This design comes from an exercise in tuning for small area on the open sky130 flow, not from production work. RTL that was checked went through simulation tests only; none was proved equivalent to the original. The series may have gaps, and a smaller design here may also do less where the tests do not look. Only the layout flow was run in runs 2 and 5; the RTL was not checked for function there. Power and IR-drop figures of this design are not reliable: the tool's default activity estimate is inflated in some of its runs.

File: design/flow/run.sh
#!/bin/bash
# synth_recipe.tcl (not shown) runs the flow's synth.tcl, then flattens the netlist and writes it again
# the make line also repeats each setting of config.mk as NAME=value (left out here)
make -C /OpenROAD-flow-scripts/flow DESIGN_CONFIG=/design/flow/config.mk WORK_HOME=/design/flow/orfs CLKGATE_MAP_FILE= SYNTH_SCRIPT=/design/flow/synth_recipe.tcl finish
File: design/flow/config.mk
export PLATFORM = sky130hd
export DESIGN_NAME = menu
export DESIGN_NICKNAME = menu
export VERILOG_FILES = /design/flow/design.v
export SDC_FILE = /design/flow/constraint.sdc
export NUM_CORES = 4
export LEC_CHECK = 0
export CAP_MARGIN = 20
export CORE_MARGIN = 2
export CORE_UTILIZATION = 40
export SLEW_MARGIN = 20
File: design/flow/constraint.sdc
create_clock -name core_clock -period 25.0 [get_ports {CLOCK_50}]
set_input_delay 5.0000 -clock core_clock [delete_from_list [all_inputs] [get_ports {CLOCK_50}]]
set_output_delay 5.0000 -clock core_clock [all_outputs]
set_load 0.01 [all_outputs]
File: design/flow/design.v
module jumpgame(CLOCK_50, SW, LEDR, LEDG, KEY, HEX0, HEX1, HEX2, HEX3, HEX4, HEX5, HEX6, HEX7, toggle, highscoreoutput, reset);
input reset;
input [17:0] SW;
input [3:0] KEY;
output reg [6:0] HEX0, HEX1, HEX2, HEX3, HEX4, HEX5, HEX6, HEX7;
input CLOCK_50;
input toggle;
output reg [17:0] LEDR;
output reg [7:0] LEDG;
reg [6:0] timer;
reg [6:0] clk_wall;
reg [6:0] clk_sjump;
reg [6:0] clk_ljump;
reg [4:0] wall_move;
reg [2:0] s_move;
reg [3:0] l_move;
reg [1:0] s_jump;
reg [1:0] l_jump;
reg s_collision;
reg l_collision;
reg loss;
reg [14:0] win;
reg [3:0] win1;
reg [14:0] highscore;
reg visit;
reg [1:0] choose_jump;
reg choose_wall;
output reg [10:0]highscoreoutput;
reg [11:0] clkrng, difficulty;
always @ (posedge CLOCK_50) begin
	if(reset) begin  
	timer = 80;
	clk_wall = 0;
	clk_sjump = 0;
	clk_ljump = 0;
	wall_move = 0;
	s_move = 0;
	l_move = 0;
	s_jump = 0;
	l_jump = 0;
	s_collision = 1;
	l_collision = 1;
	loss = 0;
	win = 0;
	win1 = 0;
	highscore = 0;
	visit = 0;
	choose_jump = 0;
	choose_wall = 0;
	clkrng <= 0;
	difficulty <= 0;
	highscoreoutput <= 0;
	HEX0 <= 0; HEX1 <= 0; HEX2 <= 0; HEX3 <= 0;
	HEX4 <= 0; HEX5 <= 0; HEX6 <= 0; HEX7 <= 0;
	LEDR <= 0;
	LEDG <= 0;
	end else begin
	highscoreoutput <= highscore;
	if(toggle) begin  
	HEX0 <= 7'b1111111;
	HEX1 <= 7'b1111111;
	HEX2 <= 7'b1111111;
	HEX3 <= 7'b1111111;
	HEX4 <= 7'b1111111;
	HEX5 <= 7'b1111111;
	HEX6 <= 7'b1111111;
	HEX7 <= 7'b1111111;
	LEDR <= 18'b000000000000000000;
	LEDG <= 8'b00000000;
	if(loss == 0) begin
		clk_wall = clk_wall + 1;
	end
	if(clk_wall >= timer) begin
		wall_move = wall_move + 1;
		clk_wall = 0;
	end
	if(wall_move > 15) begin
		wall_move = 0;
	end
	clkrng <= clkrng + 1;
	if(clkrng > difficulty) begin
		clkrng <= 0;
	end
	if(clkrng > 1000 && visit == 1) begin
		choose_wall = 1;
	end else if(visit == 1) begin
		choose_wall = 0;
	end
	if(win > 30) begin
		timer = 55;
		difficulty = 4000;
	end else if(win == 25) begin
		timer = 60;
		difficulty = 3500;
	end else if(win == 20) begin
		timer = 65;
		difficulty = 3000;
	end else if(win == 15) begin
		timer = 70;
		difficulty = 2500;
	end else if(win == 10) begin
		timer = 75;
		difficulty = 1750;
	end else if(win == 5) begin
		timer = 78;
		difficulty = 1500;
	end else if(win == 5) begin
		timer = 78;
		difficulty = 1250;
	end
	case(choose_wall)
	0: begin
		case(wall_move) 
			0: begin
				HEX0[2] <= 0;
				visit = 0;
			end
			1: HEX0[4] <= 0;
			2: HEX1[2] <= 0;
			3: HEX1[4] <= 0;
			4: HEX2[2] <= 0;
			5: HEX2[4] <= 0;
			6: HEX3[2] <= 0;
			7: HEX3[4] <= 0;
			8: HEX4[2] <= 0;
			9: HEX4[4] <= 0;
			10: HEX5[2] <= 0;
			11: HEX5[4] <= 0;
			12: HEX6[2] <= 0;
			13: HEX6[4] <= 0;
			14: HEX7[2] <= 0;
			15: begin
					HEX7[4] <= 0;
					if(visit == 0) begin
						if(s_collision == 1) begin
							loss = 1;
						end else begin
							win = win + 1;
						end
					end
					visit = 1;
				end
		endcase
	end
	1: begin
		case(wall_move) 
			0: begin
				HEX0[2] <= 0;
				HEX0[1] <= 0;
				visit = 0;
			end
			1: begin
				HEX0[4] <= 0;
				HEX0[5] <= 0;
			end
			2: begin
				HEX1[2] <= 0;
				HEX1[1] <= 0;
			end
			3: begin
				HEX1[4] <= 0;
				HEX1[5] <= 0;
			end
			4: begin
				HEX2[2] <= 0;
				HEX2[1] <= 0;
			end
			5: begin
				HEX2[4] <= 0;
				HEX2[5] <= 0;
			end
			6: begin
				HEX3[2] <= 0;
				HEX3[1] <= 0;
			end
			7: begin
				HEX3[4] <= 0;
				HEX3[5] <= 0;
			end
			8: begin
				HEX4[2] <= 0;
				HEX4[1] <= 0;
			end
			9: begin
				HEX4[4] <= 0;
				HEX4[5] <= 0;
			end
			10: begin
				HEX5[2] <= 0;
				HEX5[1] <= 0;
			end
			11: begin
				HEX5[4] <= 0;
				HEX5[5] <= 0;
			end
			12: begin
				HEX6[2] <= 0;
				HEX6[1] <= 0;
			end
			13: begin
				HEX6[4] <= 0;
				HEX6[5] <= 0;
			end
			14: begin
				HEX7[2] <= 0;
				HEX7[1] <= 0;
			end
			15: begin
					HEX7[4] <= 0;
					HEX7[5] <= 0;
					if(visit == 0) begin
						if(l_collision == 1 || s_collision == 1) begin
							loss = 1;
						end else begin
							win = win + 1;
						end
					end
					visit = 1;
				end
		endcase
	end
	endcase
	if (~KEY[1] && s_jump == 0 && loss == 0 && l_jump == 0) begin
		s_jump = 1 ; 
	end
	if (~KEY[2] && l_jump == 0 && loss == 0 && s_jump == 0) begin
		l_jump = 1 ; 
	end
	if(s_jump > 0) begin
		choose_jump = 1;
	end else if (l_jump > 0) begin
		choose_jump = 2;
	end else begin
		HEX7[4] <= 0;
		s_collision = 1;
		l_collision = 1;
		choose_jump = 0;
	end
	case(choose_jump)
		1: begin
		if(s_jump == 1) begin
			clk_sjump = clk_sjump + 1;
		end
		if(clk_sjump > 100) begin
			s_move = s_move + 1;
			clk_sjump = 0;
		end
		if(s_move > 6) begin
			s_move = 0;
			s_jump = 2;
		end
		case(s_move) 
			0,5,6: begin
				HEX7[4] <= 0;
				s_collision = 1;
				l_collision = 1;
			end
			1,2,3,4: begin
				if(loss == 0) begin
					HEX7[5] <= 0;
					s_collision = 0;
					l_collision = 1;
				end
			end
		endcase
		if (KEY[1] && s_jump == 2) begin
			s_jump = 0 ; 
			choose_jump = 0;
		end
	end
	2: begin
		if(l_jump == 1) begin
			clk_ljump = clk_ljump + 1;
		end
		if(clk_ljump > 100) begin
			l_move = l_move + 1;
			clk_ljump = 0;
		end
		if(l_move > 9) begin
			l_move = 0;
			l_jump = 2;
		end
		case(l_move) 
			0,6,7,8,9: begin
				HEX7[4] <= 0;
				s_collision = 1;
				l_collision = 1;
			end
			1,5: begin
				if(loss == 0) begin
					HEX7[5] <= 0;
					s_collision = 0;
					l_collision = 1;
				end
			end
			2,3,4: begin
				if(loss == 0) begin
					HEX7[0] <= 0;
					l_collision = 0;
					s_collision = 0;
				end
			end
		endcase
		if (KEY[2] && l_jump == 2) begin
			l_jump = 0 ; 
			choose_jump = 0;
		end
	end
	endcase
	if (~KEY[0]) begin
		wall_move = 0;
		s_move = 0;
		l_move = 0;
		s_jump = 0;
		l_jump = 0;
		s_collision = 1;
		l_collision = 1;
		loss = 0;
		win = 0;
		visit = 0;
		choose_jump = 0;
		choose_wall = 0;
		timer = 80;
		difficulty <= 0;
	end
	win1 = win%10;
	 case(win1)
		0: LEDR <= 18'b000000000000000000;
		1: LEDR <= 18'b100000000000000000;
		2: LEDR <= 18'b110000000000000000;
		3: LEDR <= 18'b111000000000000000;
		4: LEDR <= 18'b111100000000000000;
		5: LEDR <= 18'b111110000000000000;
		6: LEDR <= 18'b111111000000000000;
		7: LEDR <= 18'b111111100000000000;
		8: LEDR <= 18'b111111110000000000;
		9: LEDR <= 18'b111111111000000000;
	 endcase
	 case(win)
		0: LEDG <= 8'b00000000;
		10,11,12,13,14,15,16,17,18,19: LEDG <= 8'b10000000;
		20,21,22,23,24,25,26,27,28,29: LEDG <= 8'b11000000;
		30,31,32,33,34,35,36,37,38,39: LEDG <= 8'b11100000;
		40,41,42,43,44,45,46,47,48,49: LEDG <= 8'b11110000;
		50,51,52,53,54,55,56,57,58,59: LEDG <= 8'b11111000;
	 endcase
	if(win >= highscore && win > 0) begin
		highscore = win;
		case(wall_move)
			0,1,2,3,8,9,10,11: begin
				LEDG[0] <= 1;
				LEDG[1] <= 0;
				LEDG[2] <= 1;
			end
			4,5,6,7,12,13,14,15: begin
				LEDG[0] <= 0;
				LEDG[1] <= 1;
				LEDG[2] <= 0;
			end
		endcase
	end
	if(loss == 1) begin
		LEDG <= 8'b11111111;
		case(win1)
			0: HEX4 <= 7'b1000000;
			1: HEX4 <= 7'b1111001;
			2: HEX4 <= 7'b0100100;
			3: HEX4 <= 7'b0110000;
			4: HEX4 <= 7'b0011001;
			5: HEX4 <= 7'b0010010;
			6: HEX4 <= 7'b0000010;
			7: HEX4 <= 7'b1111000;
			8: HEX4 <= 7'b0000000;
			9: HEX4 <= 7'b0010000;
		endcase
		if(win >= 50) begin
			HEX5 <= 7'b0010010;
		end else if (win >= 40) begin
			HEX5 <= 7'b0011001;
		end else if (win >= 30) begin
			HEX5 <= 7'b0110000;
		end else if (win >= 20) begin
			HEX5 <= 7'b0100100;
		end else if (win >= 10) begin
			HEX5 <= 7'b1111001;
		end else if (win >= 0) begin
			HEX5 <= 7'b1000000;
		end
		HEX3 <= 7'b0001001;  
		HEX2 <= 7'b0110111;
		case(highscore%10)
			0: HEX0 <= 7'b1000000;
			1: HEX0 <= 7'b1111001;
			2: HEX0 <= 7'b0100100;
			3: HEX0 <= 7'b0110000;
			4: HEX0 <= 7'b0011001;
			5: HEX0 <= 7'b0010010;
			6: HEX0 <= 7'b0000010;
			7: HEX0 <= 7'b1111000;
			8: HEX0 <= 7'b0000000;
			9: HEX0 <= 7'b0010000;
		endcase
		if(highscore >= 50) begin
			HEX1 <= 7'b0010010;
		end else if (highscore >= 40) begin
			HEX1 <= 7'b0011001;
		end else if (highscore >= 30) begin
			HEX1 <= 7'b0110000;
		end else if (highscore >= 20) begin
			HEX1 <= 7'b0100100;
		end else if (highscore >= 10) begin
			HEX1 <= 7'b1111001;
		end else if (highscore >= 0) begin
			HEX1 <= 7'b1000000;
		end
	end
	end  
	end  
end
endmodule
module zapsgame(CLOCK_50, SW, LEDR, LEDG, KEY, HEX0, HEX1, HEX2, HEX3, HEX4, HEX5, HEX6, HEX7, toggle, highscoreoutput, reset);
input reset;
input [17:0] SW;
input [3:0] KEY;
input toggle;
output reg [6:0] HEX0, HEX1, HEX2, HEX3, HEX4, HEX5, HEX6, HEX7;
input CLOCK_50;
output reg [17:0] LEDR;
output reg [7:0] LEDG;
reg [6:0] timer;
reg [5:0] timer2;
reg [6:0] Q;
reg [5:0] R;
reg [4:0] S;
reg on;	
reg next;
reg [4:0] win;
reg [3:0] winnum;
reg [19:0] winnum2;
reg [3:0] highscore;
reg [19:0] highscore2;
reg [4:0] T;
output reg [10:0]highscoreoutput;
always @ (posedge CLOCK_50) begin
	if(reset) begin  
	timer <= 80;
	timer2 <= 50;
	Q <= 0;
	R <= 0;
	S <= 0;
	on <= 0;
	next <= 0;
	win <= 0;
	winnum <= 0;
	winnum2 <= 0;
	highscore <= 0;
	highscore2 <= 0;
	T <= 18;
	highscoreoutput <= 0;
	HEX0 <= 0; HEX1 <= 0; HEX2 <= 0; HEX3 <= 0;
	HEX4 <= 0; HEX5 <= 0; HEX6 <= 0; HEX7 <= 0;
	LEDR <= 0;
	LEDG <= 0;
	end else begin
	highscoreoutput <= highscore;
	if(toggle) begin  
	Q = Q + 1;
	if(Q >= timer && T > 0) begin
		if (on == 0) begin
			T <= T - 1;
		end
		Q <= 0;
	end
	if(timer > 40) begin
		timer <= 80 - (win * 2);
	end
	if(winnum > 9) begin
		winnum <= 0;
		winnum2 <= winnum2 + 1;
	end
	case(winnum)
		0: HEX4 <= 7'b1000000;
		1: HEX4 <= 7'b1111001;
		2: HEX4 <= 7'b0100100;
		3: HEX4 <= 7'b0110000;
		4: HEX4 <= 7'b0011001;
		5: HEX4 <= 7'b0010010;
		6: HEX4 <= 7'b0000010;
		7: HEX4 <= 7'b1111000;
		8: HEX4 <= 7'b0000000;
		9: HEX4 <= 7'b0010000;
		default: HEX4 <= 7'b0010000;
	endcase
	case(winnum2)
		0: HEX5 <= 7'b1000000;
		1: HEX5 <= 7'b1111001;
		2: HEX5 <= 7'b0100100;
		3: HEX5 <= 7'b0110000;
		4: HEX5 <= 7'b0011001;
		5: HEX5 <= 7'b0010010;
		6: HEX5 <= 7'b0000010;
		7: HEX5 <= 7'b1111000;
		8: HEX5 <= 7'b0000000;
		9: HEX5 <= 7'b0010000;
		default: HEX5 <= 7'b0010000;
	endcase
	if(winnum2 > highscore2) begin
		highscore <= winnum;
		highscore2 <= winnum2;
	end else if (winnum2 == highscore2) begin
		if(winnum > highscore && win > 0) begin
			highscore <= winnum;
			highscore2 <= winnum2;
		end
	end
		case(highscore)
		0: HEX0 <= 7'b1000000;
		1: HEX0 <= 7'b1111001;
		2: HEX0 <= 7'b0100100;
		3: HEX0 <= 7'b0110000;
		4: HEX0 <= 7'b0011001;
		5: HEX0 <= 7'b0010010;
		6: HEX0 <= 7'b0000010;
		7: HEX0 <= 7'b1111000;
		8: HEX0 <= 7'b0000000;
		9: HEX0 <= 7'b0010000;
		default: HEX0 <= 7'b0010000;
	endcase
	case(highscore2)
		0: HEX1 <= 7'b1000000;
		1: HEX1 <= 7'b1111001;
		2: HEX1 <= 7'b0100100;
		3: HEX1 <= 7'b0110000;
		4: HEX1 <= 7'b0011001;
		5: HEX1 <= 7'b0010010;
		6: HEX1 <= 7'b0000010;
		7: HEX1 <= 7'b1111000;
		8: HEX1 <= 7'b0000000;
		9: HEX1 <= 7'b0010000;
		default: HEX1 <= 7'b0010000;
	endcase
	R = R + 1;
	if(R >= timer2 && S < 100) begin
		if (win > 7) begin
			S <= S + 1;
		end else begin
			S <= 0;
		end
		R <= 0;
	end
	if (win > 20) begin
		timer2 <= 25;
	end else begin
		timer2 <= 45;
	end
	if (win > 0 && win < 8) begin
		case(win)
		1: LEDG <= 8'b10000000;
		2:	LEDG <= 8'b11000000;
		3:	LEDG <= 8'b11100000;
		4:	LEDG <= 8'b11110000;
		5:	LEDG <= 8'b11111000;
		6:	LEDG <= 8'b11111100;
		7:	LEDG <= 8'b11111110;
		endcase
	end
	if (win > 7) begin
		case(S)
		1:	LEDG <= 8'b00000000;
		2: LEDG <= 8'b10000000;
		3:	LEDG <= 8'b11000000;
		4:	LEDG <= 8'b11100000;
		5:	LEDG <= 8'b11110000;
		6:	LEDG <= 8'b11111000;
		7:	LEDG <= 8'b11111100;
		8:	LEDG <= 8'b11111110;
		9:	LEDG <= 8'b11111111;
		10:LEDG <= 8'b01111111;
		11:LEDG <= 8'b00111111;
		12:LEDG <= 8'b00011111;
		13:LEDG <= 8'b00001111;
		14:LEDG <= 8'b00000111;
		15:LEDG <= 8'b00000011;
		16:LEDG <= 8'b00000001;
		endcase
	end
	if (~KEY[1]) begin
		on <= 1; 
	end
	if (~KEY[0] && KEY[1]) begin
		on <= 0;
		next <= 0;
	end
	if (T < 1) begin
		T <= 18;
	end
	if (S > 17) begin
		S <= 1;
	end
	LEDR <= 18'b000000000000000000;
	if (T < 18) LEDR[T] <= 1;
	if (T < 18 && SW[T] == 1 && on == 1) begin
		if (next == 0)begin
			if (win != 5'd31) win <= win + 1;
			winnum <= winnum + 1;
			next <= 1;
		end
	end else if (on == 1) begin
		win <= 0;
		winnum <= 0;
		winnum2 <= 0;
		timer <= 80;
		LEDG <= 8'b00000000;
	end
	HEX6 <= 7'b0111111;
	HEX7 <= 7'b0111111;
	HEX3 <= 7'b0001001;
	HEX2 <= 7'b0110111;
	end  
	end  
end
endmodule
module timegame(CLOCK_50, SW, LEDR, LEDG, KEY, HEX0, HEX1, HEX2, HEX3, HEX4, HEX5, HEX6, HEX7, toggle, highscoreoutput, reset);
input reset;
input[3:0] KEY;
input[17:0] SW;
input toggle;
input CLOCK_50;
output reg [7:0] LEDG;
output reg [17:0] LEDR;
output reg[6:0] HEX0, HEX1, HEX2, HEX3, HEX4, HEX5, HEX6, HEX7;
wire [4:0] rng;
output reg [10:0] highscoreoutput;
reg [12:0] highscore;
reg [3:0] value; reg [4:0] psec; reg [3:0] pmsec;
reg [4:0] rngclk; reg [11:0] clk; reg [4:0] clks; reg [3:0] clkms;
reg [12:0] win;
reg game;
reg [1:0] state;
parameter IDLE = 0, START = 1, TIMING = 2, END = 3; 
always @ (posedge CLOCK_50) begin
	if(reset) begin  
	highscore <= 0;
	value <= 0; psec <= 0; pmsec <= 0;
	rngclk <= 5; clk <= 0; clks <= 0; clkms <= 0;
	win <= 0;
	game <= 0;
	state <= 0;
	highscoreoutput <= 0;
	HEX0 <= 0; HEX1 <= 0; HEX2 <= 0; HEX3 <= 0;
	HEX4 <= 0; HEX5 <= 0; HEX6 <= 0; HEX7 <= 0;
	LEDR <= 0;
	LEDG <= 0;
	end else begin
	highscoreoutput <= highscore;
	if(toggle) begin
	rngclk <= rngclk + 1;
	if(rngclk > 16) begin
		rngclk <= 5;
	end
	case(state)
		IDLE: begin
			LEDR <= 0;
			HEX7 <= 7'b1000000;
			HEX6 <= 7'b1000000;
			HEX5 <= 7'b1000000;
			HEX4 <= 7'b1000000;
			HEX3 <= 7'b1000000;
			HEX2 <= 7'b1000000;
			HEX1 <= 7'b1000000;
			HEX0 <= 7'b1000000;
			game <= 0;
			if(~KEY[2]) begin
				clk <= 0;
				if(rngclk < 6) begin
					value <= 5;
				end else if(rngclk < 7) begin
					value <= 6;
				end else if(rngclk < 8) begin
					value <= 7;
				end else if(rngclk < 9) begin
					value <= 8;
				end else if(rngclk < 10) begin
					value <= 9;
				end else if(rngclk < 11) begin
					value <= 10;
				end else if(rngclk < 12) begin
					value <= 11;
				end else if(rngclk < 13) begin
					value <= 12;
				end else if(rngclk < 14) begin
					value <= 13;
				end else if(rngclk < 15) begin
					value <= 14;
				end else if(rngclk < 16) begin
					value <= 15;
				end else begin
					value <= 5;
				end
				state <= START;
			end
		end
		START: begin
			clk <= clk + 1;
			if(clk < 1000) begin
				LEDG <= 8'b11111111;
			end else if (clk < 2000) begin
				LEDG <= 8'b11111100;
			end else if (clk < 3000) begin
				LEDG <= 8'b11110000;
			end else if(clk < 4000) begin
				LEDG <= 8'b11000000;
			end else begin
				LEDG <= 8'b00000000;
				state <= TIMING;
				clk <= 0;
				clks <= 0;
				clkms <= 0;
				psec <= 0;
				pmsec <= 0;
			end
			HEX5 <= 7'b1000000;
			HEX4 <= 7'b1000000;
			case(value)
				5: begin
					HEX7 <= 7'b1000000;
					HEX6 <= 7'b0010010;
				end
				6: begin
					HEX7 <= 7'b1000000;
					HEX6 <= 7'b0000010;
				end
				7: begin
					HEX7 <= 7'b1000000;
					HEX6 <= 7'b1111000;
				end
				8: begin
					HEX7 <= 7'b1000000;
					HEX6 <= 7'b0000000;
				end
				9: begin
					HEX7 <= 7'b1000000;
					HEX6 <= 7'b0010000;	
				end
				10: begin
					HEX7 <= 7'b1111001;
					HEX6 <= 7'b1000000;
				end
				11: begin
					HEX7 <= 7'b1111001;
					HEX6 <= 7'b1111001;
				end
				12: begin
					HEX7 <= 7'b1111001;
					HEX6 <= 7'b0100100;
				end
				13: begin
					HEX7 <= 7'b1111001;
					HEX6 <= 7'b0110000;
				end
				14: begin
					HEX7 <= 7'b1111001;
					HEX6 <= 7'b0011001;
				end
				15: begin
					HEX7 <= 7'b1111001;
					HEX6 <= 7'b0010010;
				end
			endcase
		end
		TIMING: begin
			clk <= clk + 1;
			if(clk >= 100 && clkms < 10) begin
				clkms <= clkms + 1;
				clk <= 0;
			end
			if(clkms > 9) begin
				clks <= clks + 1;
				clkms <= 0;
			end
			if(clks > 19) begin
				state <= END;
				psec <= 0;
				pmsec <= 0;
			end
			if(~KEY[1]) begin
				state <= END;
				psec <= clks;
				pmsec <= clkms;
			end
		end
		END: begin
			if(psec < 10)begin
				HEX3 <= 7'b1000000;
			end else begin
				HEX3 <= 7'b1111001;
			end
			case(psec%10) 
				0: HEX2 <= 7'b1000000;
				1: HEX2 <= 7'b1111001;
				2: HEX2 <= 7'b0100100;
				3: HEX2 <= 7'b0110000;
				4: HEX2 <= 7'b0011001;
				5: HEX2 <= 7'b0010010;
				6: HEX2 <= 7'b0000010;
				7: HEX2 <= 7'b1111000;
				8: HEX2 <= 7'b0000000;
				9: HEX2 <= 7'b0010000;
			endcase
			HEX1 <= 7'b1111011;
			case(pmsec)
				0: HEX0 <= 7'b1000000;
				1: HEX0 <= 7'b1111001;
				2: HEX0 <= 7'b0100100;
				3: HEX0 <= 7'b0110000;
				4: HEX0 <= 7'b0011001;
				5: HEX0 <= 7'b0010010;
				6: HEX0 <= 7'b0000010;
				7: HEX0 <= 7'b1111000;
				8: HEX0 <= 7'b0000000;
				9: HEX0 <= 7'b0010000;
			endcase
			if(((psec == value && pmsec < 5) || (psec == value - 1 && pmsec >= 5)) && game == 0) begin
				game <= 1;
				win <= win + 1;
			end else if (game == 0) begin 
				win <= 0;
				game <= 1;
			end	
			if(~KEY[2]) begin
				state <= IDLE;
			end
		end
	endcase
	case(win)
		0: HEX4 <= 7'b1000000;
		1: HEX4 <= 7'b1111001;
		2: HEX4 <= 7'b0100100;
		3: HEX4 <= 7'b0110000;
		4: HEX4 <= 7'b0011001;
		5: HEX4 <= 7'b0010010;
		6: HEX4 <= 7'b0000010;
		7: HEX4 <= 7'b1111000;
		8: HEX4 <= 7'b0000000;
		9: HEX4 <= 7'b0010000;
	endcase
	if(win >= highscore) begin
		highscore <= win;
	end
	end  
	end  
end
endmodule
module menu(CLOCK_50, LEDG, LEDR, KEY, SW, HEX0, HEX1, HEX2, HEX3, HEX4, HEX5, HEX6, HEX7, reset);
input reset;
input [3:0] KEY;
input [17:0] SW;
input CLOCK_50;
output reg [6:0] HEX0, HEX1, HEX2, HEX3, HEX4, HEX5, HEX6, HEX7;
output reg [7:0] LEDG;
output reg [17:0] LEDR;
parameter JUMP = 0, ZAPS = 1, BEAT = 2, TIME = 3;  
reg jumpEN, zapsEN, beatEN, timeEN;  
reg forset, backset;
reg [1:0] state;
reg menuon;
wire [7:0]ledgj;
wire [17:0]ledrj;
wire [6:0] hex0j, hex1j, hex2j, hex3j, hex4j, hex5j, hex6j, hex7j;
wire [7:0]ledgz;
wire [17:0]ledrz;
wire [6:0] hex0z, hex1z, hex2z, hex3z, hex4z, hex5z, hex6z, hex7z;
wire [7:0]ledgb;
wire [17:0]ledrb;
wire [6:0] hex0b, hex1b, hex2b, hex3b, hex4b, hex5b, hex6b, hex7b;
wire [7:0]ledgt;
wire [17:0]ledrt;
wire [6:0] hex0t, hex1t, hex2t, hex3t, hex4t, hex5t, hex6t, hex7t;
wire [10:0]highscorej;
wire [10:0]highscorez;
wire [10:0]highscoreb;
wire [10:0]highscoret;
always @(posedge CLOCK_50) begin
	if(reset) begin  
	jumpEN <= 0; zapsEN <= 0; beatEN <= 0; timeEN <= 0;
	forset <= 0; backset <= 0;
	state <= 0;
	menuon <= 1;
	HEX0 <= 0; HEX1 <= 0; HEX2 <= 0; HEX3 <= 0;
	HEX4 <= 0; HEX5 <= 0; HEX6 <= 0; HEX7 <= 0;
	LEDR <= 0;
	LEDG <= 0;
	end else begin
	if(~KEY[3] && ~KEY[2] && ~KEY[1] && ~menuon) begin
		forset <= 1;
		backset <= 1;
		menuon <= 1;
		jumpEN <= 0;
		zapsEN <= 0;
		beatEN <= 0;
		timeEN <= 0;
	end
	if(KEY[1]) begin  
		forset <= 0;
	end
	if(KEY[2]) begin  
		backset <= 0;
	end
	if(menuon) begin
		case(state)
			JUMP: begin
				LEDR <= 18'b00000000000000000;
				LEDG <= 8'b00001000;
				HEX3 <= 7'b1110001;
				HEX2 <= 7'b1000001;
				HEX1 <= 7'b1001000;
				HEX0 <= 7'b0001100;
				HEX7 <= 7'b0001001;
				HEX6 <= 7'b0110111;
				case(highscorej/10)
					0: HEX5 <= 7'b1000000;
					1: HEX5 <= 7'b1111001;
					2: HEX5 <= 7'b0100100;
					3: HEX5 <= 7'b0110000;
					4: HEX5 <= 7'b0011001;
					5: HEX4 <= 7'b0010010;
					6: HEX4 <= 7'b0000010;
					7: HEX4 <= 7'b1111000;
					8: HEX4 <= 7'b0000000;
					9: HEX4 <= 7'b0010000;
				endcase
				case(highscorej%10)
					0: HEX4 <= 7'b1000000;
					1: HEX4 <= 7'b1111001;
					2: HEX4 <= 7'b0100100;
					3: HEX4 <= 7'b0110000;
					4: HEX4 <= 7'b0011001;
					5: HEX4 <= 7'b0010010;
					6: HEX4 <= 7'b0000010;
					7: HEX4 <= 7'b1111000;
					8: HEX4 <= 7'b0000000;
					9: HEX4 <= 7'b0010000;
				endcase
				if(~KEY[2] && forset == 0 && backset == 0) begin  
					state <= TIME;
					backset <= 1;
				end
				if(~KEY[1] && forset == 0 && backset == 0) begin  
					state <= ZAPS;
					forset <= 1;
				end
				if(~KEY[0]) begin  
					menuon <= 0;
					jumpEN <= 1;
				end
			end
			ZAPS: begin
				LEDR <= 18'b00000000000000000;
				LEDG <= 8'b00000100;
				HEX3 <= 7'b0100100;
				HEX2 <= 7'b0001000;
				HEX1 <= 7'b0001100;
				HEX0 <= 7'b0010010;
				HEX7 <= 7'b0001001;
				HEX6 <= 7'b0110111;
				case(highscorez/10)
					0: HEX5 <= 7'b1000000;
					1: HEX5 <= 7'b1111001;
					2: HEX5 <= 7'b0100100;
					3: HEX5 <= 7'b0110000;
					4: HEX5 <= 7'b0011001;
					5: HEX4 <= 7'b0010010;
					6: HEX4 <= 7'b0000010;
					7: HEX4 <= 7'b1111000;
					8: HEX4 <= 7'b0000000;
					9: HEX4 <= 7'b0010000;
				endcase
				case(highscorez%10)
					0: HEX4 <= 7'b1000000;
					1: HEX4 <= 7'b1111001;
					2: HEX4 <= 7'b0100100;
					3: HEX4 <= 7'b0110000;
					4: HEX4 <= 7'b0011001;
					5: HEX4 <= 7'b0010010;
					6: HEX4 <= 7'b0000010;
					7: HEX4 <= 7'b1111000;
					8: HEX4 <= 7'b0000000;
					9: HEX4 <= 7'b0010000;
				endcase
				if(~KEY[2] && forset == 0 && backset == 0) begin  
					state <= JUMP;
					backset <= 1;
				end
				if(~KEY[1] && forset == 0 && backset == 0) begin  
					state <= BEAT;
					forset <= 1;
				end
				if(~KEY[0]) begin  
					menuon <= 0;
					zapsEN <= 1;
				end
			end
			BEAT: begin
				LEDR <= 18'b00000000000000000;
				LEDG <= 8'b00000010;
				HEX3 <= 7'b0000000;
				HEX2 <= 7'b0000110;
				HEX1 <= 7'b0001000;
				HEX0 <= 7'b1111000;
				HEX7 <= 7'b0001001;
				HEX6 <= 7'b0110111;
				case(highscoreb/10)
					0: HEX5 <= 7'b1000000;
					1: HEX5 <= 7'b1111001;
					2: HEX5 <= 7'b0100100;
					3: HEX5 <= 7'b0110000;
					4: HEX5 <= 7'b0011001;
					5: HEX4 <= 7'b0010010;
					6: HEX4 <= 7'b0000010;
					7: HEX4 <= 7'b1111000;
					8: HEX4 <= 7'b0000000;
					9: HEX4 <= 7'b0010000;
				endcase
				case(highscoreb%10)
					0: HEX4 <= 7'b1000000;
					1: HEX4 <= 7'b1111001;
					2: HEX4 <= 7'b0100100;
					3: HEX4 <= 7'b0110000;
					4: HEX4 <= 7'b0011001;
					5: HEX4 <= 7'b0010010;
					6: HEX4 <= 7'b0000010;
					7: HEX4 <= 7'b1111000;
					8: HEX4 <= 7'b0000000;
					9: HEX4 <= 7'b0010000;
				endcase
				if(~KEY[2] && forset == 0 && backset == 0) begin  
					state <= ZAPS;
					backset <= 1;
				end
				if(~KEY[1] && forset == 0 && backset == 0) begin  
					state <= TIME;
					forset <= 1;
				end
				if(~KEY[0]) begin  
					menuon <= 0;
					beatEN <= 1;
				end
			end
			TIME: begin
				LEDR <= 18'b00000000000000000;
				LEDG <= 8'b00000001;
				HEX3 <= 7'b1111000;
				HEX2 <= 7'b1111001;
				HEX1 <= 7'b1001000;
				HEX0 <= 7'b0000110;
				HEX7 <= 7'b0001001;
				HEX6 <= 7'b0110111;
				case(highscoret/10)
					0: HEX5 <= 7'b1000000;
					1: HEX5 <= 7'b1111001;
					2: HEX5 <= 7'b0100100;
					3: HEX5 <= 7'b0110000;
					4: HEX5 <= 7'b0011001;
					5: HEX4 <= 7'b0010010;
					6: HEX4 <= 7'b0000010;
					7: HEX4 <= 7'b1111000;
					8: HEX4 <= 7'b0000000;
					9: HEX4 <= 7'b0010000;
				endcase
				case(highscoret%10)
					0: HEX4 <= 7'b1000000;
					1: HEX4 <= 7'b1111001;
					2: HEX4 <= 7'b0100100;
					3: HEX4 <= 7'b0110000;
					4: HEX4 <= 7'b0011001;
					5: HEX4 <= 7'b0010010;
					6: HEX4 <= 7'b0000010;
					7: HEX4 <= 7'b1111000;
					8: HEX4 <= 7'b0000000;
					9: HEX4 <= 7'b0010000;
				endcase
				if(~KEY[2] && forset == 0 && backset == 0) begin  
					state <= BEAT;
					backset <= 1;
				end
				if(~KEY[1] && forset == 0 && backset == 0) begin  
					state <= JUMP;
					forset <= 1;
				end
				if(~KEY[0]) begin  
					menuon <= 0;
					timeEN <= 1;
				end
			end
		endcase
	end
	if(jumpEN) begin
		LEDG <= ledgj;
		LEDR <= ledrj;
		HEX0 <= hex0j;
		HEX1 <= hex1j;
		HEX2 <= hex2j;
		HEX3 <= hex3j;
		HEX4 <= hex4j;
		HEX5 <= hex5j;
		HEX6 <= hex6j;
		HEX7 <= hex7j;
	end else if(zapsEN) begin
		LEDG <= ledgz;
		LEDR <= ledrz;
		HEX0 <= hex0z;
		HEX1 <= hex1z;
		HEX2 <= hex2z;
		HEX3 <= hex3z;
		HEX4 <= hex4z;
		HEX5 <= hex5z;
		HEX6 <= hex6z;
		HEX7 <= hex7z;
	end else if (beatEN) begin
		LEDG <= ledgb;
		LEDR <= ledrb;
		HEX0 <= hex0b;
		HEX1 <= hex1b;
		HEX2 <= hex2b;
		HEX3 <= hex3b;
		HEX4 <= hex4b;
		HEX5 <= hex5b;
		HEX6 <= hex6b;
		HEX7 <= hex7b;
	end else if (timeEN) begin
		LEDG <= ledgt;
		LEDR <= ledrt;
		HEX0 <= hex0t;
		HEX1 <= hex1t;
		HEX2 <= hex2t;
		HEX3 <= hex3t;
		HEX4 <= hex4t;
		HEX5 <= hex5t;
		HEX6 <= hex6t;
		HEX7 <= hex7t;
	end
	end  
end
jumpgame runjump(CLOCK_50, SW, ledrj, ledgj, KEY, hex0j, hex1j, hex2j, hex3j, hex4j, hex5j, hex6j, hex7j, jumpEN, highscorej, reset);
zapsgame runzaps(CLOCK_50, SW, ledrz, ledgz, KEY, hex0z, hex1z, hex2z, hex3z, hex4z, hex5z, hex6z, hex7z, zapsEN, highscorez, reset);
assign ledrb = 18'b0;
assign ledgb = 8'b0;
assign {hex0b, hex1b, hex2b, hex3b, hex4b, hex5b, hex6b, hex7b} = 56'b0;
assign highscoreb = 11'b0;
timegame runtime(CLOCK_50, SW, ledrt, ledgt, KEY, hex0t, hex1t, hex2t, hex3t, hex4t, hex5t, hex6t, hex7t, timeEN, highscoret, reset);
endmodule
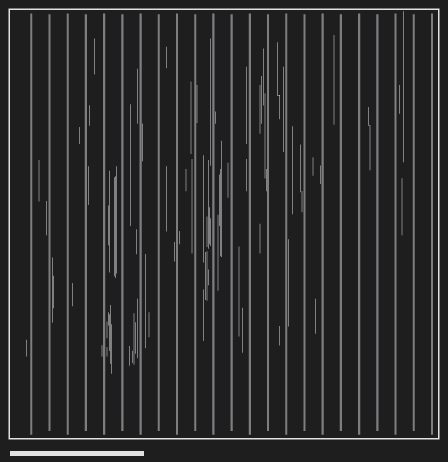
Figure 1: run 1, metal 4.
The bar under the picture is 100 microns long. Supply wires on this layer in grey.
The layer carries 3130 microns of wire. The layer holds 2.5% of the routed length. The longest straight run is 112 microns. The wires run mostly vertical. 59 nets have wire on it.
final wirelength: 127200 microns
routed via count: 39583

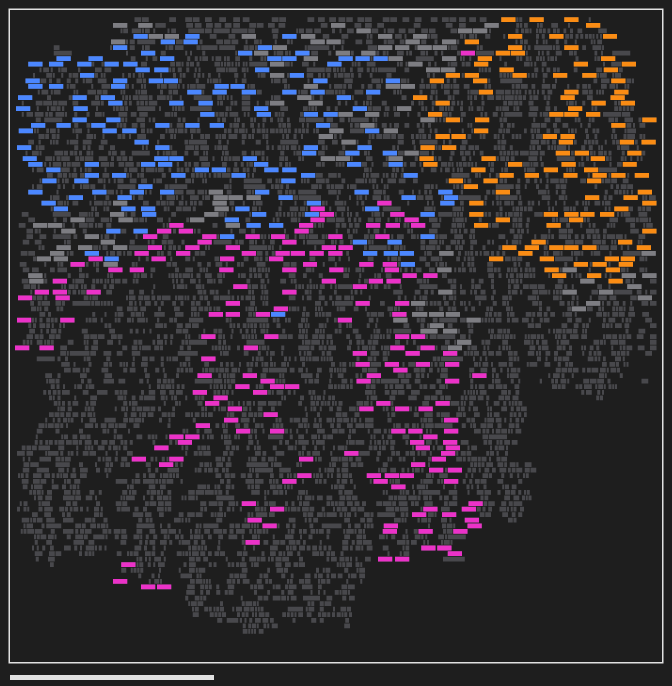
Figure 2: run 1, hierarchy map of the flops.
The bar under the picture is 100 microns long.
Magenta stands for `runjump`, flops 173. Blue stands for `runzaps`, flops 148. Orange stands for `runtime`, flops 116, where north-east.
non-filler instance count after layout: 6620
Die Area: 0.1017 sq mm

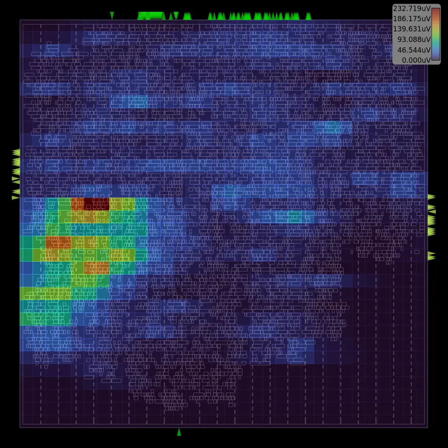
Figure 3: run 1, static IR drop.

==> summary.txt, run 1 <==
- Row count: 115
- Via/cell ratio: 5.979
- Synth area leaders: dfxtp_1 (27%), nor2_1 (7.4%), a21oi_1 (5.6%)
- Top post-synthesis cells by count: nor2_1 (781), dfxtp_1 (542), nand2_1 (504)
- Count leader, synth: nor2_1
- Commonest cells after routing, fill and taps aside: nor2_1 (778), dfxtp_1 (539), nand2_1 (504), a21oi_1 (442), o21ai_0 (302)
- H-tree levels: 2
- Worst r2r src: runjump.clk_wall[0]
- DRC viols: 0
- Initial DRC Count: 3555
- Post-CTS Resized: 0
- Most Crowded Layer GR: met2
- Stages on worst setup path: 50
- Largest net degree at the start of global routing: 206
- Sequential area share after synthesis: 0.2735
- Worst Setup EP: runjump.HEX0[5]
- Tmin final: 19490 ps
- Reg2reg path depth: 61
- Routing usage on met3: 0.02959
- Syn Nets: 5581
- Complex-gate fraction of the synthesized area: 0.2659
- Initial antenna violation count: 2
- Clk sinks: 542
- # clk buffers: 74
- Synth area leader: dfxtp_1
- Clock latency (worst-skew pair): 660 ps
- First-pass iteration count of the detailed router: 6
- # IOs: 106
- Register area: 0.01086 sq mm
- Non-CTS buffers: 157
- Startpoint Class: input port
- Largest registers: runzaps.highscore2: 20 flops, runzaps.winnum2: 20 flops
- Fraction of area in multi-input gates: 0.6133
- CP delay by family, top: compound AO/OA/AOI/OAI gates
- CTS clk-pin slew, worst paths: 60 ps
- Placed inst area: 0.04152 sq mm
- Number of synthesized register bits: 542
- Max_cap viols: 0
- Critical path data arrival time: 20060 ps
- Tap Cells: 1287
- Crit path largest cell delay: 790 ps
- GRT met1 Usage: 0.3429
- R2R Path End: runjump.HEX0[5]
- Fillcell total: 9955
- Setup bufs post-CTS: 0
- Syn Area/Cell: 7.368 sq um
- Final Hold Vio Count: 0
- GRT overflow: 0
- Reg-to-reg setup timing slack: 6930 ps
- First-pass GRT wire length: 202100 microns
- Main combinational cell family by area after synthesis: simple AND/OR/NAND/NOR gates
- Vias in the first global route: 36095
- # diodes: 0
- Clk buf depth: 3
- # nets final: 5479
- Register share of the cell area: 0.2484
- DP Cell Count: 6506
- Max_slew headroom: 0.2242
- RSZ-0062 raised after global routing: false
- Port Buffers: 105
- YS warnings: 4
- Ys flop type: dfxtp_1
- Worst EP required: 25570 ps
- Post-Place Worst Slack: 5114 ps
- Setup Skew: 24.24 ps
- GRT met2 Usage: 0.3797
- Die W: 318.9 microns
- Total track usage: 0.2397
- Slowest cell on the critical path: xnor2_1
- Setup CP Type: in -> reg
- Synth unique cells: 135
- Outcome: timing/DRC/antenna clean
- Count of flip-flops with a built-in enable after synthesis: 0
- Seq cells: 542
- Finished Cell Area: 0.04371 sq mm
- Post-Synthesis Cells: 5384
- Fin worst setup slack: 5508 ps
- Clk cell area share: 0.04975
- Core Util, Final: 0.4448
- Chip height: 318.9 microns
- Layout area overhead: 10.19%
- Bufs and invs on worst path: 6
- Number of non-clock inverters: 208
- Post-synthesis mux area share: 0.03091
- Wire length on met2: 56020 microns
- Setup_tns: 0 ps
- Core area: 0.09828 sq mm
- Routed len/inst: 19.21 microns
- Root Buffer: clkbuf_16
- Synth top area share: 0.2735
- GPL Wtd Cong: 0.9497
- CTS tree: built
- Adder-Cell Fraction of Synth Area: 0.05964
- Met1 WL: 60030 microns
- Worst slew pin tran: 1156 ps
- Routed Antenna Nets: 0
- Post-synthesis instance area: 0.03967 sq mm
- Hold Path Cell Cnt: 2
- Highest Signal Layer: met5
- Comb_multi_in: 4313
- CTS Buf Count: 60
- Hold bufs inserted after CTS: 0
- Multi-input combinational cell area: 0.02681 sq mm
- Final setup fails: 0
- Worst min path class: reg -> reg
- Synth Area in XOR/XNOR: 0.05103
- Fmax: 51.30 MHz
- Max FO, Critical Path: 35
- Met3 WL post-DR: 7983 microns
- Worst Hold Path EP: runzaps.HEX1[4]
- Largest class: multi-input combinational cells
- Most common cell after layout, fill and taps aside: nor2_1
- Post-DP HPWL: 92650 microns
- Crit. End Element: flop
- Buffering overhead: 0.03383
- Layout cells sized above 1: 0.06657
- Final period util: 0.7797
- Post-synth ARST share: 0
- Fin. max-slew vios: 0
- Worst hold slack: 428.3 ps
Figure 4. Clock wires, drivers and flops (run 1).
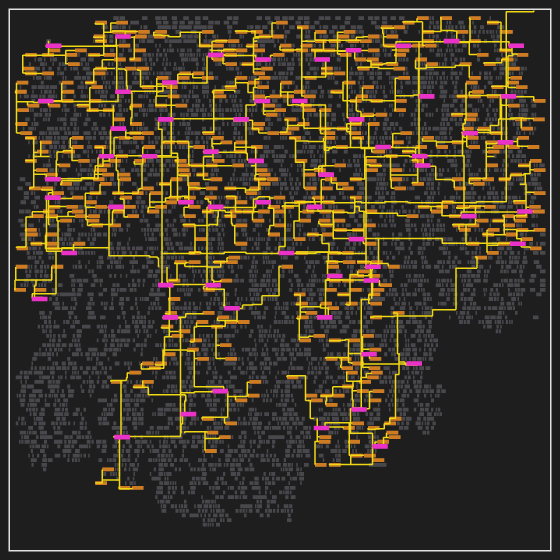

==> inputs of run 2 (changes only) <==
--- a/design/flow/design.v
+++ b/design/flow/design.v
@@ -7,26 +7,28 @@
 input toggle;
 output reg [17:0] LEDR;
 output reg [7:0] LEDG;
-reg [6:0] timer;
-reg [6:0] clk_wall;
-reg [6:0] clk_sjump;
-reg [6:0] clk_ljump;
-reg [4:0] wall_move;
-reg [2:0] s_move;
-reg [3:0] l_move;
-reg [1:0] s_jump;
-reg [1:0] l_jump;
-reg s_collision;
-reg l_collision;
-reg loss;
-reg [14:0] win;
-reg [3:0] win1;
-reg [14:0] highscore;
-reg visit;
-reg [1:0] choose_jump;
-reg choose_wall;
+integer timer;
+reg[27:0] clk_wall;
+reg[27:0] clk_sjump;
+reg[27:0] clk_ljump;
+integer wall_move;
+integer wall_move2;
+integer s_move;
+integer l_move;
+integer s_jump;
+integer l_jump;
+integer s_collision;
+integer l_collision;
+integer loss;
+integer win;
+integer win1;
+integer highscore;
+integer visit;
+integer choose_jump;
+integer choose_wall;
 output reg [10:0]highscoreoutput;
-reg [11:0] clkrng, difficulty;
+reg [27:0] clkrng, difficulty;
+reg newpress;
 always @ (posedge CLOCK_50) begin
 	if(reset) begin  
 	timer = 80;
@@ -34,6 +36,7 @@
 	clk_sjump = 0;
 	clk_ljump = 0;
 	wall_move = 0;
+	wall_move2 = 0;
 	s_move = 0;
 	l_move = 0;
 	s_jump = 0;
@@ -49,6 +52,7 @@
 	choose_wall = 0;
 	clkrng <= 0;
 	difficulty <= 0;
+	newpress <= 0;
 	highscoreoutput <= 0;
 	HEX0 <= 0; HEX1 <= 0; HEX2 <= 0; HEX3 <= 0;
 	HEX4 <= 0; HEX5 <= 0; HEX6 <= 0; HEX7 <= 0;
@@ -427,19 +431,21 @@
 input CLOCK_50;
 output reg [17:0] LEDR;
 output reg [7:0] LEDG;
-reg [6:0] timer;
-reg [5:0] timer2;
-reg [6:0] Q;
-reg [5:0] R;
-reg [4:0] S;
-reg on;	
-reg next;
-reg [4:0] win;
-reg [3:0] winnum;
-reg [19:0] winnum2;
-reg [3:0] highscore;
-reg [19:0] highscore2;
-reg [4:0] T;
+integer timer;
+integer timer2;
+reg[27:0] Q;
+reg[27:0] R;
+integer S;
+integer on;	
+integer next;
+integer win;
+integer winnum;
+integer winnum2;
+integer highscore;
+integer highscore2;
+integer newhighscore;
+integer T;
+integer N;
 output reg [10:0]highscoreoutput;
 always @ (posedge CLOCK_50) begin
 	if(reset) begin  
@@ -455,7 +461,9 @@
 	winnum2 <= 0;
 	highscore <= 0;
 	highscore2 <= 0;
+	newhighscore <= 0;
 	T <= 18;
+	N <= 0;
 	highscoreoutput <= 0;
 	HEX0 <= 0; HEX1 <= 0; HEX2 <= 0; HEX3 <= 0;
 	HEX4 <= 0; HEX5 <= 0; HEX6 <= 0; HEX7 <= 0;
@@ -507,10 +515,12 @@
 	if(winnum2 > highscore2) begin
 		highscore <= winnum;
 		highscore2 <= winnum2;
+		newhighscore <= 1;
 	end else if (winnum2 == highscore2) begin
 		if(winnum > highscore && win > 0) begin
 			highscore <= winnum;
 			highscore2 <= winnum2;
+			newhighscore <= 1;
 		end
 	end
 		case(highscore)
@@ -601,7 +611,7 @@
 	if (T < 18) LEDR[T] <= 1;
 	if (T < 18 && SW[T] == 1 && on == 1) begin
 		if (next == 0)begin
-			if (win != 5'd31) win <= win + 1;
+			win <= win + 1;
 			winnum <= winnum + 1;
 			next <= 1;
 		end
@@ -609,6 +619,7 @@
 		win <= 0;
 		winnum <= 0;
 		winnum2 <= 0;
+		newhighscore <= 0;
 		timer <= 80;
 		LEDG <= 8'b00000000;
 	end
@@ -630,21 +641,33 @@
 output reg [17:0] LEDR;
 output reg[6:0] HEX0, HEX1, HEX2, HEX3, HEX4, HEX5, HEX6, HEX7;
 wire [4:0] rng;
+integer pattern;
 output reg [10:0] highscoreoutput;
-reg [12:0] highscore;
-reg [3:0] value; reg [4:0] psec; reg [3:0] pmsec;
-reg [4:0] rngclk; reg [11:0] clk; reg [4:0] clks; reg [3:0] clkms;
-reg [12:0] win;
+integer next;
+integer highscore;
+reg [29:0] value, psec, pmsec, ptotal;
+reg [29:0] rngclk, clk, clks, clkms, clktotal;
+reg start;
+reg run;
+integer win;
+reg [5:0] timer;
 reg game;
-reg [1:0] state;
+integer loss;
+reg [2:0] state;
 parameter IDLE = 0, START = 1, TIMING = 2, END = 3; 
 always @ (posedge CLOCK_50) begin
 	if(reset) begin  
+	pattern <= 0;
+	next <= 0;
 	highscore <= 0;
-	value <= 0; psec <= 0; pmsec <= 0;
-	rngclk <= 5; clk <= 0; clks <= 0; clkms <= 0;
+	value <= 0; psec <= 0; pmsec <= 0; ptotal <= 0;
+	rngclk <= 5; clk <= 0; clks <= 0; clkms <= 0; clktotal <= 0;
+	start <= 1;
+	run <= 0;
 	win <= 0;
+	timer <= 0;
 	game <= 0;
+	loss <= 0;
 	state <= 0;
 	highscoreoutput <= 0;
 	HEX0 <= 0; HEX1 <= 0; HEX2 <= 0; HEX3 <= 0;
@@ -716,8 +739,10 @@
 				clk <= 0;
 				clks <= 0;
 				clkms <= 0;
+				clktotal <= 0;
 				psec <= 0;
 				pmsec <= 0;
+				ptotal <= 0;
 			end
 			HEX5 <= 7'b1000000;
 			HEX4 <= 7'b1000000;
@@ -860,10 +885,11 @@
 output reg [7:0] LEDG;
 output reg [17:0] LEDR;
 parameter JUMP = 0, ZAPS = 1, BEAT = 2, TIME = 3;  
-reg jumpEN, zapsEN, beatEN, timeEN;  
-reg forset, backset;
-reg [1:0] state;
+integer jumpEN, zapsEN, beatEN, timeEN;  
+integer forset, backset;
+integer state;
 reg menuon;
+reg press1, press2;
 wire [7:0]ledgj;
 wire [17:0]ledrj;
 wire [6:0] hex0j, hex1j, hex2j, hex3j, hex4j, hex5j, hex6j, hex7j;
@@ -886,6 +912,7 @@
 	forset <= 0; backset <= 0;
 	state <= 0;
 	menuon <= 1;
+	press1 <= 0; press2 <= 0;
 	HEX0 <= 0; HEX1 <= 0; HEX2 <= 0; HEX3 <= 0;
 	HEX4 <= 0; HEX5 <= 0; HEX6 <= 0; HEX7 <= 0;
 	LEDR <= 0;
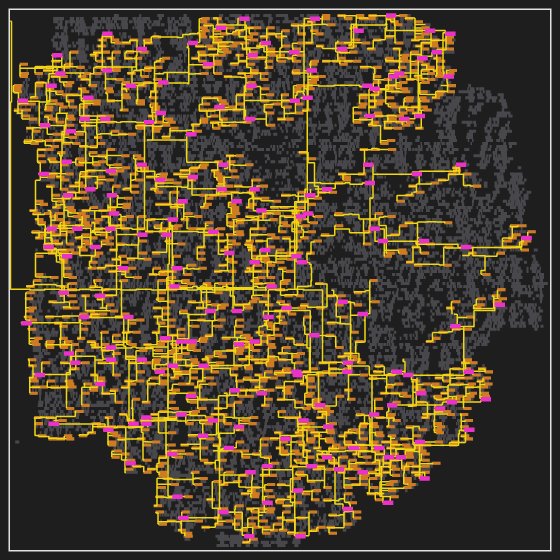
Figure 5: run 2, clock wires, drivers and flops.
Magenta stands for cells driving clock nets, count 177. Orange stands for flip-flops, count 1573. Yellow stands for clock wires, length 21.2 mm.
There are 178 routed clock nets. Position of the flops: widely spread.
clock latency (worst-skew pair): 850 ps
Setup Skew: 43.57 ps

==> summary.txt, run 2 <==
- Outcome: timing/DRC/antenna clean
- CTS Buf Count: 177 (+200%)
- Register share of the cell area: 0.3106 (+0.06222)
- Post-DP HPWL: 193500 microns (+110%)
- Layout area overhead: 10.80%
- Core area: 0.2275 sq mm (+130%)
- # diodes: 5 (+5)
- Wire length on met2: 121600 microns (+120%)
- Final setup fails: 0 (unchanged)
- Worst slew pin tran: 1178 ps (+21.63 ps)
- Final Hold Vio Count: 0 (unchanged)
- CP delay by family, top: compound AO/OA/AOI/OAI gates
- Chip height: 482.4 microns (+51%)
- Fraction of area in multi-input gates: 0.5531 (-0.06022)
- GPL Wtd Cong: 1.000 (+5.3%)
- Clk sinks: 1573 (+190%)
- # nets final: 11918 (+120%)
- Met1 WL: 120300 microns (+100%)
- Tmin final: 23330 ps (+3834 ps)
- Stages on worst setup path: 83 (+66%)
- Port Buffers: 105 (unchanged)
- Complex-gate fraction of the synthesized area: 0.1973 (-0.06852)
- Synth unique cells: 158 (+17%)
- Initial antenna violation count: 5 (+3)
- First-pass iteration count of the detailed router: 9 (+3)
- Buffering overhead: 0.02221 (-0.01163)
- Routed via count: 85435 (+120%)
- Setup bufs post-CTS: 0 (unchanged)
- Die W: 482.4 microns (+51%)
- Fin worst setup slack: 1674 ps (-3834 ps)
- Post-Place Worst Slack: 280.4 ps (-4834 ps)
- Routed len/inst: 18.14 microns (-5.6%)
- Ys flop type: dfxtp_1
- GRT met2 Usage: 0.3604 (-0.01931)
- Register area: 0.03150 sq mm (+190%)
- Crit. End Element: flop
- Setup_tns: 0 ps (unchanged)
- Placed inst area: 0.09476 sq mm (+130%)
- Post-Synthesis Cells: 11857 (+120%)
- Final wirelength: 268000 microns (+110%)
- Setup CP Type: reg -> reg
- Comb_multi_in: 9230 (+110%)
- Number of synthesized register bits: 1573 (+190%)
- Top post-synthesis cells by count: nor2_1 (1591), dfxtp_1 (1573), nand2_1 (982)
- Main combinational cell family by area after synthesis: simple AND/OR/NAND/NOR gates
- Via/cell ratio: 5.781 (-3.3%)
- Count leader, synth: nor2_1
- Worst Hold Path EP: runtime.HEX7[6]
- Met3 WL post-DR: 12500 microns (+57%)
- Syn Nets: 12158 (+120%)
- Max FO, Critical Path: 48 (+37%)
- Largest class: multi-input combinational cells
- Root Buffer: clkbuf_16
- Syn Area/Cell: 7.719 sq um (+4.8%)
- Worst Setup EP: runjump.HEX0[4]
- Post-synth ARST share: 0 (unchanged)
- Fillcell total: 22271 (+120%)
- Initial DRC Count: 6741 (+90%)
- Post-CTS Resized: 0 (unchanged)
- H-tree levels: 4 (+2)
- Synth area leaders: dfxtp_1 (34%), nor2_1 (6.5%), a21oi_1 (5.2%)
- Non-CTS buffers: 256 (+63%)
- Critical path data arrival time: 24050 ps (+3990 ps)
- Adder-Cell Fraction of Synth Area: 0.04005 (-0.01959)
- DRC viols: 0 (unchanged)
- Row count: 175 (+52%)
- Fmax: 42.87 MHz (-16%)
- GRT overflow: 0 (unchanged)
- Worst r2r src: runjump.loss[1]
- Crit path largest cell delay: 790 ps (about the same)
- Max_cap viols: 0 (unchanged)
- Hold bufs inserted after CTS: 0 (unchanged)
- Clk buf depth: 3 (unchanged)
- Worst hold slack: 445.3 ps (+17.09 ps)
- Most common cell after layout, fill and taps aside: nor2_1
- Final period util: 0.9330 (+0.1534)
- GRT met1 Usage: 0.2909 (-0.05205)
- Layout cells sized above 1: 0.06647 (-0.00009267)
- Hold Path Cell Cnt: 2 (unchanged)
- Synth top area share: 0.3440 (+0.07052)
- Number of non-clock inverters: 379 (+82%)
- Sequential area share after synthesis: 0.3440 (+0.07052)
- Synth area leader: dfxtp_1
- Slowest cell on the critical path: or4_4
- CTS clk-pin slew, worst paths: 60 ps (about the same)
- Synth Area in XOR/XNOR: 0.05495 (+0.003920)
- RSZ-0062 raised after global routing: false
- Count of flip-flops with a built-in enable after synthesis: 0 (unchanged)
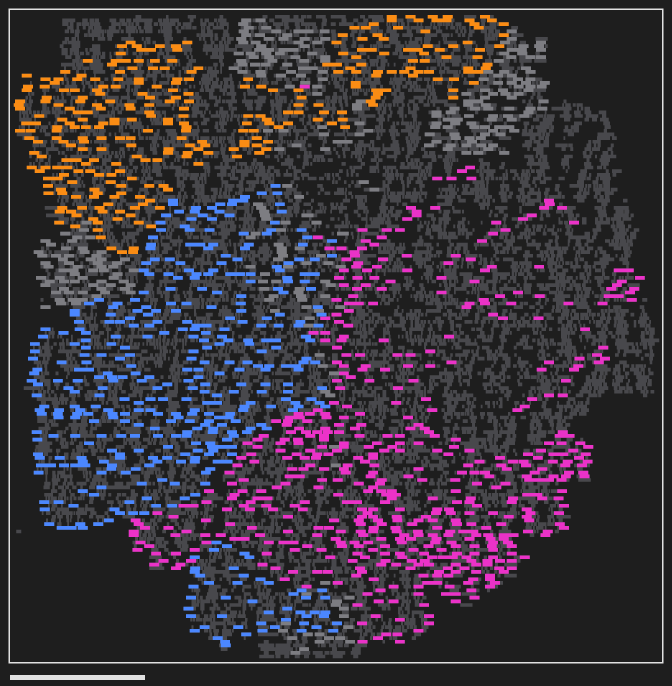
Figure 6: run 2, hierarchy map of the flops.
The bar under the picture is 100 microns long.
Magenta stands for `runjump`, flops 554. Orange stands for `runtime`, flops 299. Blue stands for `runzaps`, flops 415.
non-filler instance count after layout: 14778
Core Util, Final: 0.4458
Die Area: 0.2327 sq mm

Figure 7. Metal 4 (run 2).
The bar under the picture is 100 microns long. Supply wires on this layer in grey.
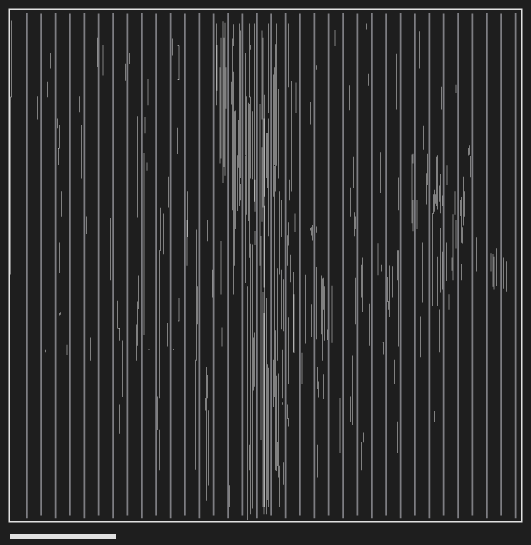

## Run 3: files that changed since run 2, shown whole
==> design/flow/design.v <==
module jumpgame(CLOCK_50, reset, toggle, KEY, sel_prev,
                LEDR, LEDG, HEX0, HEX1, HEX2, HEX3, HEX4, HEX5, HEX6, HEX7, hv_t, hv_o);
input CLOCK_50, reset, toggle, sel_prev;
input [3:0] KEY;
output reg [17:0] LEDR;
output reg [7:0] LEDG;
output reg [6:0] HEX0, HEX1, HEX2, HEX3, HEX4, HEX5, HEX6, HEX7;
output [7:0] hv_t;    
output [3:0] hv_o;    
reg [6:0] clk_wall;
reg [3:0] wall_move;
reg [2:0] lvl;         
reg [11:0] clkrng;
reg visit, choose_wall;
reg [1:0] s_jump, l_jump;
reg [6:0] clk_s, clk_l;
reg [2:0] s_move;
reg [3:0] l_move;
reg loss;
reg [3:0] wk, wo, wq, hk, ho, hq;
reg [7:0] wt, ht;
reg k0, k1, k2;
reg on;                
reg [6:0] clk_wall_n;
reg [3:0] wall_move_n;
reg [2:0] lvl_n;
reg [11:0] clkrng_n;
reg visit_n, choose_wall_n;
reg [1:0] s_jump_n, l_jump_n;
reg [6:0] clk_s_n, clk_l_n;
reg [2:0] s_move_n;
reg [3:0] l_move_n;
reg loss_n;
reg [3:0] wk_n, wo_n, wq_n, hk_n, ho_n, hq_n;
reg [7:0] wt_n, ht_n;
reg s_col, l_col;
reg [6:0] timer;
reg [11:0] difficulty;
reg [1:0] choose_jump;
reg winz, hs_ge5, w_ge5;
reg [6:0] d_hex0, d_hex1, d_hex2, d_hex3, d_hex4, d_hex5, d_hex6, d_hex7;
reg [17:0] d_ledr;
reg [7:0] d_ledg;
function [6:0] seg;
	input [3:0] d;
	reg [69:0] tab;
	begin
		tab = 70'b0010000_0000000_1111000_0000010_0010010_0011001_0110000_0100100_1111001_1000000;
		seg = (d > 9) ? 7'b0010000 : tab[d*7 +: 7];
	end
endfunction
always @* begin
	clk_wall_n = clk_wall; wall_move_n = wall_move; lvl_n = lvl; clkrng_n = clkrng;
	visit_n = visit; choose_wall_n = choose_wall;
	s_jump_n = s_jump; l_jump_n = l_jump; clk_s_n = clk_s; clk_l_n = clk_l;
	s_move_n = s_move; l_move_n = l_move; loss_n = loss;
	wk_n = wk; wt_n = wt; wo_n = wo; wq_n = wq;
	hk_n = hk; ht_n = ht; ho_n = ho; hq_n = hq;
	if (s_jump != 0) begin
		s_col = !(s_move >= 1 && s_move <= 4);
		l_col = 1;
	end else if (l_jump != 0) begin
		s_col = !(l_move >= 1 && l_move <= 5);
		l_col = !(l_move >= 2 && l_move <= 4);
	end else begin
		s_col = 1;
		l_col = 1;
	end
	case(lvl)
		1: begin timer = 78; difficulty = 1500; end
		2: begin timer = 75; difficulty = 1750; end
		3: begin timer = 70; difficulty = 2500; end
		4: begin timer = 65; difficulty = 3000; end
		5: begin timer = 60; difficulty = 3500; end
		6: begin timer = 55; difficulty = 4000; end
		default: begin timer = 80; difficulty = 0; end
	endcase
	d_hex0 = 7'b1111111; d_hex1 = 7'b1111111; d_hex2 = 7'b1111111; d_hex3 = 7'b1111111;
	d_hex4 = 7'b1111111; d_hex5 = 7'b1111111; d_hex6 = 7'b1111111; d_hex7 = 7'b1111111;
	if (loss == 0) clk_wall_n = clk_wall_n + 1;
	if (clk_wall_n >= timer) begin
		wall_move_n = wall_move_n + 1;    
		clk_wall_n = 0;
	end
	clkrng_n = (clkrng > difficulty) ? 12'd0 : clkrng + 1;
	if (visit) choose_wall_n = (clkrng > 1000);
	if (wk != 0 || wt > 3 || (wt == 3 && wo != 0)) lvl_n = 6;
	else if (wt == 2 && wo == 5) lvl_n = 5;
	else if (wt == 2 && wo == 0) lvl_n = 4;
	else if (wt == 1 && wo == 5) lvl_n = 3;
	else if (wt == 1 && wo == 0) lvl_n = 2;
	else if (wt == 0 && wo == 5) lvl_n = 1;
	case(wall_move_n)
		0: d_hex0[2] = 0;
		1: d_hex0[4] = 0;
		2: d_hex1[2] = 0;
		3: d_hex1[4] = 0;
		4: d_hex2[2] = 0;
		5: d_hex2[4] = 0;
		6: d_hex3[2] = 0;
		7: d_hex3[4] = 0;
		8: d_hex4[2] = 0;
		9: d_hex4[4] = 0;
		10: d_hex5[2] = 0;
		11: d_hex5[4] = 0;
		12: d_hex6[2] = 0;
		13: d_hex6[4] = 0;
		14: d_hex7[2] = 0;
		15: d_hex7[4] = 0;
	endcase
	if (choose_wall_n) case(wall_move_n)
		0: d_hex0[1] = 0;
		1: d_hex0[5] = 0;
		2: d_hex1[1] = 0;
		3: d_hex1[5] = 0;
		4: d_hex2[1] = 0;
		5: d_hex2[5] = 0;
		6: d_hex3[1] = 0;
		7: d_hex3[5] = 0;
		8: d_hex4[1] = 0;
		9: d_hex4[5] = 0;
		10: d_hex5[1] = 0;
		11: d_hex5[5] = 0;
		12: d_hex6[1] = 0;
		13: d_hex6[5] = 0;
		14: d_hex7[1] = 0;
		15: d_hex7[5] = 0;
	endcase
	if (wall_move_n == 0) visit_n = 0;
	if (wall_move_n == 15) begin
		if (visit == 0) begin
			if (s_col || (choose_wall_n && l_col)) begin
				loss_n = 1;
			end else begin
				wq_n = (wq == 9) ? 4'd0 : wq + 1;
				if (wt == 204 && wo == 7) begin
					wk_n = wk + 1; wt_n = 0; wo_n = 0;
				end else if (wo == 9) begin
					wt_n = wt + 1; wo_n = 0;
				end else begin
					wo_n = wo + 1;
				end
			end
		end
		visit_n = 1;
	end
	if (!k1 && s_jump_n == 0 && loss_n == 0 && l_jump_n == 0) s_jump_n = 1;
	if (!k2 && l_jump_n == 0 && loss_n == 0 && s_jump_n == 0) l_jump_n = 1;
	if (s_jump_n != 0) choose_jump = 1;
	else if (l_jump_n != 0) choose_jump = 2;
	else begin
		d_hex7[4] = 0;
		choose_jump = 0;
	end
	case(choose_jump)
		1: begin
			if (s_jump_n == 1) clk_s_n = clk_s_n + 1;
			if (clk_s_n > 100) begin
				s_move_n = s_move_n + 1;
				clk_s_n = 0;
			end
			if (s_move_n > 6) begin
				s_move_n = 0;
				s_jump_n = 2;
			end
			case(s_move_n)
				1, 2, 3, 4: if (loss_n == 0) d_hex7[5] = 0;
				default: d_hex7[4] = 0;
			endcase
			if (k1 && s_jump_n == 2) s_jump_n = 0;
		end
		2: begin
			if (l_jump_n == 1) clk_l_n = clk_l_n + 1;
			if (clk_l_n > 100) begin
				l_move_n = l_move_n + 1;
				clk_l_n = 0;
			end
			if (l_move_n > 9) begin
				l_move_n = 0;
				l_jump_n = 2;
			end
			case(l_move_n)
				1, 5: if (loss_n == 0) d_hex7[5] = 0;
				2, 3, 4: if (loss_n == 0) d_hex7[0] = 0;
				default: d_hex7[4] = 0;
			endcase
			if (k2 && l_jump_n == 2) l_jump_n = 0;
		end
		default: ;
	endcase
	if (!k0) begin
		wall_move_n = 0;
		s_move_n = 0;
		l_move_n = 0;
		s_jump_n = 0;
		l_jump_n = 0;
		loss_n = 0;
		wk_n = 0; wt_n = 0; wo_n = 0; wq_n = 0;
		visit_n = 0;
		choose_wall_n = 0;
		lvl_n = 0;
	end
	d_ledr = 18'd0;
	if (wq_n > 0) d_ledr[17] = 1;
	if (wq_n > 1) d_ledr[16] = 1;
	if (wq_n > 2) d_ledr[15] = 1;
	if (wq_n > 3) d_ledr[14] = 1;
	if (wq_n > 4) d_ledr[13] = 1;
	if (wq_n > 5) d_ledr[12] = 1;
	if (wq_n > 6) d_ledr[11] = 1;
	if (wq_n > 7) d_ledr[10] = 1;
	if (wq_n > 8) d_ledr[9] = 1;
	d_ledg = 8'd0;
	if (wk_n == 0) case(wt_n)
		1: d_ledg = 8'b10000000;
		2: d_ledg = 8'b11000000;
		3: d_ledg = 8'b11100000;
		4: d_ledg = 8'b11110000;
		5: d_ledg = 8'b11111000;
		default: ;
	endcase
	winz = (wk_n == 0 && wt_n == 0 && wo_n == 0);
	if ({wk_n, wt_n, wo_n} >= {hk, ht, ho} && !winz) begin
		hk_n = wk_n; ht_n = wt_n; ho_n = wo_n; hq_n = wq_n;
		if (wall_move_n[2]) begin
			d_ledg[0] = 0; d_ledg[1] = 1; d_ledg[2] = 0;
		end else begin
			d_ledg[0] = 1; d_ledg[1] = 0; d_ledg[2] = 1;
		end
	end
	w_ge5 = (wk_n != 0 || wt_n >= 5);
	hs_ge5 = (hk_n != 0 || ht_n >= 5);
	if (loss_n) begin
		d_ledg = 8'b11111111;
		d_hex4 = seg(wq_n);
		d_hex5 = seg(w_ge5 ? 4'd5 : wt_n[3:0]);
		d_hex3 = 7'b0001001;
		d_hex2 = 7'b0110111;
		d_hex0 = seg(hq_n);
		d_hex1 = seg(hs_ge5 ? 4'd5 : ht_n[3:0]);
	end
	if (!on) begin
		d_hex0 = 0; d_hex1 = 0; d_hex2 = 0; d_hex3 = 0;
		d_hex4 = 0; d_hex5 = 0; d_hex6 = 0; d_hex7 = 0;
		d_ledr = 0; d_ledg = 0;
	end
	LEDR = d_ledr; LEDG = d_ledg;
	HEX0 = d_hex0; HEX1 = d_hex1; HEX2 = d_hex2; HEX3 = d_hex3;
	HEX4 = d_hex4; HEX5 = d_hex5; HEX6 = d_hex6; HEX7 = d_hex7;
end
assign hv_t = sel_prev ? ht : ht_n;
assign hv_o = sel_prev ? ho : ho_n;
always @(posedge CLOCK_50) begin
	if (reset) begin
		clk_wall <= 0; wall_move <= 0; lvl <= 0; clkrng <= 0;
		visit <= 0; choose_wall <= 0;
		s_jump <= 0; l_jump <= 0; clk_s <= 0; clk_l <= 0;
		s_move <= 0; l_move <= 0; loss <= 0;
		wk <= 0; wt <= 0; wo <= 0; wq <= 0;
		hk <= 0; ht <= 0; ho <= 0; hq <= 0;
		k0 <= 1; k1 <= 1; k2 <= 1;
		on <= 0;
	end else if (toggle) begin
		k0 <= KEY[0]; k1 <= KEY[1]; k2 <= KEY[2];
		on <= 1;
		if (on) begin
			clk_wall <= clk_wall_n; wall_move <= wall_move_n; lvl <= lvl_n; clkrng <= clkrng_n;
			visit <= visit_n; choose_wall <= choose_wall_n;
			s_jump <= s_jump_n; l_jump <= l_jump_n; clk_s <= clk_s_n; clk_l <= clk_l_n;
			s_move <= s_move_n; l_move <= l_move_n; loss <= loss_n;
			wk <= wk_n; wt <= wt_n; wo <= wo_n; wq <= wq_n;
			hk <= hk_n; ht <= ht_n; ho <= ho_n; hq <= hq_n;
		end
	end
end
endmodule
module zapsgame(CLOCK_50, reset, toggle, KEY, SW, sel_prev,
                LEDR, LEDG, HEX0, HEX1, HEX4, HEX5, on, hs_view);
input CLOCK_50, reset, toggle, sel_prev;
input [3:0] KEY;
input [17:0] SW;
output reg [17:0] LEDR;
output reg [7:0] LEDG;
output reg [6:0] HEX0, HEX1, HEX4, HEX5;    
output reg on;                               
output [3:0] hs_view;                        
reg [6:0] Q;
reg [5:0] th;           
reg [4:0] T;
reg lit, nxt;           
reg [4:0] win;          
reg [3:0] winnum, hs;
reg [19:0] winnum2, hs2;
reg [5:0] R;
reg [4:0] S;
reg fast;               
reg [3:0] gcode;        
reg k0, k1, swb;
reg [6:0] Q_n;
reg [5:0] th_n;
reg [4:0] T_n;
reg lit_n, nxt_n;
reg [4:0] win_n;
reg [3:0] winnum_n, hs_n;
reg [19:0] winnum2_n, hs2_n;
reg [5:0] R_n;
reg [4:0] S_n;
reg fast_n;
reg [3:0] gcode_n;
reg [6:0] Q1;
reg [5:0] R1;
reg [4:0] Tload;
function [6:0] seg;
	input [3:0] d;
	reg [69:0] tab;
	begin
		tab = 70'b0010000_0000000_1111000_0000010_0010010_0011001_0110000_0100100_1111001_1000000;
		seg = (d > 9) ? 7'b0010000 : tab[d*7 +: 7];
	end
endfunction
integer i;
always @* begin
	Q_n = Q; th_n = th; T_n = T; lit_n = lit; nxt_n = nxt; win_n = win;
	winnum_n = winnum; hs_n = hs; winnum2_n = winnum2; hs2_n = hs2;
	R_n = R; S_n = S; fast_n = fast; gcode_n = gcode;
	Q1 = Q + 1;
	if (Q1 >= {th, 1'b0} && T > 0) begin
		if (lit == 0) T_n = T - 1;
		Q_n = 0;
	end else begin
		Q_n = Q1;
	end
	if (th > 20) th_n = 6'd40 - win;
	if (winnum > 9) begin
		winnum_n = 0;
		winnum2_n = winnum2 + 1;
	end
	if (winnum2 > hs2) begin
		hs_n = winnum;
		hs2_n = winnum2;
	end else if (winnum2 == hs2) begin
		if (winnum > hs && win > 0) begin
			hs_n = winnum;
			hs2_n = winnum2;
		end
	end
	R1 = R + 1;
	if (R1 >= (fast ? 6'd25 : 6'd45)) begin
		S_n = (win > 7) ? S + 1 : 5'd0;
		R_n = 0;
	end else begin
		R_n = R1;
	end
	fast_n = (win > 20);
	if (win > 0 && win < 8) gcode_n = win[3:0];
	if (win > 7 && S >= 1 && S <= 16) gcode_n = S - 1;
	if (!k1) lit_n = 1;
	if (!k0 && k1) begin
		lit_n = 0;
		nxt_n = 0;
	end
	if (T < 1) T_n = 18;
	if (S > 17) S_n = 1;
	if (T < 18 && swb && lit) begin
		if (nxt == 0) begin
			if (win != 31) win_n = win + 1;
			winnum_n = winnum + 1;
			nxt_n = 1;
		end
	end else if (lit) begin
		win_n = 0;
		winnum_n = 0;
		winnum2_n = 0;
		th_n = 40;
		gcode_n = 0;
	end
	HEX4 = seg(winnum);
	HEX5 = seg(winnum2 > 9 ? 4'd9 : winnum2[3:0]);
	HEX0 = seg(hs);
	HEX1 = seg(hs2 > 9 ? 4'd9 : hs2[3:0]);
	LEDR = 0;
	for (i = 0; i < 18; i = i + 1)
		if (T == i) LEDR[i] = 1;
	for (i = 0; i < 8; i = i + 1)
		LEDG[7-i] = (gcode_n >= 1 && gcode_n <= 8 && i < gcode_n) || (gcode_n >= 9 && i + 8 >= gcode_n);
	if (!on) begin
		HEX0 = 0; HEX1 = 0; HEX4 = 0; HEX5 = 0; LEDR = 0; LEDG = 0;
	end
	Tload = on ? T_n : T;
end
assign hs_view = sel_prev ? hs : hs_n;
always @(posedge CLOCK_50) begin
	if (reset) begin
		Q <= 0; th <= 40; T <= 18; lit <= 0; nxt <= 0; win <= 0;
		winnum <= 0; hs <= 0; winnum2 <= 0; hs2 <= 0;
		R <= 0; S <= 0; fast <= 0; gcode <= 0;
		k0 <= 1; k1 <= 1; swb <= 0;
		on <= 0;
	end else if (toggle) begin
		k0 <= KEY[0]; k1 <= KEY[1];
		swb <= (Tload < 18) ? SW[Tload] : 1'b0;
		on <= 1;
		if (on) begin
			Q <= Q_n; th <= th_n; T <= T_n; lit <= lit_n; nxt <= nxt_n; win <= win_n;
			winnum <= winnum_n; hs <= hs_n; winnum2 <= winnum2_n; hs2 <= hs2_n;
			R <= R_n; S <= S_n; fast <= fast_n; gcode <= gcode_n;
		end
	end
end
endmodule
module timegame(CLOCK_50, reset, toggle, KEY, sel_prev,
                LEDG, HEX0, HEX1, HEX2, HEX3, HEX4, HEX6, HEX7, on, hv_t, hv_o);
input CLOCK_50, reset, toggle, sel_prev;
input [3:0] KEY;
output reg [7:0] LEDG;                        
output reg [6:0] HEX0, HEX1, HEX2, HEX3, HEX4, HEX6, HEX7;
output reg on;                                
output reg [7:0] hv_t;                        
output reg [3:0] hv_o;                        
parameter IDLE = 0, START = 1, TIMING = 2, END = 3;
reg [1:0] state;
reg game;
reg [3:0] rng;         
reg [3:0] value;
reg [11:0] clk;
reg [3:0] clkms;
reg [4:0] clks;
reg [4:0] psec;
reg [3:0] pmsec;
reg [1:0] wk, hk;
reg [7:0] wt, ht;
reg [3:0] wo, ho;
reg hinc;              
reg [3:0] d4;          
function [6:0] seg;
	input [3:0] d;
	reg [69:0] tab;
	begin
		tab = 70'b0010000_0000000_1111000_0000010_0010010_0011001_0110000_0100100_1111001_1000000;
		seg = (d > 9) ? 7'b0010000 : tab[d*7 +: 7];
	end
endfunction
wire wsmall = (wk == 0 && wt == 0);           
wire hit = ((psec == value && pmsec < 5) || (psec == value - 1 && pmsec >= 5));
always @(posedge CLOCK_50) begin
	if (reset) begin
		state <= IDLE; game <= 0; rng <= 0; value <= 0;
		clk <= 0; clkms <= 0; clks <= 0; psec <= 0; pmsec <= 0;
		wk <= 0; wt <= 0; wo <= 0; hk <= 0; ht <= 0; ho <= 0;
		hinc <= 0; d4 <= 0; on <= 0;
	end else if (toggle) begin
		on <= 1;
		rng <= (rng > 11) ? 4'd0 : rng + 1;
		case(state)
			IDLE: begin
				game <= 0;
				d4 <= wsmall ? wo : 4'd0;
				if (!KEY[2]) begin
					clk <= 0;
					value <= (rng >= 1 && rng <= 10) ? rng + 5 : 4'd5;
					state <= START;
				end
			end
			START: begin
				d4 <= wsmall ? wo : 4'd0;
				clk <= clk + 1;
				if (clk >= 4000) begin
					state <= TIMING;
					clk <= 0;
					clks <= 0;
					clkms <= 0;
					psec <= 0;
					pmsec <= 0;
				end
			end
			TIMING: begin
				if (wsmall) d4 <= wo;
				clk <= clk + 1;
				if (clk >= 100 && clkms < 10) begin
					clkms <= clkms + 1;
					clk <= 0;
				end
				if (clkms > 9) begin
					clks <= clks + 1;
					clkms <= 0;
				end
				if (clks > 19) begin
					state <= END;
					psec <= 0;
					pmsec <= 0;
				end
				if (!KEY[1]) begin
					state <= END;
					psec <= clks;
					pmsec <= clkms;
				end
			end
			END: begin
				if (wsmall) d4 <= wo;
				if (game == 0) begin
					game <= 1;
					if (hit) begin
						if (wt == 204 && wo == 7) begin
							wk <= wk + 1; wt <= 0; wo <= 0;
						end else if (wo == 9) begin
							wt <= wt + 1; wo <= 0;
						end else begin
							wo <= wo + 1;
						end
					end else begin
						wk <= 0; wt <= 0; wo <= 0;
					end
				end
				if (!KEY[2]) state <= IDLE;
			end
		endcase
		hinc <= 0;
		if ({wk, wt, wo} >= {hk, ht, ho}) begin
			hk <= wk; ht <= wt; ho <= wo;
			hinc <= ({wk, wt, wo} != {hk, ht, ho});
		end
	end
end
reg showval, showend;
always @* begin
	showval = (state == TIMING) || (state == END) || (state == START && clk != 0) || (state == IDLE && game);
	showend = (state == END || state == IDLE) && game;
	LEDG = 0;
	if (state == START && clk != 0) begin
		if (clk <= 1000) LEDG = 8'b11111111;
		else if (clk <= 2000) LEDG = 8'b11111100;
		else if (clk <= 3000) LEDG = 8'b11110000;
		else LEDG = 8'b11000000;
	end
	HEX7 = 7'b1000000;
	HEX6 = 7'b1000000;
	if (showval) begin
		if (value >= 10) begin
			HEX7 = 7'b1111001;
			HEX6 = seg(value - 10);
		end else begin
			HEX6 = seg(value);
		end
	end
	HEX4 = seg(d4);
	HEX3 = 7'b1000000; HEX2 = 7'b1000000; HEX1 = 7'b1000000; HEX0 = 7'b1000000;
	if (showend) begin
		HEX3 = (psec < 10) ? 7'b1000000 : 7'b1111001;
		HEX2 = seg(psec >= 20 ? psec - 20 : psec >= 10 ? psec - 10 : psec);
		HEX1 = 7'b1111011;
		HEX0 = seg(pmsec > 9 ? 4'd0 : pmsec);
	end
	if (!on) begin
		LEDG = 0; HEX7 = 0; HEX6 = 0; HEX4 = 0; HEX3 = 0; HEX2 = 0; HEX1 = 0; HEX0 = 0;
	end
	hv_t = ht; hv_o = ho;
	if (sel_prev && hinc) begin
		if (ho != 0) hv_o = ho - 1;
		else begin
			hv_o = 9;
			if (ht != 0) hv_t = ht - 1;
			else begin hv_t = 204; hv_o = 7; end
		end
	end
end
endmodule
module menu(CLOCK_50, LEDG, LEDR, KEY, SW, HEX0, HEX1, HEX2, HEX3, HEX4, HEX5, HEX6, HEX7, reset);
input reset;
input [3:0] KEY;
input [17:0] SW;
input CLOCK_50;
output reg [6:0] HEX0, HEX1, HEX2, HEX3, HEX4, HEX5, HEX6, HEX7;
output reg [7:0] LEDG;
output reg [17:0] LEDR;
parameter JUMP = 0, ZAPS = 1, BEAT = 2, TIME = 3;  
reg [1:0] state;
reg [1:0] game;        
reg menuon;
reg forset, backset;
reg left;              
wire [17:0] ledrj, ledrz;
wire [7:0] ledgj, ledgz, ledgt;
wire [6:0] hex0j, hex1j, hex2j, hex3j, hex4j, hex5j, hex6j, hex7j;
wire [6:0] hex0z, hex1z, hex4z, hex5z;
wire [6:0] hex0t, hex1t, hex2t, hex3t, hex4t, hex6t, hex7t;
wire zon, ton;
wire [7:0] hvj_t, hvt_t;
wire [3:0] hvj_o, hvt_o, hvz;
function [6:0] seg;
	input [3:0] d;
	reg [69:0] tab;
	begin
		tab = 70'b0010000_0000000_1111000_0000010_0010010_0011001_0110000_0100100_1111001_1000000;
		seg = (d > 9) ? 7'b0010000 : tab[d*7 +: 7];
	end
endfunction
reg [7:0] hs_t;
reg [3:0] hs_o;
always @* begin
	case(state)
		JUMP: begin hs_t = hvj_t; hs_o = hvj_o; end
		ZAPS: begin hs_t = (hvz == 10) ? 8'd1 : 8'd0; hs_o = (hvz == 10) ? 4'd0 : hvz; end
		TIME: begin hs_t = hvt_t; hs_o = hvt_o; end
		default: begin hs_t = 0; hs_o = 0; end
	endcase
end
always @(posedge CLOCK_50) begin
	if(reset) begin
		forset <= 0; backset <= 0;
		state <= 0; game <= 0;
		menuon <= 1; left <= 0;
		HEX0 <= 0; HEX1 <= 0; HEX2 <= 0; HEX3 <= 0;
		HEX4 <= 0; HEX5 <= 0; HEX6 <= 0; HEX7 <= 0;
		LEDR <= 0;
		LEDG <= 0;
	end else begin
		left <= ~menuon;
		if(~KEY[3] && ~KEY[2] && ~KEY[1] && ~menuon) begin
			forset <= 1;
			backset <= 1;
			menuon <= 1;
		end
		if(KEY[1]) forset <= 0;
		if(KEY[2]) backset <= 0;
		if(menuon) begin
			LEDR <= 0;
			case(state)
				JUMP: begin
					LEDG <= 8'b00001000;
					HEX3 <= 7'b1110001; HEX2 <= 7'b1000001; HEX1 <= 7'b1001000; HEX0 <= 7'b0001100;
				end
				ZAPS: begin
					LEDG <= 8'b00000100;
					HEX3 <= 7'b0100100; HEX2 <= 7'b0001000; HEX1 <= 7'b0001100; HEX0 <= 7'b0010010;
				end
				BEAT: begin
					LEDG <= 8'b00000010;
					HEX3 <= 7'b0000000; HEX2 <= 7'b0000110; HEX1 <= 7'b0001000; HEX0 <= 7'b1111000;
				end
				TIME: begin
					LEDG <= 8'b00000001;
					HEX3 <= 7'b1111000; HEX2 <= 7'b1111001; HEX1 <= 7'b1001000; HEX0 <= 7'b0000110;
				end
			endcase
			HEX7 <= 7'b0001001;
			HEX6 <= 7'b0110111;
			if (hs_t < 5) HEX5 <= seg(hs_t[3:0]);
			HEX4 <= seg(hs_o);
			if(~KEY[2] && forset == 0 && backset == 0) begin  
				state <= state - 1;
				backset <= 1;
			end
			if(~KEY[1] && forset == 0 && backset == 0) begin  
				state <= state + 1;
				forset <= 1;
			end
			if(~KEY[0]) begin  
				menuon <= 0;
				game <= state;
			end
		end else begin
			case(game)
				JUMP: begin
					LEDG <= ledgj; LEDR <= ledrj;
					HEX0 <= hex0j; HEX1 <= hex1j; HEX2 <= hex2j; HEX3 <= hex3j;
					HEX4 <= hex4j; HEX5 <= hex5j; HEX6 <= hex6j; HEX7 <= hex7j;
				end
				ZAPS: begin
					LEDG <= ledgz; LEDR <= ledrz;
					HEX0 <= hex0z; HEX1 <= hex1z;
					HEX2 <= zon ? 7'b0110111 : 7'b0; HEX3 <= zon ? 7'b0001001 : 7'b0;
					HEX4 <= hex4z; HEX5 <= hex5z;
					HEX6 <= zon ? 7'b0111111 : 7'b0; HEX7 <= zon ? 7'b0111111 : 7'b0;
				end
				BEAT: begin
					LEDG <= 0; LEDR <= 0;
					HEX0 <= 0; HEX1 <= 0; HEX2 <= 0; HEX3 <= 0;
					HEX4 <= 0; HEX5 <= 0; HEX6 <= 0; HEX7 <= 0;
				end
				TIME: begin
					LEDG <= ledgt; LEDR <= 0;
					HEX0 <= hex0t; HEX1 <= hex1t; HEX2 <= hex2t; HEX3 <= hex3t;
					HEX4 <= hex4t; HEX5 <= ton ? 7'b1000000 : 7'b0; HEX6 <= hex6t; HEX7 <= hex7t;
				end
			endcase
		end
	end
end
jumpgame runjump(.CLOCK_50(CLOCK_50), .reset(reset), .toggle(~menuon && game == JUMP), .KEY(KEY),
	.sel_prev(left && game == JUMP),
	.LEDR(ledrj), .LEDG(ledgj), .HEX0(hex0j), .HEX1(hex1j), .HEX2(hex2j), .HEX3(hex3j),
	.HEX4(hex4j), .HEX5(hex5j), .HEX6(hex6j), .HEX7(hex7j), .hv_t(hvj_t), .hv_o(hvj_o));
zapsgame runzaps(.CLOCK_50(CLOCK_50), .reset(reset), .toggle(~menuon && game == ZAPS), .KEY(KEY), .SW(SW),
	.sel_prev(left && game == ZAPS),
	.LEDR(ledrz), .LEDG(ledgz), .HEX0(hex0z), .HEX1(hex1z), .HEX4(hex4z), .HEX5(hex5z),
	.on(zon), .hs_view(hvz));
timegame runtime(.CLOCK_50(CLOCK_50), .reset(reset), .toggle(~menuon && game == TIME), .KEY(KEY),
	.sel_prev(left && game == TIME),
	.LEDG(ledgt), .HEX0(hex0t), .HEX1(hex1t), .HEX2(hex2t), .HEX3(hex3t), .HEX4(hex4t),
	.HEX6(hex6t), .HEX7(hex7t), .on(ton), .hv_t(hvt_t), .hv_o(hvt_o));
endmodule
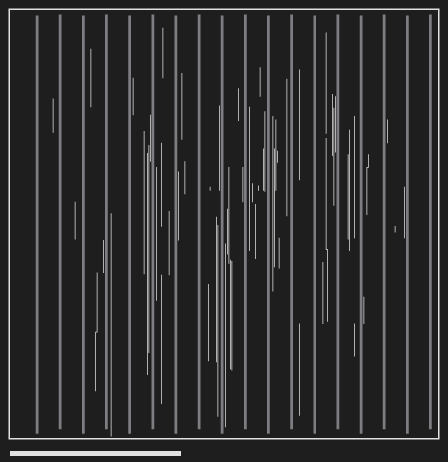
Figure 8: run 3, metal 4.
The bar under the picture is 100 microns long. Supply wires on this layer in grey.
The wires run mostly vertical. 44 nets have wire on it. The layer holds 3.8% of the routed length.
routed via count: 23682
final wirelength: 79190 microns

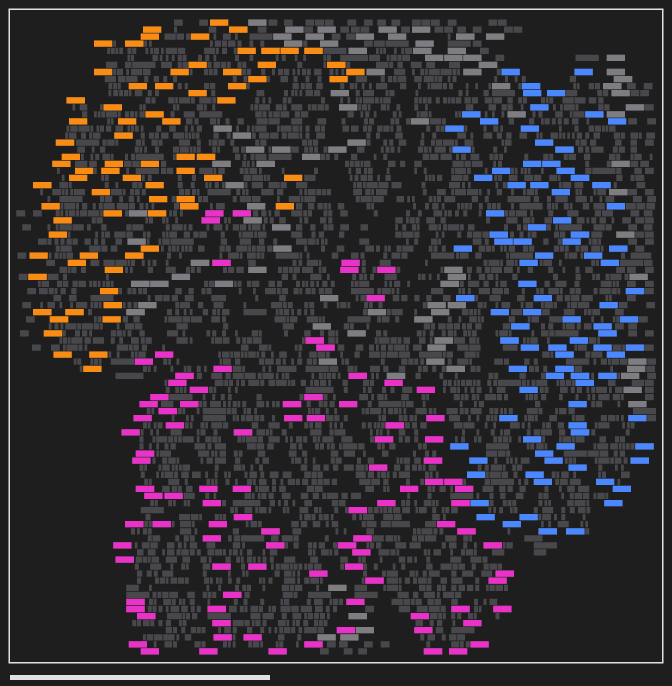
Figure 9: run 3, hierarchy map of the flops.
The bar under the picture is 100 microns long.
Blue stands for `runzaps`, flops 93. Orange stands for `runtime`, flops 75. Magenta stands for `runjump`, flops 98.
Another 90 sequential cells are not coloured.
Die Area: 0.06299 sq mm
non-filler instance count after layout: 4081
Core Util, Final: 0.4612

==> summary.txt, run 3 <==
- Setup Skew: 20.68 ps (-22.89 ps)
- Count leader, synth: nor2_1
- Row count: 90 (-49%)
- Met3 WL post-DR: 4681 microns (-63%)
- Setup CP Type: reg -> reg
- Worst Setup EP: HEX5[2]
- Post-Place Worst Slack: 15940 ps (+15660 ps)
- Main combinational cell family by area after synthesis: simple AND/OR/NAND/NOR gates
- Routed len/inst: 19.40 microns (+7.0%)
- Root Buffer: clkbuf_16
- GRT met1 Usage: 0.3446 (+0.05375)
- Outcome: timing/DRC/antenna clean
- GRT met2 Usage: 0.3831 (+0.02274)
- Sequential area share after synthesis: 0.2921 (-0.05197)
- Final period util: 0.3693 (-0.5637)
- Hold Path Cell Cnt: 2 (unchanged)
- Top post-synthesis cells by count: nor2_1 (366), dfxtp_1 (356), nand2_1 (338)
- Setup_tns: 0 ps (unchanged)
- Final setup fails: 0 (unchanged)
- Post-CTS Resized: 0 (unchanged)
- Fraction of area in multi-input gates: 0.5758 (+0.02267)
- Port Buffers: 105 (unchanged)
- Ys flop type: dfxtp_1
- Post-Synthesis Cells: 3221 (-73%)
- Syn Area/Cell: 7.576 sq um (-1.9%)
- Clk buf depth: 3 (unchanged)
- Fin worst setup slack: 15770 ps (+14090 ps)
- GRT overflow: 0 (unchanged)
- Synth area leader: dfxtp_1
- Wire length on met2: 34330 microns (-72%)
- Synth area leaders: dfxtp_1 (29%), ha_1 (12%), a21oi_1 (6.4%)
- Comb_multi_in: 2527 (-73%)
- Complex-gate fraction of the synthesized area: 0.2284 (+0.03110)
- Final Hold Vio Count: 0 (unchanged)
- CP delay by family, top: compound AO/OA/AOI/OAI gates
- Number of non-clock inverters: 191 (-50%)
- Hold bufs inserted after CTS: 0 (unchanged)
- DRC viols: 0 (unchanged)
- GPL Wtd Cong: 0.9694 (-3.1%)
- # nets final: 3513 (-71%)
- Met1 WL: 37180 microns (-69%)
- CTS clk-pin slew, worst paths: 70 ps (about the same)
- Crit path largest cell delay: 870 ps (+80 ps)
- Post-DP HPWL: 57980 microns (-70%)
- Adder-Cell Fraction of Synth Area: 0.1169 (+0.07686)
- H-tree levels: 2 (-2)
- Stages on worst setup path: 28 (-66%)
- Clock latency (worst-skew pair): 590 ps (-260 ps)
- Tmin final: 9233 ps (-14090 ps)
- First-pass iteration count of the detailed router: 6 (-3)
- Post-synth ARST share: 0 (unchanged)
- Slowest cell on the critical path: o41ai_2
- Buffering overhead: 0.04742 (+0.02521)
- Critical path data arrival time: 9720 ps (-14330 ps)
- Synth top area share: 0.2921 (-0.05197)
- Crit. End Element: flop
- Number of synthesized register bits: 356 (-77%)
- Clk sinks: 356 (-77%)
- Initial DRC Count: 2114 (-69%)
- Max FO, Critical Path: 17 (-65%)
- Synth unique cells: 97 (-39%)
- Max_cap viols: 0 (unchanged)
- Largest class: multi-input combinational cells
- R2R Path End: HEX5[2]
- RSZ-0062 raised after global routing: false
Figure 10. Wiring by layer (run 3).
The bar under the picture is 100 microns long.
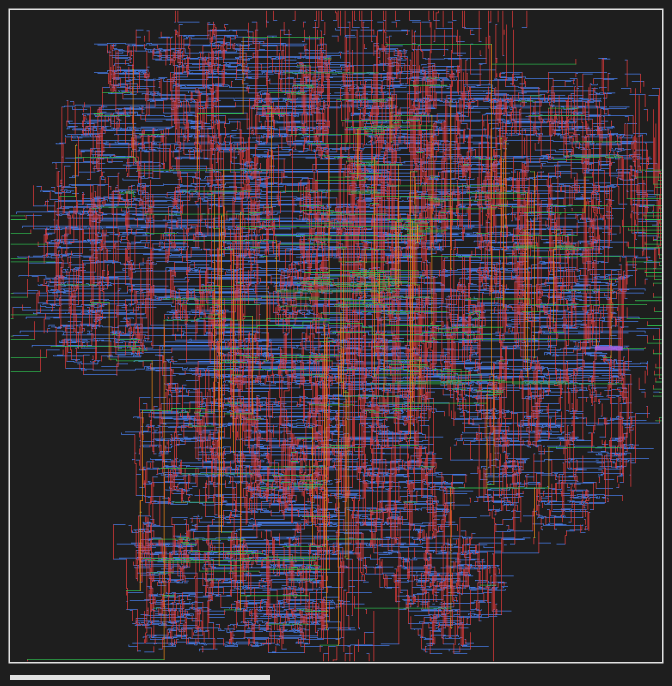

==> inputs of run 4 (changes only) <==
--- a/design/flow/design.v
+++ b/design/flow/design.v
@@ -17,8 +17,8 @@
 reg [2:0] s_move;
 reg [3:0] l_move;
 reg loss;
-reg [3:0] wk, wo, wq, hk, ho, hq;
-reg [7:0] wt, ht;
+reg [3:0] wo, ho;
+reg [2:0] wt, ht;
 reg k0, k1, k2;
 reg on;                
 reg [6:0] clk_wall_n;
@@ -31,11 +31,10 @@
 reg [2:0] s_move_n;
 reg [3:0] l_move_n;
 reg loss_n;
-reg [3:0] wk_n, wo_n, wq_n, hk_n, ho_n, hq_n;
-reg [7:0] wt_n, ht_n;
+reg [3:0] wo_n, ho_n;
+reg [2:0] wt_n, ht_n;
 reg s_col, l_col;
-reg [6:0] timer;
-reg [11:0] difficulty;
+reg wall_step, rng_wrap;
 reg [1:0] choose_jump;
 reg winz, hs_ge5, w_ge5;
 reg [6:0] d_hex0, d_hex1, d_hex2, d_hex3, d_hex4, d_hex5, d_hex6, d_hex7;
@@ -54,8 +53,8 @@
 	visit_n = visit; choose_wall_n = choose_wall;
 	s_jump_n = s_jump; l_jump_n = l_jump; clk_s_n = clk_s; clk_l_n = clk_l;
 	s_move_n = s_move; l_move_n = l_move; loss_n = loss;
-	wk_n = wk; wt_n = wt; wo_n = wo; wq_n = wq;
-	hk_n = hk; ht_n = ht; ho_n = ho; hq_n = hq;
+	wt_n = wt; wo_n = wo;
+	ht_n = ht; ho_n = ho;
 	if (s_jump != 0) begin
 		s_col = !(s_move >= 1 && s_move <= 4);
 		l_col = 1;
@@ -66,25 +65,34 @@
 		s_col = 1;
 		l_col = 1;
 	end
-	case(lvl)
-		1: begin timer = 78; difficulty = 1500; end
-		2: begin timer = 75; difficulty = 1750; end
-		3: begin timer = 70; difficulty = 2500; end
-		4: begin timer = 65; difficulty = 3000; end
-		5: begin timer = 60; difficulty = 3500; end
-		6: begin timer = 55; difficulty = 4000; end
-		default: begin timer = 80; difficulty = 0; end
-	endcase
 	d_hex0 = 7'b1111111; d_hex1 = 7'b1111111; d_hex2 = 7'b1111111; d_hex3 = 7'b1111111;
 	d_hex4 = 7'b1111111; d_hex5 = 7'b1111111; d_hex6 = 7'b1111111; d_hex7 = 7'b1111111;
 	if (loss == 0) clk_wall_n = clk_wall_n + 1;
-	if (clk_wall_n >= timer) begin
+	case(lvl)
+		1: wall_step = (clk_wall_n >= 78);
+		2: wall_step = (clk_wall_n >= 75);
+		3: wall_step = (clk_wall_n >= 70);
+		4: wall_step = (clk_wall_n >= 65);
+		5: wall_step = (clk_wall_n >= 60);
+		6: wall_step = (clk_wall_n >= 55);
+		default: wall_step = (clk_wall_n >= 80);
+	endcase
+	if (wall_step) begin
 		wall_move_n = wall_move_n + 1;    
 		clk_wall_n = 0;
 	end
-	clkrng_n = (clkrng > difficulty) ? 12'd0 : clkrng + 1;
+	case(lvl)
+		1: rng_wrap = (clkrng > 1500);
+		2: rng_wrap = (clkrng > 1750);
+		3: rng_wrap = (clkrng > 2500);
+		4: rng_wrap = (clkrng > 3000);
+		5: rng_wrap = (clkrng > 3500);
+		6: rng_wrap = (clkrng > 4000);
+		default: rng_wrap = (clkrng != 0);
+	endcase
+	clkrng_n = rng_wrap ? 12'd0 : clkrng + 1;
 	if (visit) choose_wall_n = (clkrng > 1000);
-	if (wk != 0 || wt > 3 || (wt == 3 && wo != 0)) lvl_n = 6;
+	if (wt > 3 || (wt == 3 && wo != 0)) lvl_n = 6;
 	else if (wt == 2 && wo == 5) lvl_n = 5;
 	else if (wt == 2 && wo == 0) lvl_n = 4;
 	else if (wt == 1 && wo == 5) lvl_n = 3;
@@ -132,10 +140,7 @@
 			if (s_col || (choose_wall_n && l_col)) begin
 				loss_n = 1;
 			end else begin
-				wq_n = (wq == 9) ? 4'd0 : wq + 1;
-				if (wt == 204 && wo == 7) begin
-					wk_n = wk + 1; wt_n = 0; wo_n = 0;
-				end else if (wo == 9) begin
+				if (wo == 9) begin
 					wt_n = wt + 1; wo_n = 0;
 				end else begin
 					wo_n = wo + 1;
@@ -195,23 +200,23 @@
 		s_jump_n = 0;
 		l_jump_n = 0;
 		loss_n = 0;
-		wk_n = 0; wt_n = 0; wo_n = 0; wq_n = 0;
+		wt_n = 0; wo_n = 0;
 		visit_n = 0;
 		choose_wall_n = 0;
 		lvl_n = 0;
 	end
 	d_ledr = 18'd0;
-	if (wq_n > 0) d_ledr[17] = 1;
-	if (wq_n > 1) d_ledr[16] = 1;
-	if (wq_n > 2) d_ledr[15] = 1;
-	if (wq_n > 3) d_ledr[14] = 1;
-	if (wq_n > 4) d_ledr[13] = 1;
-	if (wq_n > 5) d_ledr[12] = 1;
-	if (wq_n > 6) d_ledr[11] = 1;
-	if (wq_n > 7) d_ledr[10] = 1;
-	if (wq_n > 8) d_ledr[9] = 1;
+	if (wo_n > 0) d_ledr[17] = 1;
+	if (wo_n > 1) d_ledr[16] = 1;
+	if (wo_n > 2) d_ledr[15] = 1;
+	if (wo_n > 3) d_ledr[14] = 1;
+	if (wo_n > 4) d_ledr[13] = 1;
+	if (wo_n > 5) d_ledr[12] = 1;
+	if (wo_n > 6) d_ledr[11] = 1;
+	if (wo_n > 7) d_ledr[10] = 1;
+	if (wo_n > 8) d_ledr[9] = 1;
 	d_ledg = 8'd0;
-	if (wk_n == 0) case(wt_n)
+	case(wt_n)
 		1: d_ledg = 8'b10000000;
 		2: d_ledg = 8'b11000000;
 		3: d_ledg = 8'b11100000;
@@ -219,25 +224,25 @@
 		5: d_ledg = 8'b11111000;
 		default: ;
 	endcase
-	winz = (wk_n == 0 && wt_n == 0 && wo_n == 0);
-	if ({wk_n, wt_n, wo_n} >= {hk, ht, ho} && !winz) begin
-		hk_n = wk_n; ht_n = wt_n; ho_n = wo_n; hq_n = wq_n;
+	winz = (wt_n == 0 && wo_n == 0);
+	if ({wt_n, wo_n} >= {ht, ho} && !winz) begin
+		ht_n = wt_n; ho_n = wo_n;
 		if (wall_move_n[2]) begin
 			d_ledg[0] = 0; d_ledg[1] = 1; d_ledg[2] = 0;
 		end else begin
 			d_ledg[0] = 1; d_ledg[1] = 0; d_ledg[2] = 1;
 		end
 	end
-	w_ge5 = (wk_n != 0 || wt_n >= 5);
-	hs_ge5 = (hk_n != 0 || ht_n >= 5);
+	w_ge5 = (wt_n >= 5);
+	hs_ge5 = (ht_n >= 5);
 	if (loss_n) begin
 		d_ledg = 8'b11111111;
-		d_hex4 = seg(wq_n);
-		d_hex5 = seg(w_ge5 ? 4'd5 : wt_n[3:0]);
+		d_hex4 = seg(wo_n);
+		d_hex5 = seg(w_ge5 ? 4'd5 : {1'b0, wt_n});
 		d_hex3 = 7'b0001001;
 		d_hex2 = 7'b0110111;
-		d_hex0 = seg(hq_n);
-		d_hex1 = seg(hs_ge5 ? 4'd5 : ht_n[3:0]);
+		d_hex0 = seg(ho_n);
+		d_hex1 = seg(hs_ge5 ? 4'd5 : {1'b0, ht_n});
 	end
 	if (!on) begin
 		d_hex0 = 0; d_hex1 = 0; d_hex2 = 0; d_hex3 = 0;
@@ -248,7 +253,7 @@
 	HEX0 = d_hex0; HEX1 = d_hex1; HEX2 = d_hex2; HEX3 = d_hex3;
 	HEX4 = d_hex4; HEX5 = d_hex5; HEX6 = d_hex6; HEX7 = d_hex7;
 end
-assign hv_t = sel_prev ? ht : ht_n;
+assign hv_t = {5'd0, sel_prev ? ht : ht_n};
 assign hv_o = sel_prev ? ho : ho_n;
 always @(posedge CLOCK_50) begin
 	if (reset) begin
@@ -256,8 +261,8 @@
 		visit <= 0; choose_wall <= 0;
 		s_jump <= 0; l_jump <= 0; clk_s <= 0; clk_l <= 0;
 		s_move <= 0; l_move <= 0; loss <= 0;
-		wk <= 0; wt <= 0; wo <= 0; wq <= 0;
-		hk <= 0; ht <= 0; ho <= 0; hq <= 0;
+		wt <= 0; wo <= 0;
+		ht <= 0; ho <= 0;
 		k0 <= 1; k1 <= 1; k2 <= 1;
 		on <= 0;
 	end else if (toggle) begin
@@ -268,8 +273,8 @@
 			visit <= visit_n; choose_wall <= choose_wall_n;
 			s_jump <= s_jump_n; l_jump <= l_jump_n; clk_s <= clk_s_n; clk_l <= clk_l_n;
 			s_move <= s_move_n; l_move <= l_move_n; loss <= loss_n;
-			wk <= wk_n; wt <= wt_n; wo <= wo_n; wq <= wq_n;
-			hk <= hk_n; ht <= ht_n; ho <= ho_n; hq <= hq_n;
+			wt <= wt_n; wo <= wo_n;
+			ht <= ht_n; ho <= ho_n;
 		end
 	end
 end
@@ -424,10 +429,7 @@
 reg [3:0] value;
 reg [11:0] clk;
 reg [3:0] clkms;
-reg [4:0] clks;
-reg [4:0] psec;
-reg [3:0] pmsec;
-reg [1:0] wk, hk;
+reg [4:0] clks;        
 reg [7:0] wt, ht;
 reg [3:0] wo, ho;
 reg hinc;              
@@ -440,13 +442,13 @@
 		seg = (d > 9) ? 7'b0010000 : tab[d*7 +: 7];
 	end
 endfunction
-wire wsmall = (wk == 0 && wt == 0);           
-wire hit = ((psec == value && pmsec < 5) || (psec == value - 1 && pmsec >= 5));
+wire wsmall = (wt == 0);                      
+wire hit = ((clks == value && clkms < 5) || (clks == value - 1 && clkms >= 5));
 always @(posedge CLOCK_50) begin
 	if (reset) begin
 		state <= IDLE; game <= 0; rng <= 0; value <= 0;
-		clk <= 0; clkms <= 0; clks <= 0; psec <= 0; pmsec <= 0;
-		wk <= 0; wt <= 0; wo <= 0; hk <= 0; ht <= 0; ho <= 0;
+		clk <= 0; clkms <= 0; clks <= 0;
+		wt <= 0; wo <= 0; ht <= 0; ho <= 0;
 		hinc <= 0; d4 <= 0; on <= 0;
 	end else if (toggle) begin
 		on <= 1;
@@ -469,8 +471,6 @@
 					clk <= 0;
 					clks <= 0;
 					clkms <= 0;
-					psec <= 0;
-					pmsec <= 0;
 				end
 			end
 			TIMING: begin
@@ -486,13 +486,13 @@
 				end
 				if (clks > 19) begin
 					state <= END;
-					psec <= 0;
-					pmsec <= 0;
+					clks <= 0;
+					clkms <= 0;
 				end
 				if (!KEY[1]) begin
 					state <= END;
-					psec <= clks;
-					pmsec <= clkms;
+					clks <= clks;
+					clkms <= clkms;
 				end
 			end
 			END: begin
@@ -500,24 +500,22 @@
 				if (game == 0) begin
 					game <= 1;
 					if (hit) begin
-						if (wt == 204 && wo == 7) begin
-							wk <= wk + 1; wt <= 0; wo <= 0;
-						end else if (wo == 9) begin
+						if (wo == 9) begin
 							wt <= wt + 1; wo <= 0;
 						end else begin
 							wo <= wo + 1;
 						end
 					end else begin
-						wk <= 0; wt <= 0; wo <= 0;
+						wt <= 0; wo <= 0;
 					end
 				end
 				if (!KEY[2]) state <= IDLE;
 			end
 		endcase
 		hinc <= 0;
-		if ({wk, wt, wo} >= {hk, ht, ho}) begin
-			hk <= wk; ht <= wt; ho <= wo;
-			hinc <= ({wk, wt, wo} != {hk, ht, ho});
+		if ({wt, wo} >= {ht, ho}) begin
+			ht <= wt; ho <= wo;
+			hinc <= ({wt, wo} != {ht, ho});
 		end
 	end
 end
@@ -545,10 +543,10 @@
 	HEX4 = seg(d4);
 	HEX3 = 7'b1000000; HEX2 = 7'b1000000; HEX1 = 7'b1000000; HEX0 = 7'b1000000;
 	if (showend) begin
-		HEX3 = (psec < 10) ? 7'b1000000 : 7'b1111001;
-		HEX2 = seg(psec >= 20 ? psec - 20 : psec >= 10 ? psec - 10 : psec);
+		HEX3 = (clks < 10) ? 7'b1000000 : 7'b1111001;
+		HEX2 = seg(clks >= 20 ? clks - 20 : clks >= 10 ? clks - 10 : clks);
 		HEX1 = 7'b1111011;
-		HEX0 = seg(pmsec > 9 ? 4'd0 : pmsec);
+		HEX0 = seg(clkms > 9 ? 4'd0 : clkms);
 	end
 	if (!on) begin
 		LEDG = 0; HEX7 = 0; HEX6 = 0; HEX4 = 0; HEX3 = 0; HEX2 = 0; HEX1 = 0; HEX0 = 0;
@@ -558,8 +556,7 @@
 		if (ho != 0) hv_o = ho - 1;
 		else begin
 			hv_o = 9;
-			if (ht != 0) hv_t = ht - 1;
-			else begin hv_t = 204; hv_o = 7; end
+			hv_t = ht - 1;
 		end
 	end
 end
--- a/design/flow/config.mk
+++ b/design/flow/config.mk
@@ -5,6 +5,7 @@
 export SDC_FILE = /design/flow/constraint.sdc
 export NUM_CORES = 4
 export LEC_CHECK = 0
+export ABC_AREA = 1
 export CAP_MARGIN = 20
 export CORE_MARGIN = 2
 export CORE_UTILIZATION = 40
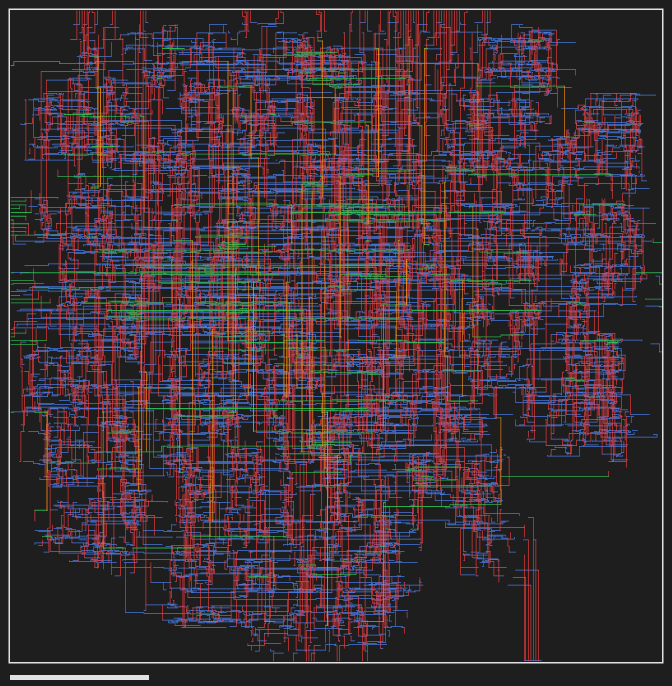
Figure 11: run 4, wiring by layer.
The bar under the picture is 50 microns long.
Blue stands for met1, wire length 29.6 mm. Green stands for met3, wire length 4060 microns. Red stands for met2, wire length 30.7 mm. Orange stands for met4, wire length 2540 microns.
final wirelength: 66880 microns
total track usage: 0.2348
routed via count: 21136
routed len/inst: 17.00 microns

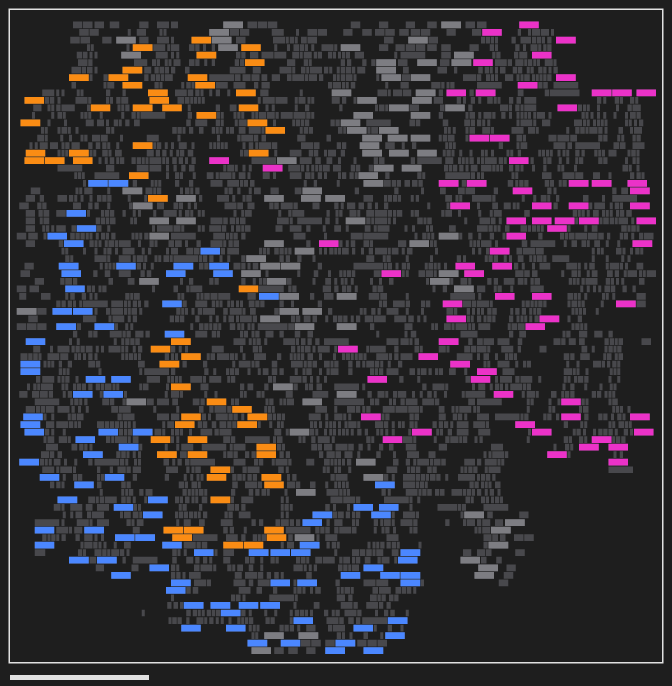
Figure 12: run 4, hierarchy map of the flops.
The bar under the picture is 50 microns long.
Orange stands for `runtime`, flops 62. Magenta stands for `runjump`, flops 72. Blue stands for `runzaps`, flops 93.
Core Util, Final: 0.4638
non-filler instance count after layout: 3934
Die Area: 0.05533 sq mm

==> summary.txt, run 4 <==
- Outcome: timing/DRC/antenna clean
- Commonest cells after routing, fill and taps aside: nand2_1 (555), inv_1 (461), dfxtp_1 (317), nor2_1 (295), a21oi_1 (264)
- Met1 WL: 29580 microns (-20%)
- Worst Hold Path EP: runjump.choose_wall
- Hold Path Cell Cnt: 2 (unchanged)
- YS warnings: 4
- Adder-Cell Fraction of Synth Area: 0.1153 (-0.001659)
- Slowest cell on the critical path: buf_4
- Post-DP HPWL: 50660 microns (-13%)
- Post-synthesis instance area: 0.02139 sq mm
- Critical path data arrival time: 7320 ps (-2400 ps)
- Register share of the cell area: 0.2593
- Core area: 0.05276 sq mm
- DRC viols: 0 (unchanged)
- Count of flip-flops with a built-in enable after synthesis: 0
- Sequential area share after synthesis: 0.2967 (+0.004657)
- Buffering overhead: 0.04868 (+0.001255)
- Wire length on met2: 30710 microns (-11%)
- Initial antenna violation count: 0
- # clk buffers: 55
- Highest Signal Layer: met4
- Routing usage on met3: 0.04010
- Startpoint Class: input port
- Bufs and invs on worst path: 5
- Final setup fails: 0 (unchanged)
- Most Crowded Layer GR: met2
- Syn Nets: 3348
- Most common cell after layout, fill and taps aside: nand2_1
- CTS Buf Count: 40
- Comb_multi_in: 2252 (-11%)
- Worst EP required: 25500 ps
- GPL Wtd Cong: 0.9542 (-1.6%)
- R2R Path End: HEX4[0]
- First-pass iteration count of the detailed router: 5 (-1)
- Clock latency (worst-skew pair): 570 ps (-20 ps)
- Crit. End Element: flop
- Worst min path class: reg -> reg
- Number of synthesized register bits: 317 (-11%)
- Chip height: 235.2 microns
- Synth unique cells: 73 (-25%)
- Top post-synthesis cells by count: nand2_1 (555), inv_1 (462), dfxtp_1 (317)
- Multi-input combinational cell area: 0.01291 sq mm
- Fmax: 146.6 MHz
- Setup_tns: 0 ps (unchanged)
- Reg-to-reg setup timing slack: 18620 ps
- CTS tree: built
- Max_slew headroom: 0.3705
- Fillcell total: 5360
- Die W: 235.2 microns
- Largest net degree at the start of global routing: 70
- Fin. max-slew vios: 0
- Hold bufs inserted after CTS: 0 (unchanged)
- H-tree levels: 2 (unchanged)
- Number of non-clock inverters: 479 (+150%)
- CTS clk-pin slew, worst paths: 60 ps (about the same)
- Worst hold slack: 466.7 ps
- # nets final: 3435 (-2.2%)
- Fin worst setup slack: 18180 ps (+2412 ps)
- Post-CTS Resized: 0 (unchanged)
- Layout cells sized above 1: 0.06410
- Non-CTS buffers: 124
- # diodes: 1
- Crit path launch: reset
- Largest class: multi-input combinational cells
- Worst slew pin tran: 934.1 ps
- First-pass GRT wire length: 105800 microns
- Tap Cells: 688
- Port Buffers: 105 (unchanged)
- Worst Setup EP: runjump.clkrng[7]
- Via/cell ratio: 5.373
- Reg2reg path depth: 32
- Initial DRC Count: 1423 (-33%)
- Root Buffer: clkbuf_16
- Complex-gate fraction of the synthesized area: 0.2008 (-0.02760)
- Stages on worst setup path: 7 (-75%)
- Post-Synthesis Cells: 3127 (-2.9%)
- RSZ-0062 raised after global routing: false
- Met3 WL post-DR: 4056 microns (-13%)
- Synth area leader: dfxtp_1
- Crit path largest cell delay: 700 ps (-170 ps)
- Initial Util: 0.4054
- Row count: 84 (-6.7%)
- Post-synth ARST share: 0 (unchanged)
- Area share of and/or/nand/nor cells after synthesis: 0.2655
- # IOs: 106
- Clk cell area share: 0.05542
- Setup CP Type: in -> reg
- Register area: 0.006346 sq mm
- Seq cells: 317
- Layout area overhead: 14.42%
- Fraction of area in multi-input gates: 0.5275 (-0.04833)
- Routed Antenna Nets: 0
- Final period util: 0.2728 (-0.09649)
- Post-synthesis mux area share: 0.0009361
- Final Hold Vio Count: 0 (unchanged)
- Ys flop type: dfxtp_1
- Max FO, Critical Path: 56 (+39)
- Synth area leaders: dfxtp_1 (30%), ha_1 (12%), nand2_1 (9.7%)
- Post-Place Worst Slack: 17570 ps (+1627 ps)
- GRT met2 Usage: 0.3917 (+0.008596)
- Count leader, synth: nand2_1
- Synth top area share: 0.2967 (+0.004657)
- CP delay by family, top: buffers and inverters
- GRT overflow: 0 (unchanged)
- Worst r2r src: runjump.clk_wall[0]
- Largest registers: runzaps.hs2: 20 flops, runzaps.winnum2: 20 flops, LEDR: 18 flops
- Syn Area/Cell: 6.839 sq um (-9.7%)
- Setup Skew: 19.53 ps (-1.151 ps)
- Setup bufs post-CTS: 0
- CP Cell Sequence: buf_4, inv_2, buf_4, nand2_1, inv_1, nand3_1, inv_1
- Placed inst area: 0.02311 sq mm
- Clk sinks: 317 (-11%)
- GRT met1 Usage: 0.3013 (-0.04329)
- Finished Cell Area: 0.02447 sq mm
- DP Cell Count: 3860
- HP Start: runjump.choose_wall
- Vias in the first global route: 19938
- Synth Area in XOR/XNOR: 0.02048
- Clk buf depth: 3 (unchanged)
- Tmin final: 6821 ps (-2412 ps)
- Max_cap viols: 0 (unchanged)
- Main combinational cell family by area after synthesis: simple AND/OR/NAND/NOR gates
Figure 13. Static IR drop (run 4).
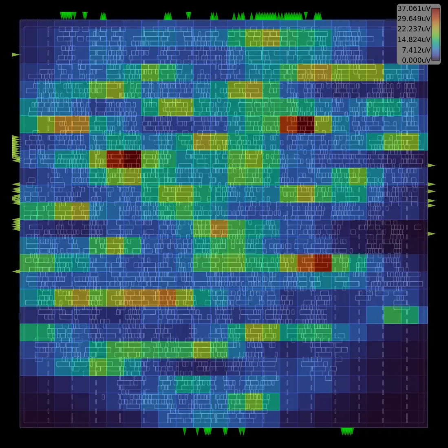

--- run 5: outline of the changes from run 4 ---
design/flow/design.v: 698 -> 687 lines; modules unchanged: 0
  jumpgame: edited, 281 -> 272 lines
  zapsgame: edited, 134 -> 123 lines
  timegame: edited, 148 -> 119 lines
  menu: edited, 135 -> 173 lines
==> module timegame as of run 5 <==
module timegame(CLOCK_50, reset, toggle, KEY, sel_prev,
                LEDG, showval, showend, value, clks, clkms, d4, on, hv_t, hv_o);
input CLOCK_50, reset, toggle, sel_prev;
input [3:0] KEY;
output reg [7:0] LEDG;                        
output reg showval;                           
output reg showend;                           
output reg on;                                
output reg [7:0] hv_t;                        
output reg [3:0] hv_o;                        
parameter IDLE = 0, START = 1, TIMING = 2, END = 3;
reg [1:0] state;
reg game;
reg [3:0] rng;         
output reg [3:0] value;
reg [11:0] clk;
output reg [3:0] clkms;
output reg [4:0] clks;        
reg [7:0] wt, ht;
reg [3:0] wo, ho;
reg hinc;              
output reg [3:0] d4;          
wire wsmall = (wt == 0);                      
wire hit = ((clks == value && clkms < 5) || (clks == value - 1 && clkms >= 5));
always @(posedge CLOCK_50) begin
	if (reset) begin
		state <= IDLE; game <= 0; rng <= 0; value <= 0;
		clk <= 0; clkms <= 0; clks <= 0;
		wt <= 0; wo <= 0; ht <= 0; ho <= 0;
		hinc <= 0; d4 <= 0; on <= 0;
	end else if (toggle) begin
		on <= 1;
		rng <= (rng > 11) ? 4'd0 : rng + 1;
		case(state)
			IDLE: begin
				game <= 0;
				d4 <= wsmall ? wo : 4'd0;
				if (!KEY[2]) begin
					clk <= 0;
					value <= (rng >= 1 && rng <= 10) ? rng + 5 : 4'd5;
					state <= START;
				end
			end
			START: begin
				d4 <= wsmall ? wo : 4'd0;
				clk <= clk + 1;
				if (clk >= 4000) begin
					state <= TIMING;
					clk <= 0;
					clks <= 0;
					clkms <= 0;
				end
			end
			TIMING: begin
				if (wsmall) d4 <= wo;
				clk <= clk + 1;
				if (clk >= 100 && clkms < 10) begin
					clkms <= clkms + 1;
					clk <= 0;
				end
				if (clkms > 9) begin
					clks <= clks + 1;
					clkms <= 0;
				end
				if (clks > 19) begin
					state <= END;
					clks <= 0;
					clkms <= 0;
				end
				if (!KEY[1]) begin
					state <= END;
					clks <= clks;
					clkms <= clkms;
				end
			end
			END: begin
				if (wsmall) d4 <= wo;
				if (game == 0) begin
					game <= 1;
					if (hit) begin
						if (wo == 9) begin
							wt <= wt + 1; wo <= 0;
						end else begin
							wo <= wo + 1;
						end
					end else begin
						wt <= 0; wo <= 0;
					end
				end
				if (!KEY[2]) state <= IDLE;
			end
		endcase
		hinc <= 0;
		if ({wt, wo} >= {ht, ho}) begin
			ht <= wt; ho <= wo;
			hinc <= ({wt, wo} != {ht, ho});
		end
	end
end
always @* begin
	showval = (state == TIMING) || (state == END) || (state == START && clk != 0) || (state == IDLE && game);
	showend = (state == END || state == IDLE) && game;
	LEDG = 0;
	if (state == START && clk != 0) begin
		if (clk <= 1000) LEDG = 8'b11111111;
		else if (clk <= 2000) LEDG = 8'b11111100;
		else if (clk <= 3000) LEDG = 8'b11110000;
		else LEDG = 8'b11000000;
	end
	hv_t = ht; hv_o = ho;
	if (sel_prev && hinc) begin
		if (ho != 0) hv_o = ho - 1;
		else begin
			hv_o = 9;
			hv_t = ht - 1;
		end
	end
end
endmodule
--- a/design/flow/config.mk
+++ b/design/flow/config.mk
@@ -10,3 +10,4 @@
 export CORE_MARGIN = 2
 export CORE_UTILIZATION = 40
+export CTS_BUF_LIST = sky130_fd_sc_hd__clkbuf_4
 export SLEW_MARGIN = 20
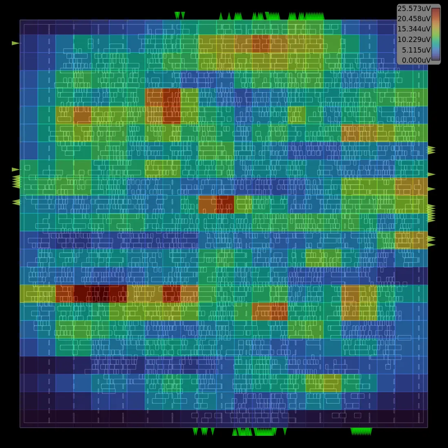
Figure 14: run 5, static IR drop.

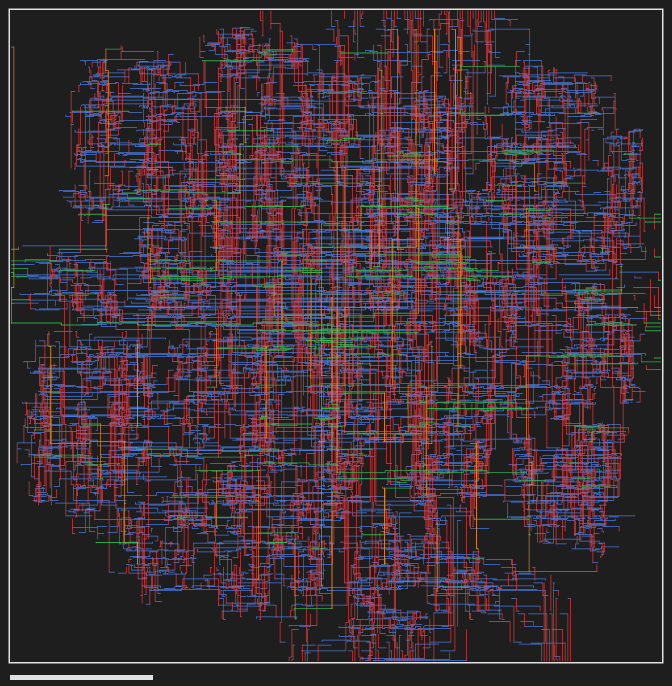
Figure 15: run 5, wiring by layer.
The bar under the picture is 50 microns long.
Red stands for met2, wire length 28.2 mm. Orange stands for met4, wire length 1940 microns. Blue stands for met1, wire length 26.6 mm. Green stands for met3, wire length 3280 microns.
final wirelength: 60090 microns
routed len/inst: 15.72 microns
total track usage: 0.2284

==> summary.txt, run 5 <==
- Outcome: timing/DRC/antenna clean
- Non-CTS buffers: 116 (-6.5%)
- Core Util, Final: 0.4618 (-0.002002)
- Routing usage on met3: 0.04138 (+0.001272)
- GRT overflow: 0 (unchanged)
- Port Buffers: 105 (unchanged)
- Setup CP Type: reg -> out
- DRC viols: 0 (unchanged)
- Syn Area/Cell: 6.836 sq um (about the same)
- Largest class: multi-input combinational cells
- Routed via count: 20144 (-4.7%)
- Bufs and invs on worst path: 1 (-4)
- Largest registers: runzaps.hs2: 20 flops, runzaps.winnum2: 20 flops, LEDR: 18 flops
- Number of non-clock inverters: 443 (-7.5%)
- Worst min path class: reg -> reg
- Hold Path Cell Cnt: 2 (unchanged)
- Chip height: 228.2 microns (-3.0%)
- Clock latency (worst-skew pair): 850 ps (+280 ps)
- Initial DRC Count: 1418 (-0.35%)
- Post-synthesis instance area: 0.02011 sq mm (-6.0%)
- First-pass iteration count of the detailed router: 5 (unchanged)
- Via/cell ratio: 5.269 (-1.9%)
- Tap Cells: 672 (-2.3%)
- Layout cells sized above 1: 0.07502 (+0.01092)
- Post-Synthesis Cells: 2942 (-5.9%)
- Highest Signal Layer: met4
- Syn Nets: 3127 (-6.6%)
- CP Cell Sequence: clkdlybuf4s50_1
- Post-synthesis mux area share: 0.0004977 (-0.0004384)
- Crit path launch: HEX1[3]
- Setup_tns: 0 ps (unchanged)
- RSZ-0062 raised after global routing: false
- Die W: 228.2 microns (-3.0%)
- Adder-Cell Fraction of Synth Area: 0.1002 (-0.01509)
- H-tree levels: 3 (+1)
- Worst Setup EP: HEX1[3]
- Routed Antenna Nets: 0 (unchanged)
- Synth unique cells: 66 (-9.6%)
- GPL Wtd Cong: 0.9563 (+0.22%)
- Post-DP HPWL: 45420 microns (-10%)
- Max FO, Critical Path: 1 (-98%)
- HP Start: runjump.l_jump[0]
- Setup bufs post-CTS: 0 (unchanged)
- DP Cell Count: 3660 (-5.2%)
- Complex-gate fraction of the synthesized area: 0.1957 (-0.005123)
- Tmin final: 6803 ps (-18.00 ps)
- Non-filler instance count after layout: 3823 (-2.8%)
- Clk sinks: 317 (unchanged)
- Stages on worst setup path: 1 (-6)
- Final Hold Vio Count: 0 (unchanged)
- Fin worst setup slack: 18200 ps (+18.00 ps)
- CP delay by family, top: buffers and inverters
- Slowest cell on the critical path: clkdlybuf4s50_1
- Placed inst area: 0.02181 sq mm (-5.6%)
- Fin. max-slew vios: 0 (unchanged)
- Final period util: 0.2721 (-0.0007200)
- Most Crowded Layer GR: met2
- Most common cell after layout, fill and taps aside: nand2_1
- Finished Cell Area: 0.02303 sq mm (-5.9%)
- Clk buf depth: 3 (unchanged)
- Fillcell total: 5194 (-3.1%)
- Post-Place Worst Slack: 17210 ps (-359.1 ps)
- Max_cap viols: 0 (unchanged)
- Comb_multi_in: 2112 (-6.2%)
- Post-CTS Resized: 0 (unchanged)
- Vias in the first global route: 19113 (-4.1%)
- YS warnings: 4 (unchanged)
- CTS Buf Count: 91 (+130%)
- # nets final: 3266 (-4.9%)
- Crit. End Element: output port
- Hold bufs inserted after CTS: 0 (unchanged)
- GRT met1 Usage: 0.2897 (-0.01166)
- Critical path data arrival time: 1800 ps (-5520 ps)
- Crit path largest cell delay: 560 ps (-140 ps)
- # clk buffers: 124 (+130%)
- Synth area leaders: dfxtp_1 (32%), nand2_1 (10%), ha_1 (10%)
- Clk cell area share: 0.05222 (-0.003208)
- Seq cells: 317 (unchanged)
- Synth area leader: dfxtp_1
- Root Buffer: clkbuf_4
- Count leader, synth: nand2_1
- Initial Util: 0.4033 (-0.002012)
- Main combinational cell family by area after synthesis: simple AND/OR/NAND/NOR gates
- Reg2reg path depth: 35 (+9.4%)
- Worst EP required: 20000 ps (-5500 ps)
- Layout area overhead: 14.50% (about the same)
- Max_slew headroom: 0.2293 (-0.1412)
- Met1 WL: 26630 microns (-10%)
- Buffering overhead: 0.04912 (+0.0004439)
- CTS clk-pin slew, worst paths: 70 ps (about the same)
- # IOs: 106 (unchanged)
- Setup Skew: 66.14 ps (+46.61 ps)
- Fmax: 147.0 MHz (+0.26%)
- GRT met2 Usage: 0.3875 (-0.004210)
- Synth Area in XOR/XNOR: 0.02047 (about the same)
- CTS tree: built
- Top post-synthesis cells by count: nand2_1 (559), inv_1 (428), dfxtp_1 (317)
- Core area: 0.04986 sq mm (-5.5%)
- Count of flip-flops with a built-in enable after synthesis: 0 (unchanged)
- R2R Path End: HEX5[1]
- First-pass GRT wire length: 98070 microns (-7.3%)
- Worst Hold Path EP: runjump.l_jump[0]
- Reg-to-reg setup timing slack: 18930 ps (+310 ps)
- Number of synthesized register bits: 317 (unchanged)
- Worst hold slack: 468.5 ps (+1.826 ps)
- Final setup fails: 0 (unchanged)
- Startpoint Class: flop
- Area share of and/or/nand/nor cells after synthesis: 0.2705 (+0.004952)
- Commonest cells after routing, fill and taps aside: nand2_1 (559), inv_1 (427), dfxtp_1 (317), nor2_1 (277), a21oi_1 (267)
- Worst r2r src: runjump.clkrng[9]
- Row count: 82 (-2.4%)
- Wire length on met2: 28250 microns (-8.0%)
- Post-synth ARST share: 0 (unchanged)
- Ys flop type: dfxtp_1
- Largest net degree at the start of global routing: 67 (-4.3%)
- # diodes: 5 (+4)
- Multi-input combinational cell area: 0.01183 sq mm (-8.4%)
- Worst slew pin tran: 1142 ps (+207.6 ps)
- Register area: 0.006346 sq mm (unchanged)
- Fraction of area in multi-input gates: 0.5136 (-0.01388)
- Initial antenna violation count: 2 (+2)
- Synth top area share: 0.3155 (+0.01881)
- Sequential area share after synthesis: 0.3155 (+0.01881)
- Register share of the cell area: 0.2756 (+0.01626)
- Die Area: 0.05209 sq mm (-5.9%)
- Met3 WL post-DR: 3278 microns (-19%)

==> screenshots <==
Clock wires, drivers and flops.
picture 1
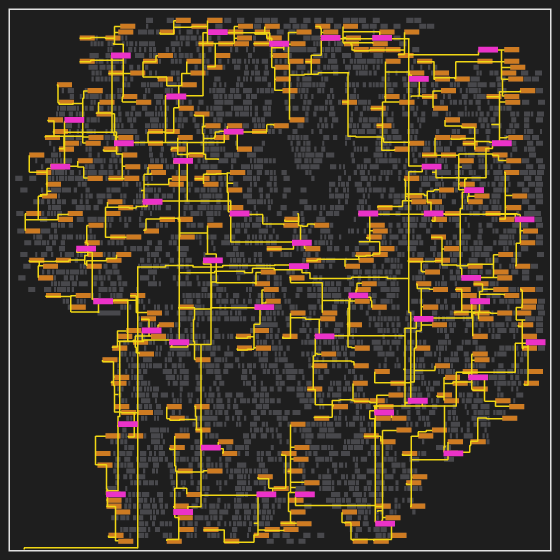
picture 2
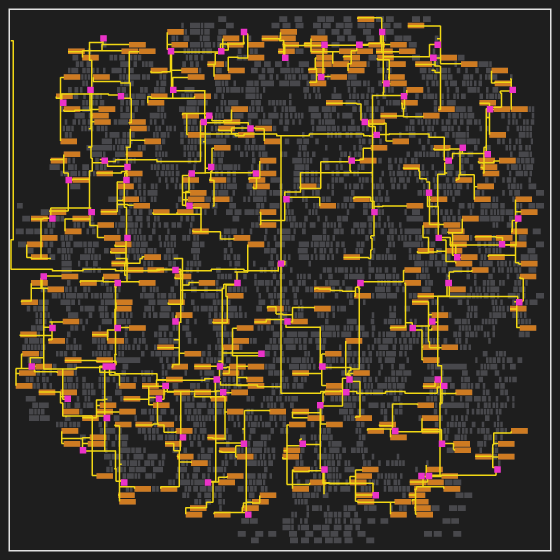
picture 3
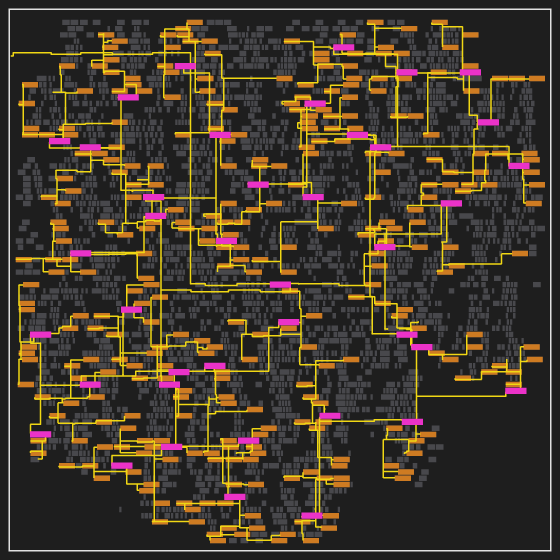
picture 3: run 4
picture 2: run 5
picture 1: run 3

Key to picture 1:
Orange stands for flip-flops, count 356. Magenta stands for cells driving clock nets, count 46. Yellow stands for clock wires, length 5710 microns.
Position of the flops: widely spread.

## port drivers added, routing unchanged
No port has a modelled driver above. Below, the same layouts with a new extraction and two added sets of constraints. Step 1 sets driving cells, clkbuf_16 on the clock port and buf_2 on the other inputs (assumed; they add their load-dependent delay and slew). Step 2 adds t to the input delays and takes it off the output delays; t is the mean of the earliest and latest rising clock arrival at the registers after step 1. Input paths then give back, and output paths get back, about the clock's delay inside the block. Three values: ideal, step 1, step 2; two values: the first two.
| run | t, ns | slack for setup (ns) | worst setup path after step 2 | clock arrival spread, ns |
|---|---|---|---|---|
| run 1 | 0.717 | 5.508 / 5.520 / 4.803 | input to register | 0.026 / 0.026 |
| run 2 | 0.919 | 1.674 / 1.674 / 1.674 | register to register | 0.046 / 0.046 |
| run 3 | 0.645 | 15.767 / 15.767 / 15.767 | register to register | 0.021 / 0.021 |
| run 4 | 0.623 | 18.179 / 18.218 / 17.595 | input to register | 0.020 / 0.021 |
| run 5 | 0.870 | 18.197 / 18.147 / 17.367 | input to register | 0.068 / 0.068 |
After both steps setup and hold are still met in every run listed. The setup slack of run 5, which loses most, moves by -0.050 ns with the drivers and by -0.830 ns with both steps.
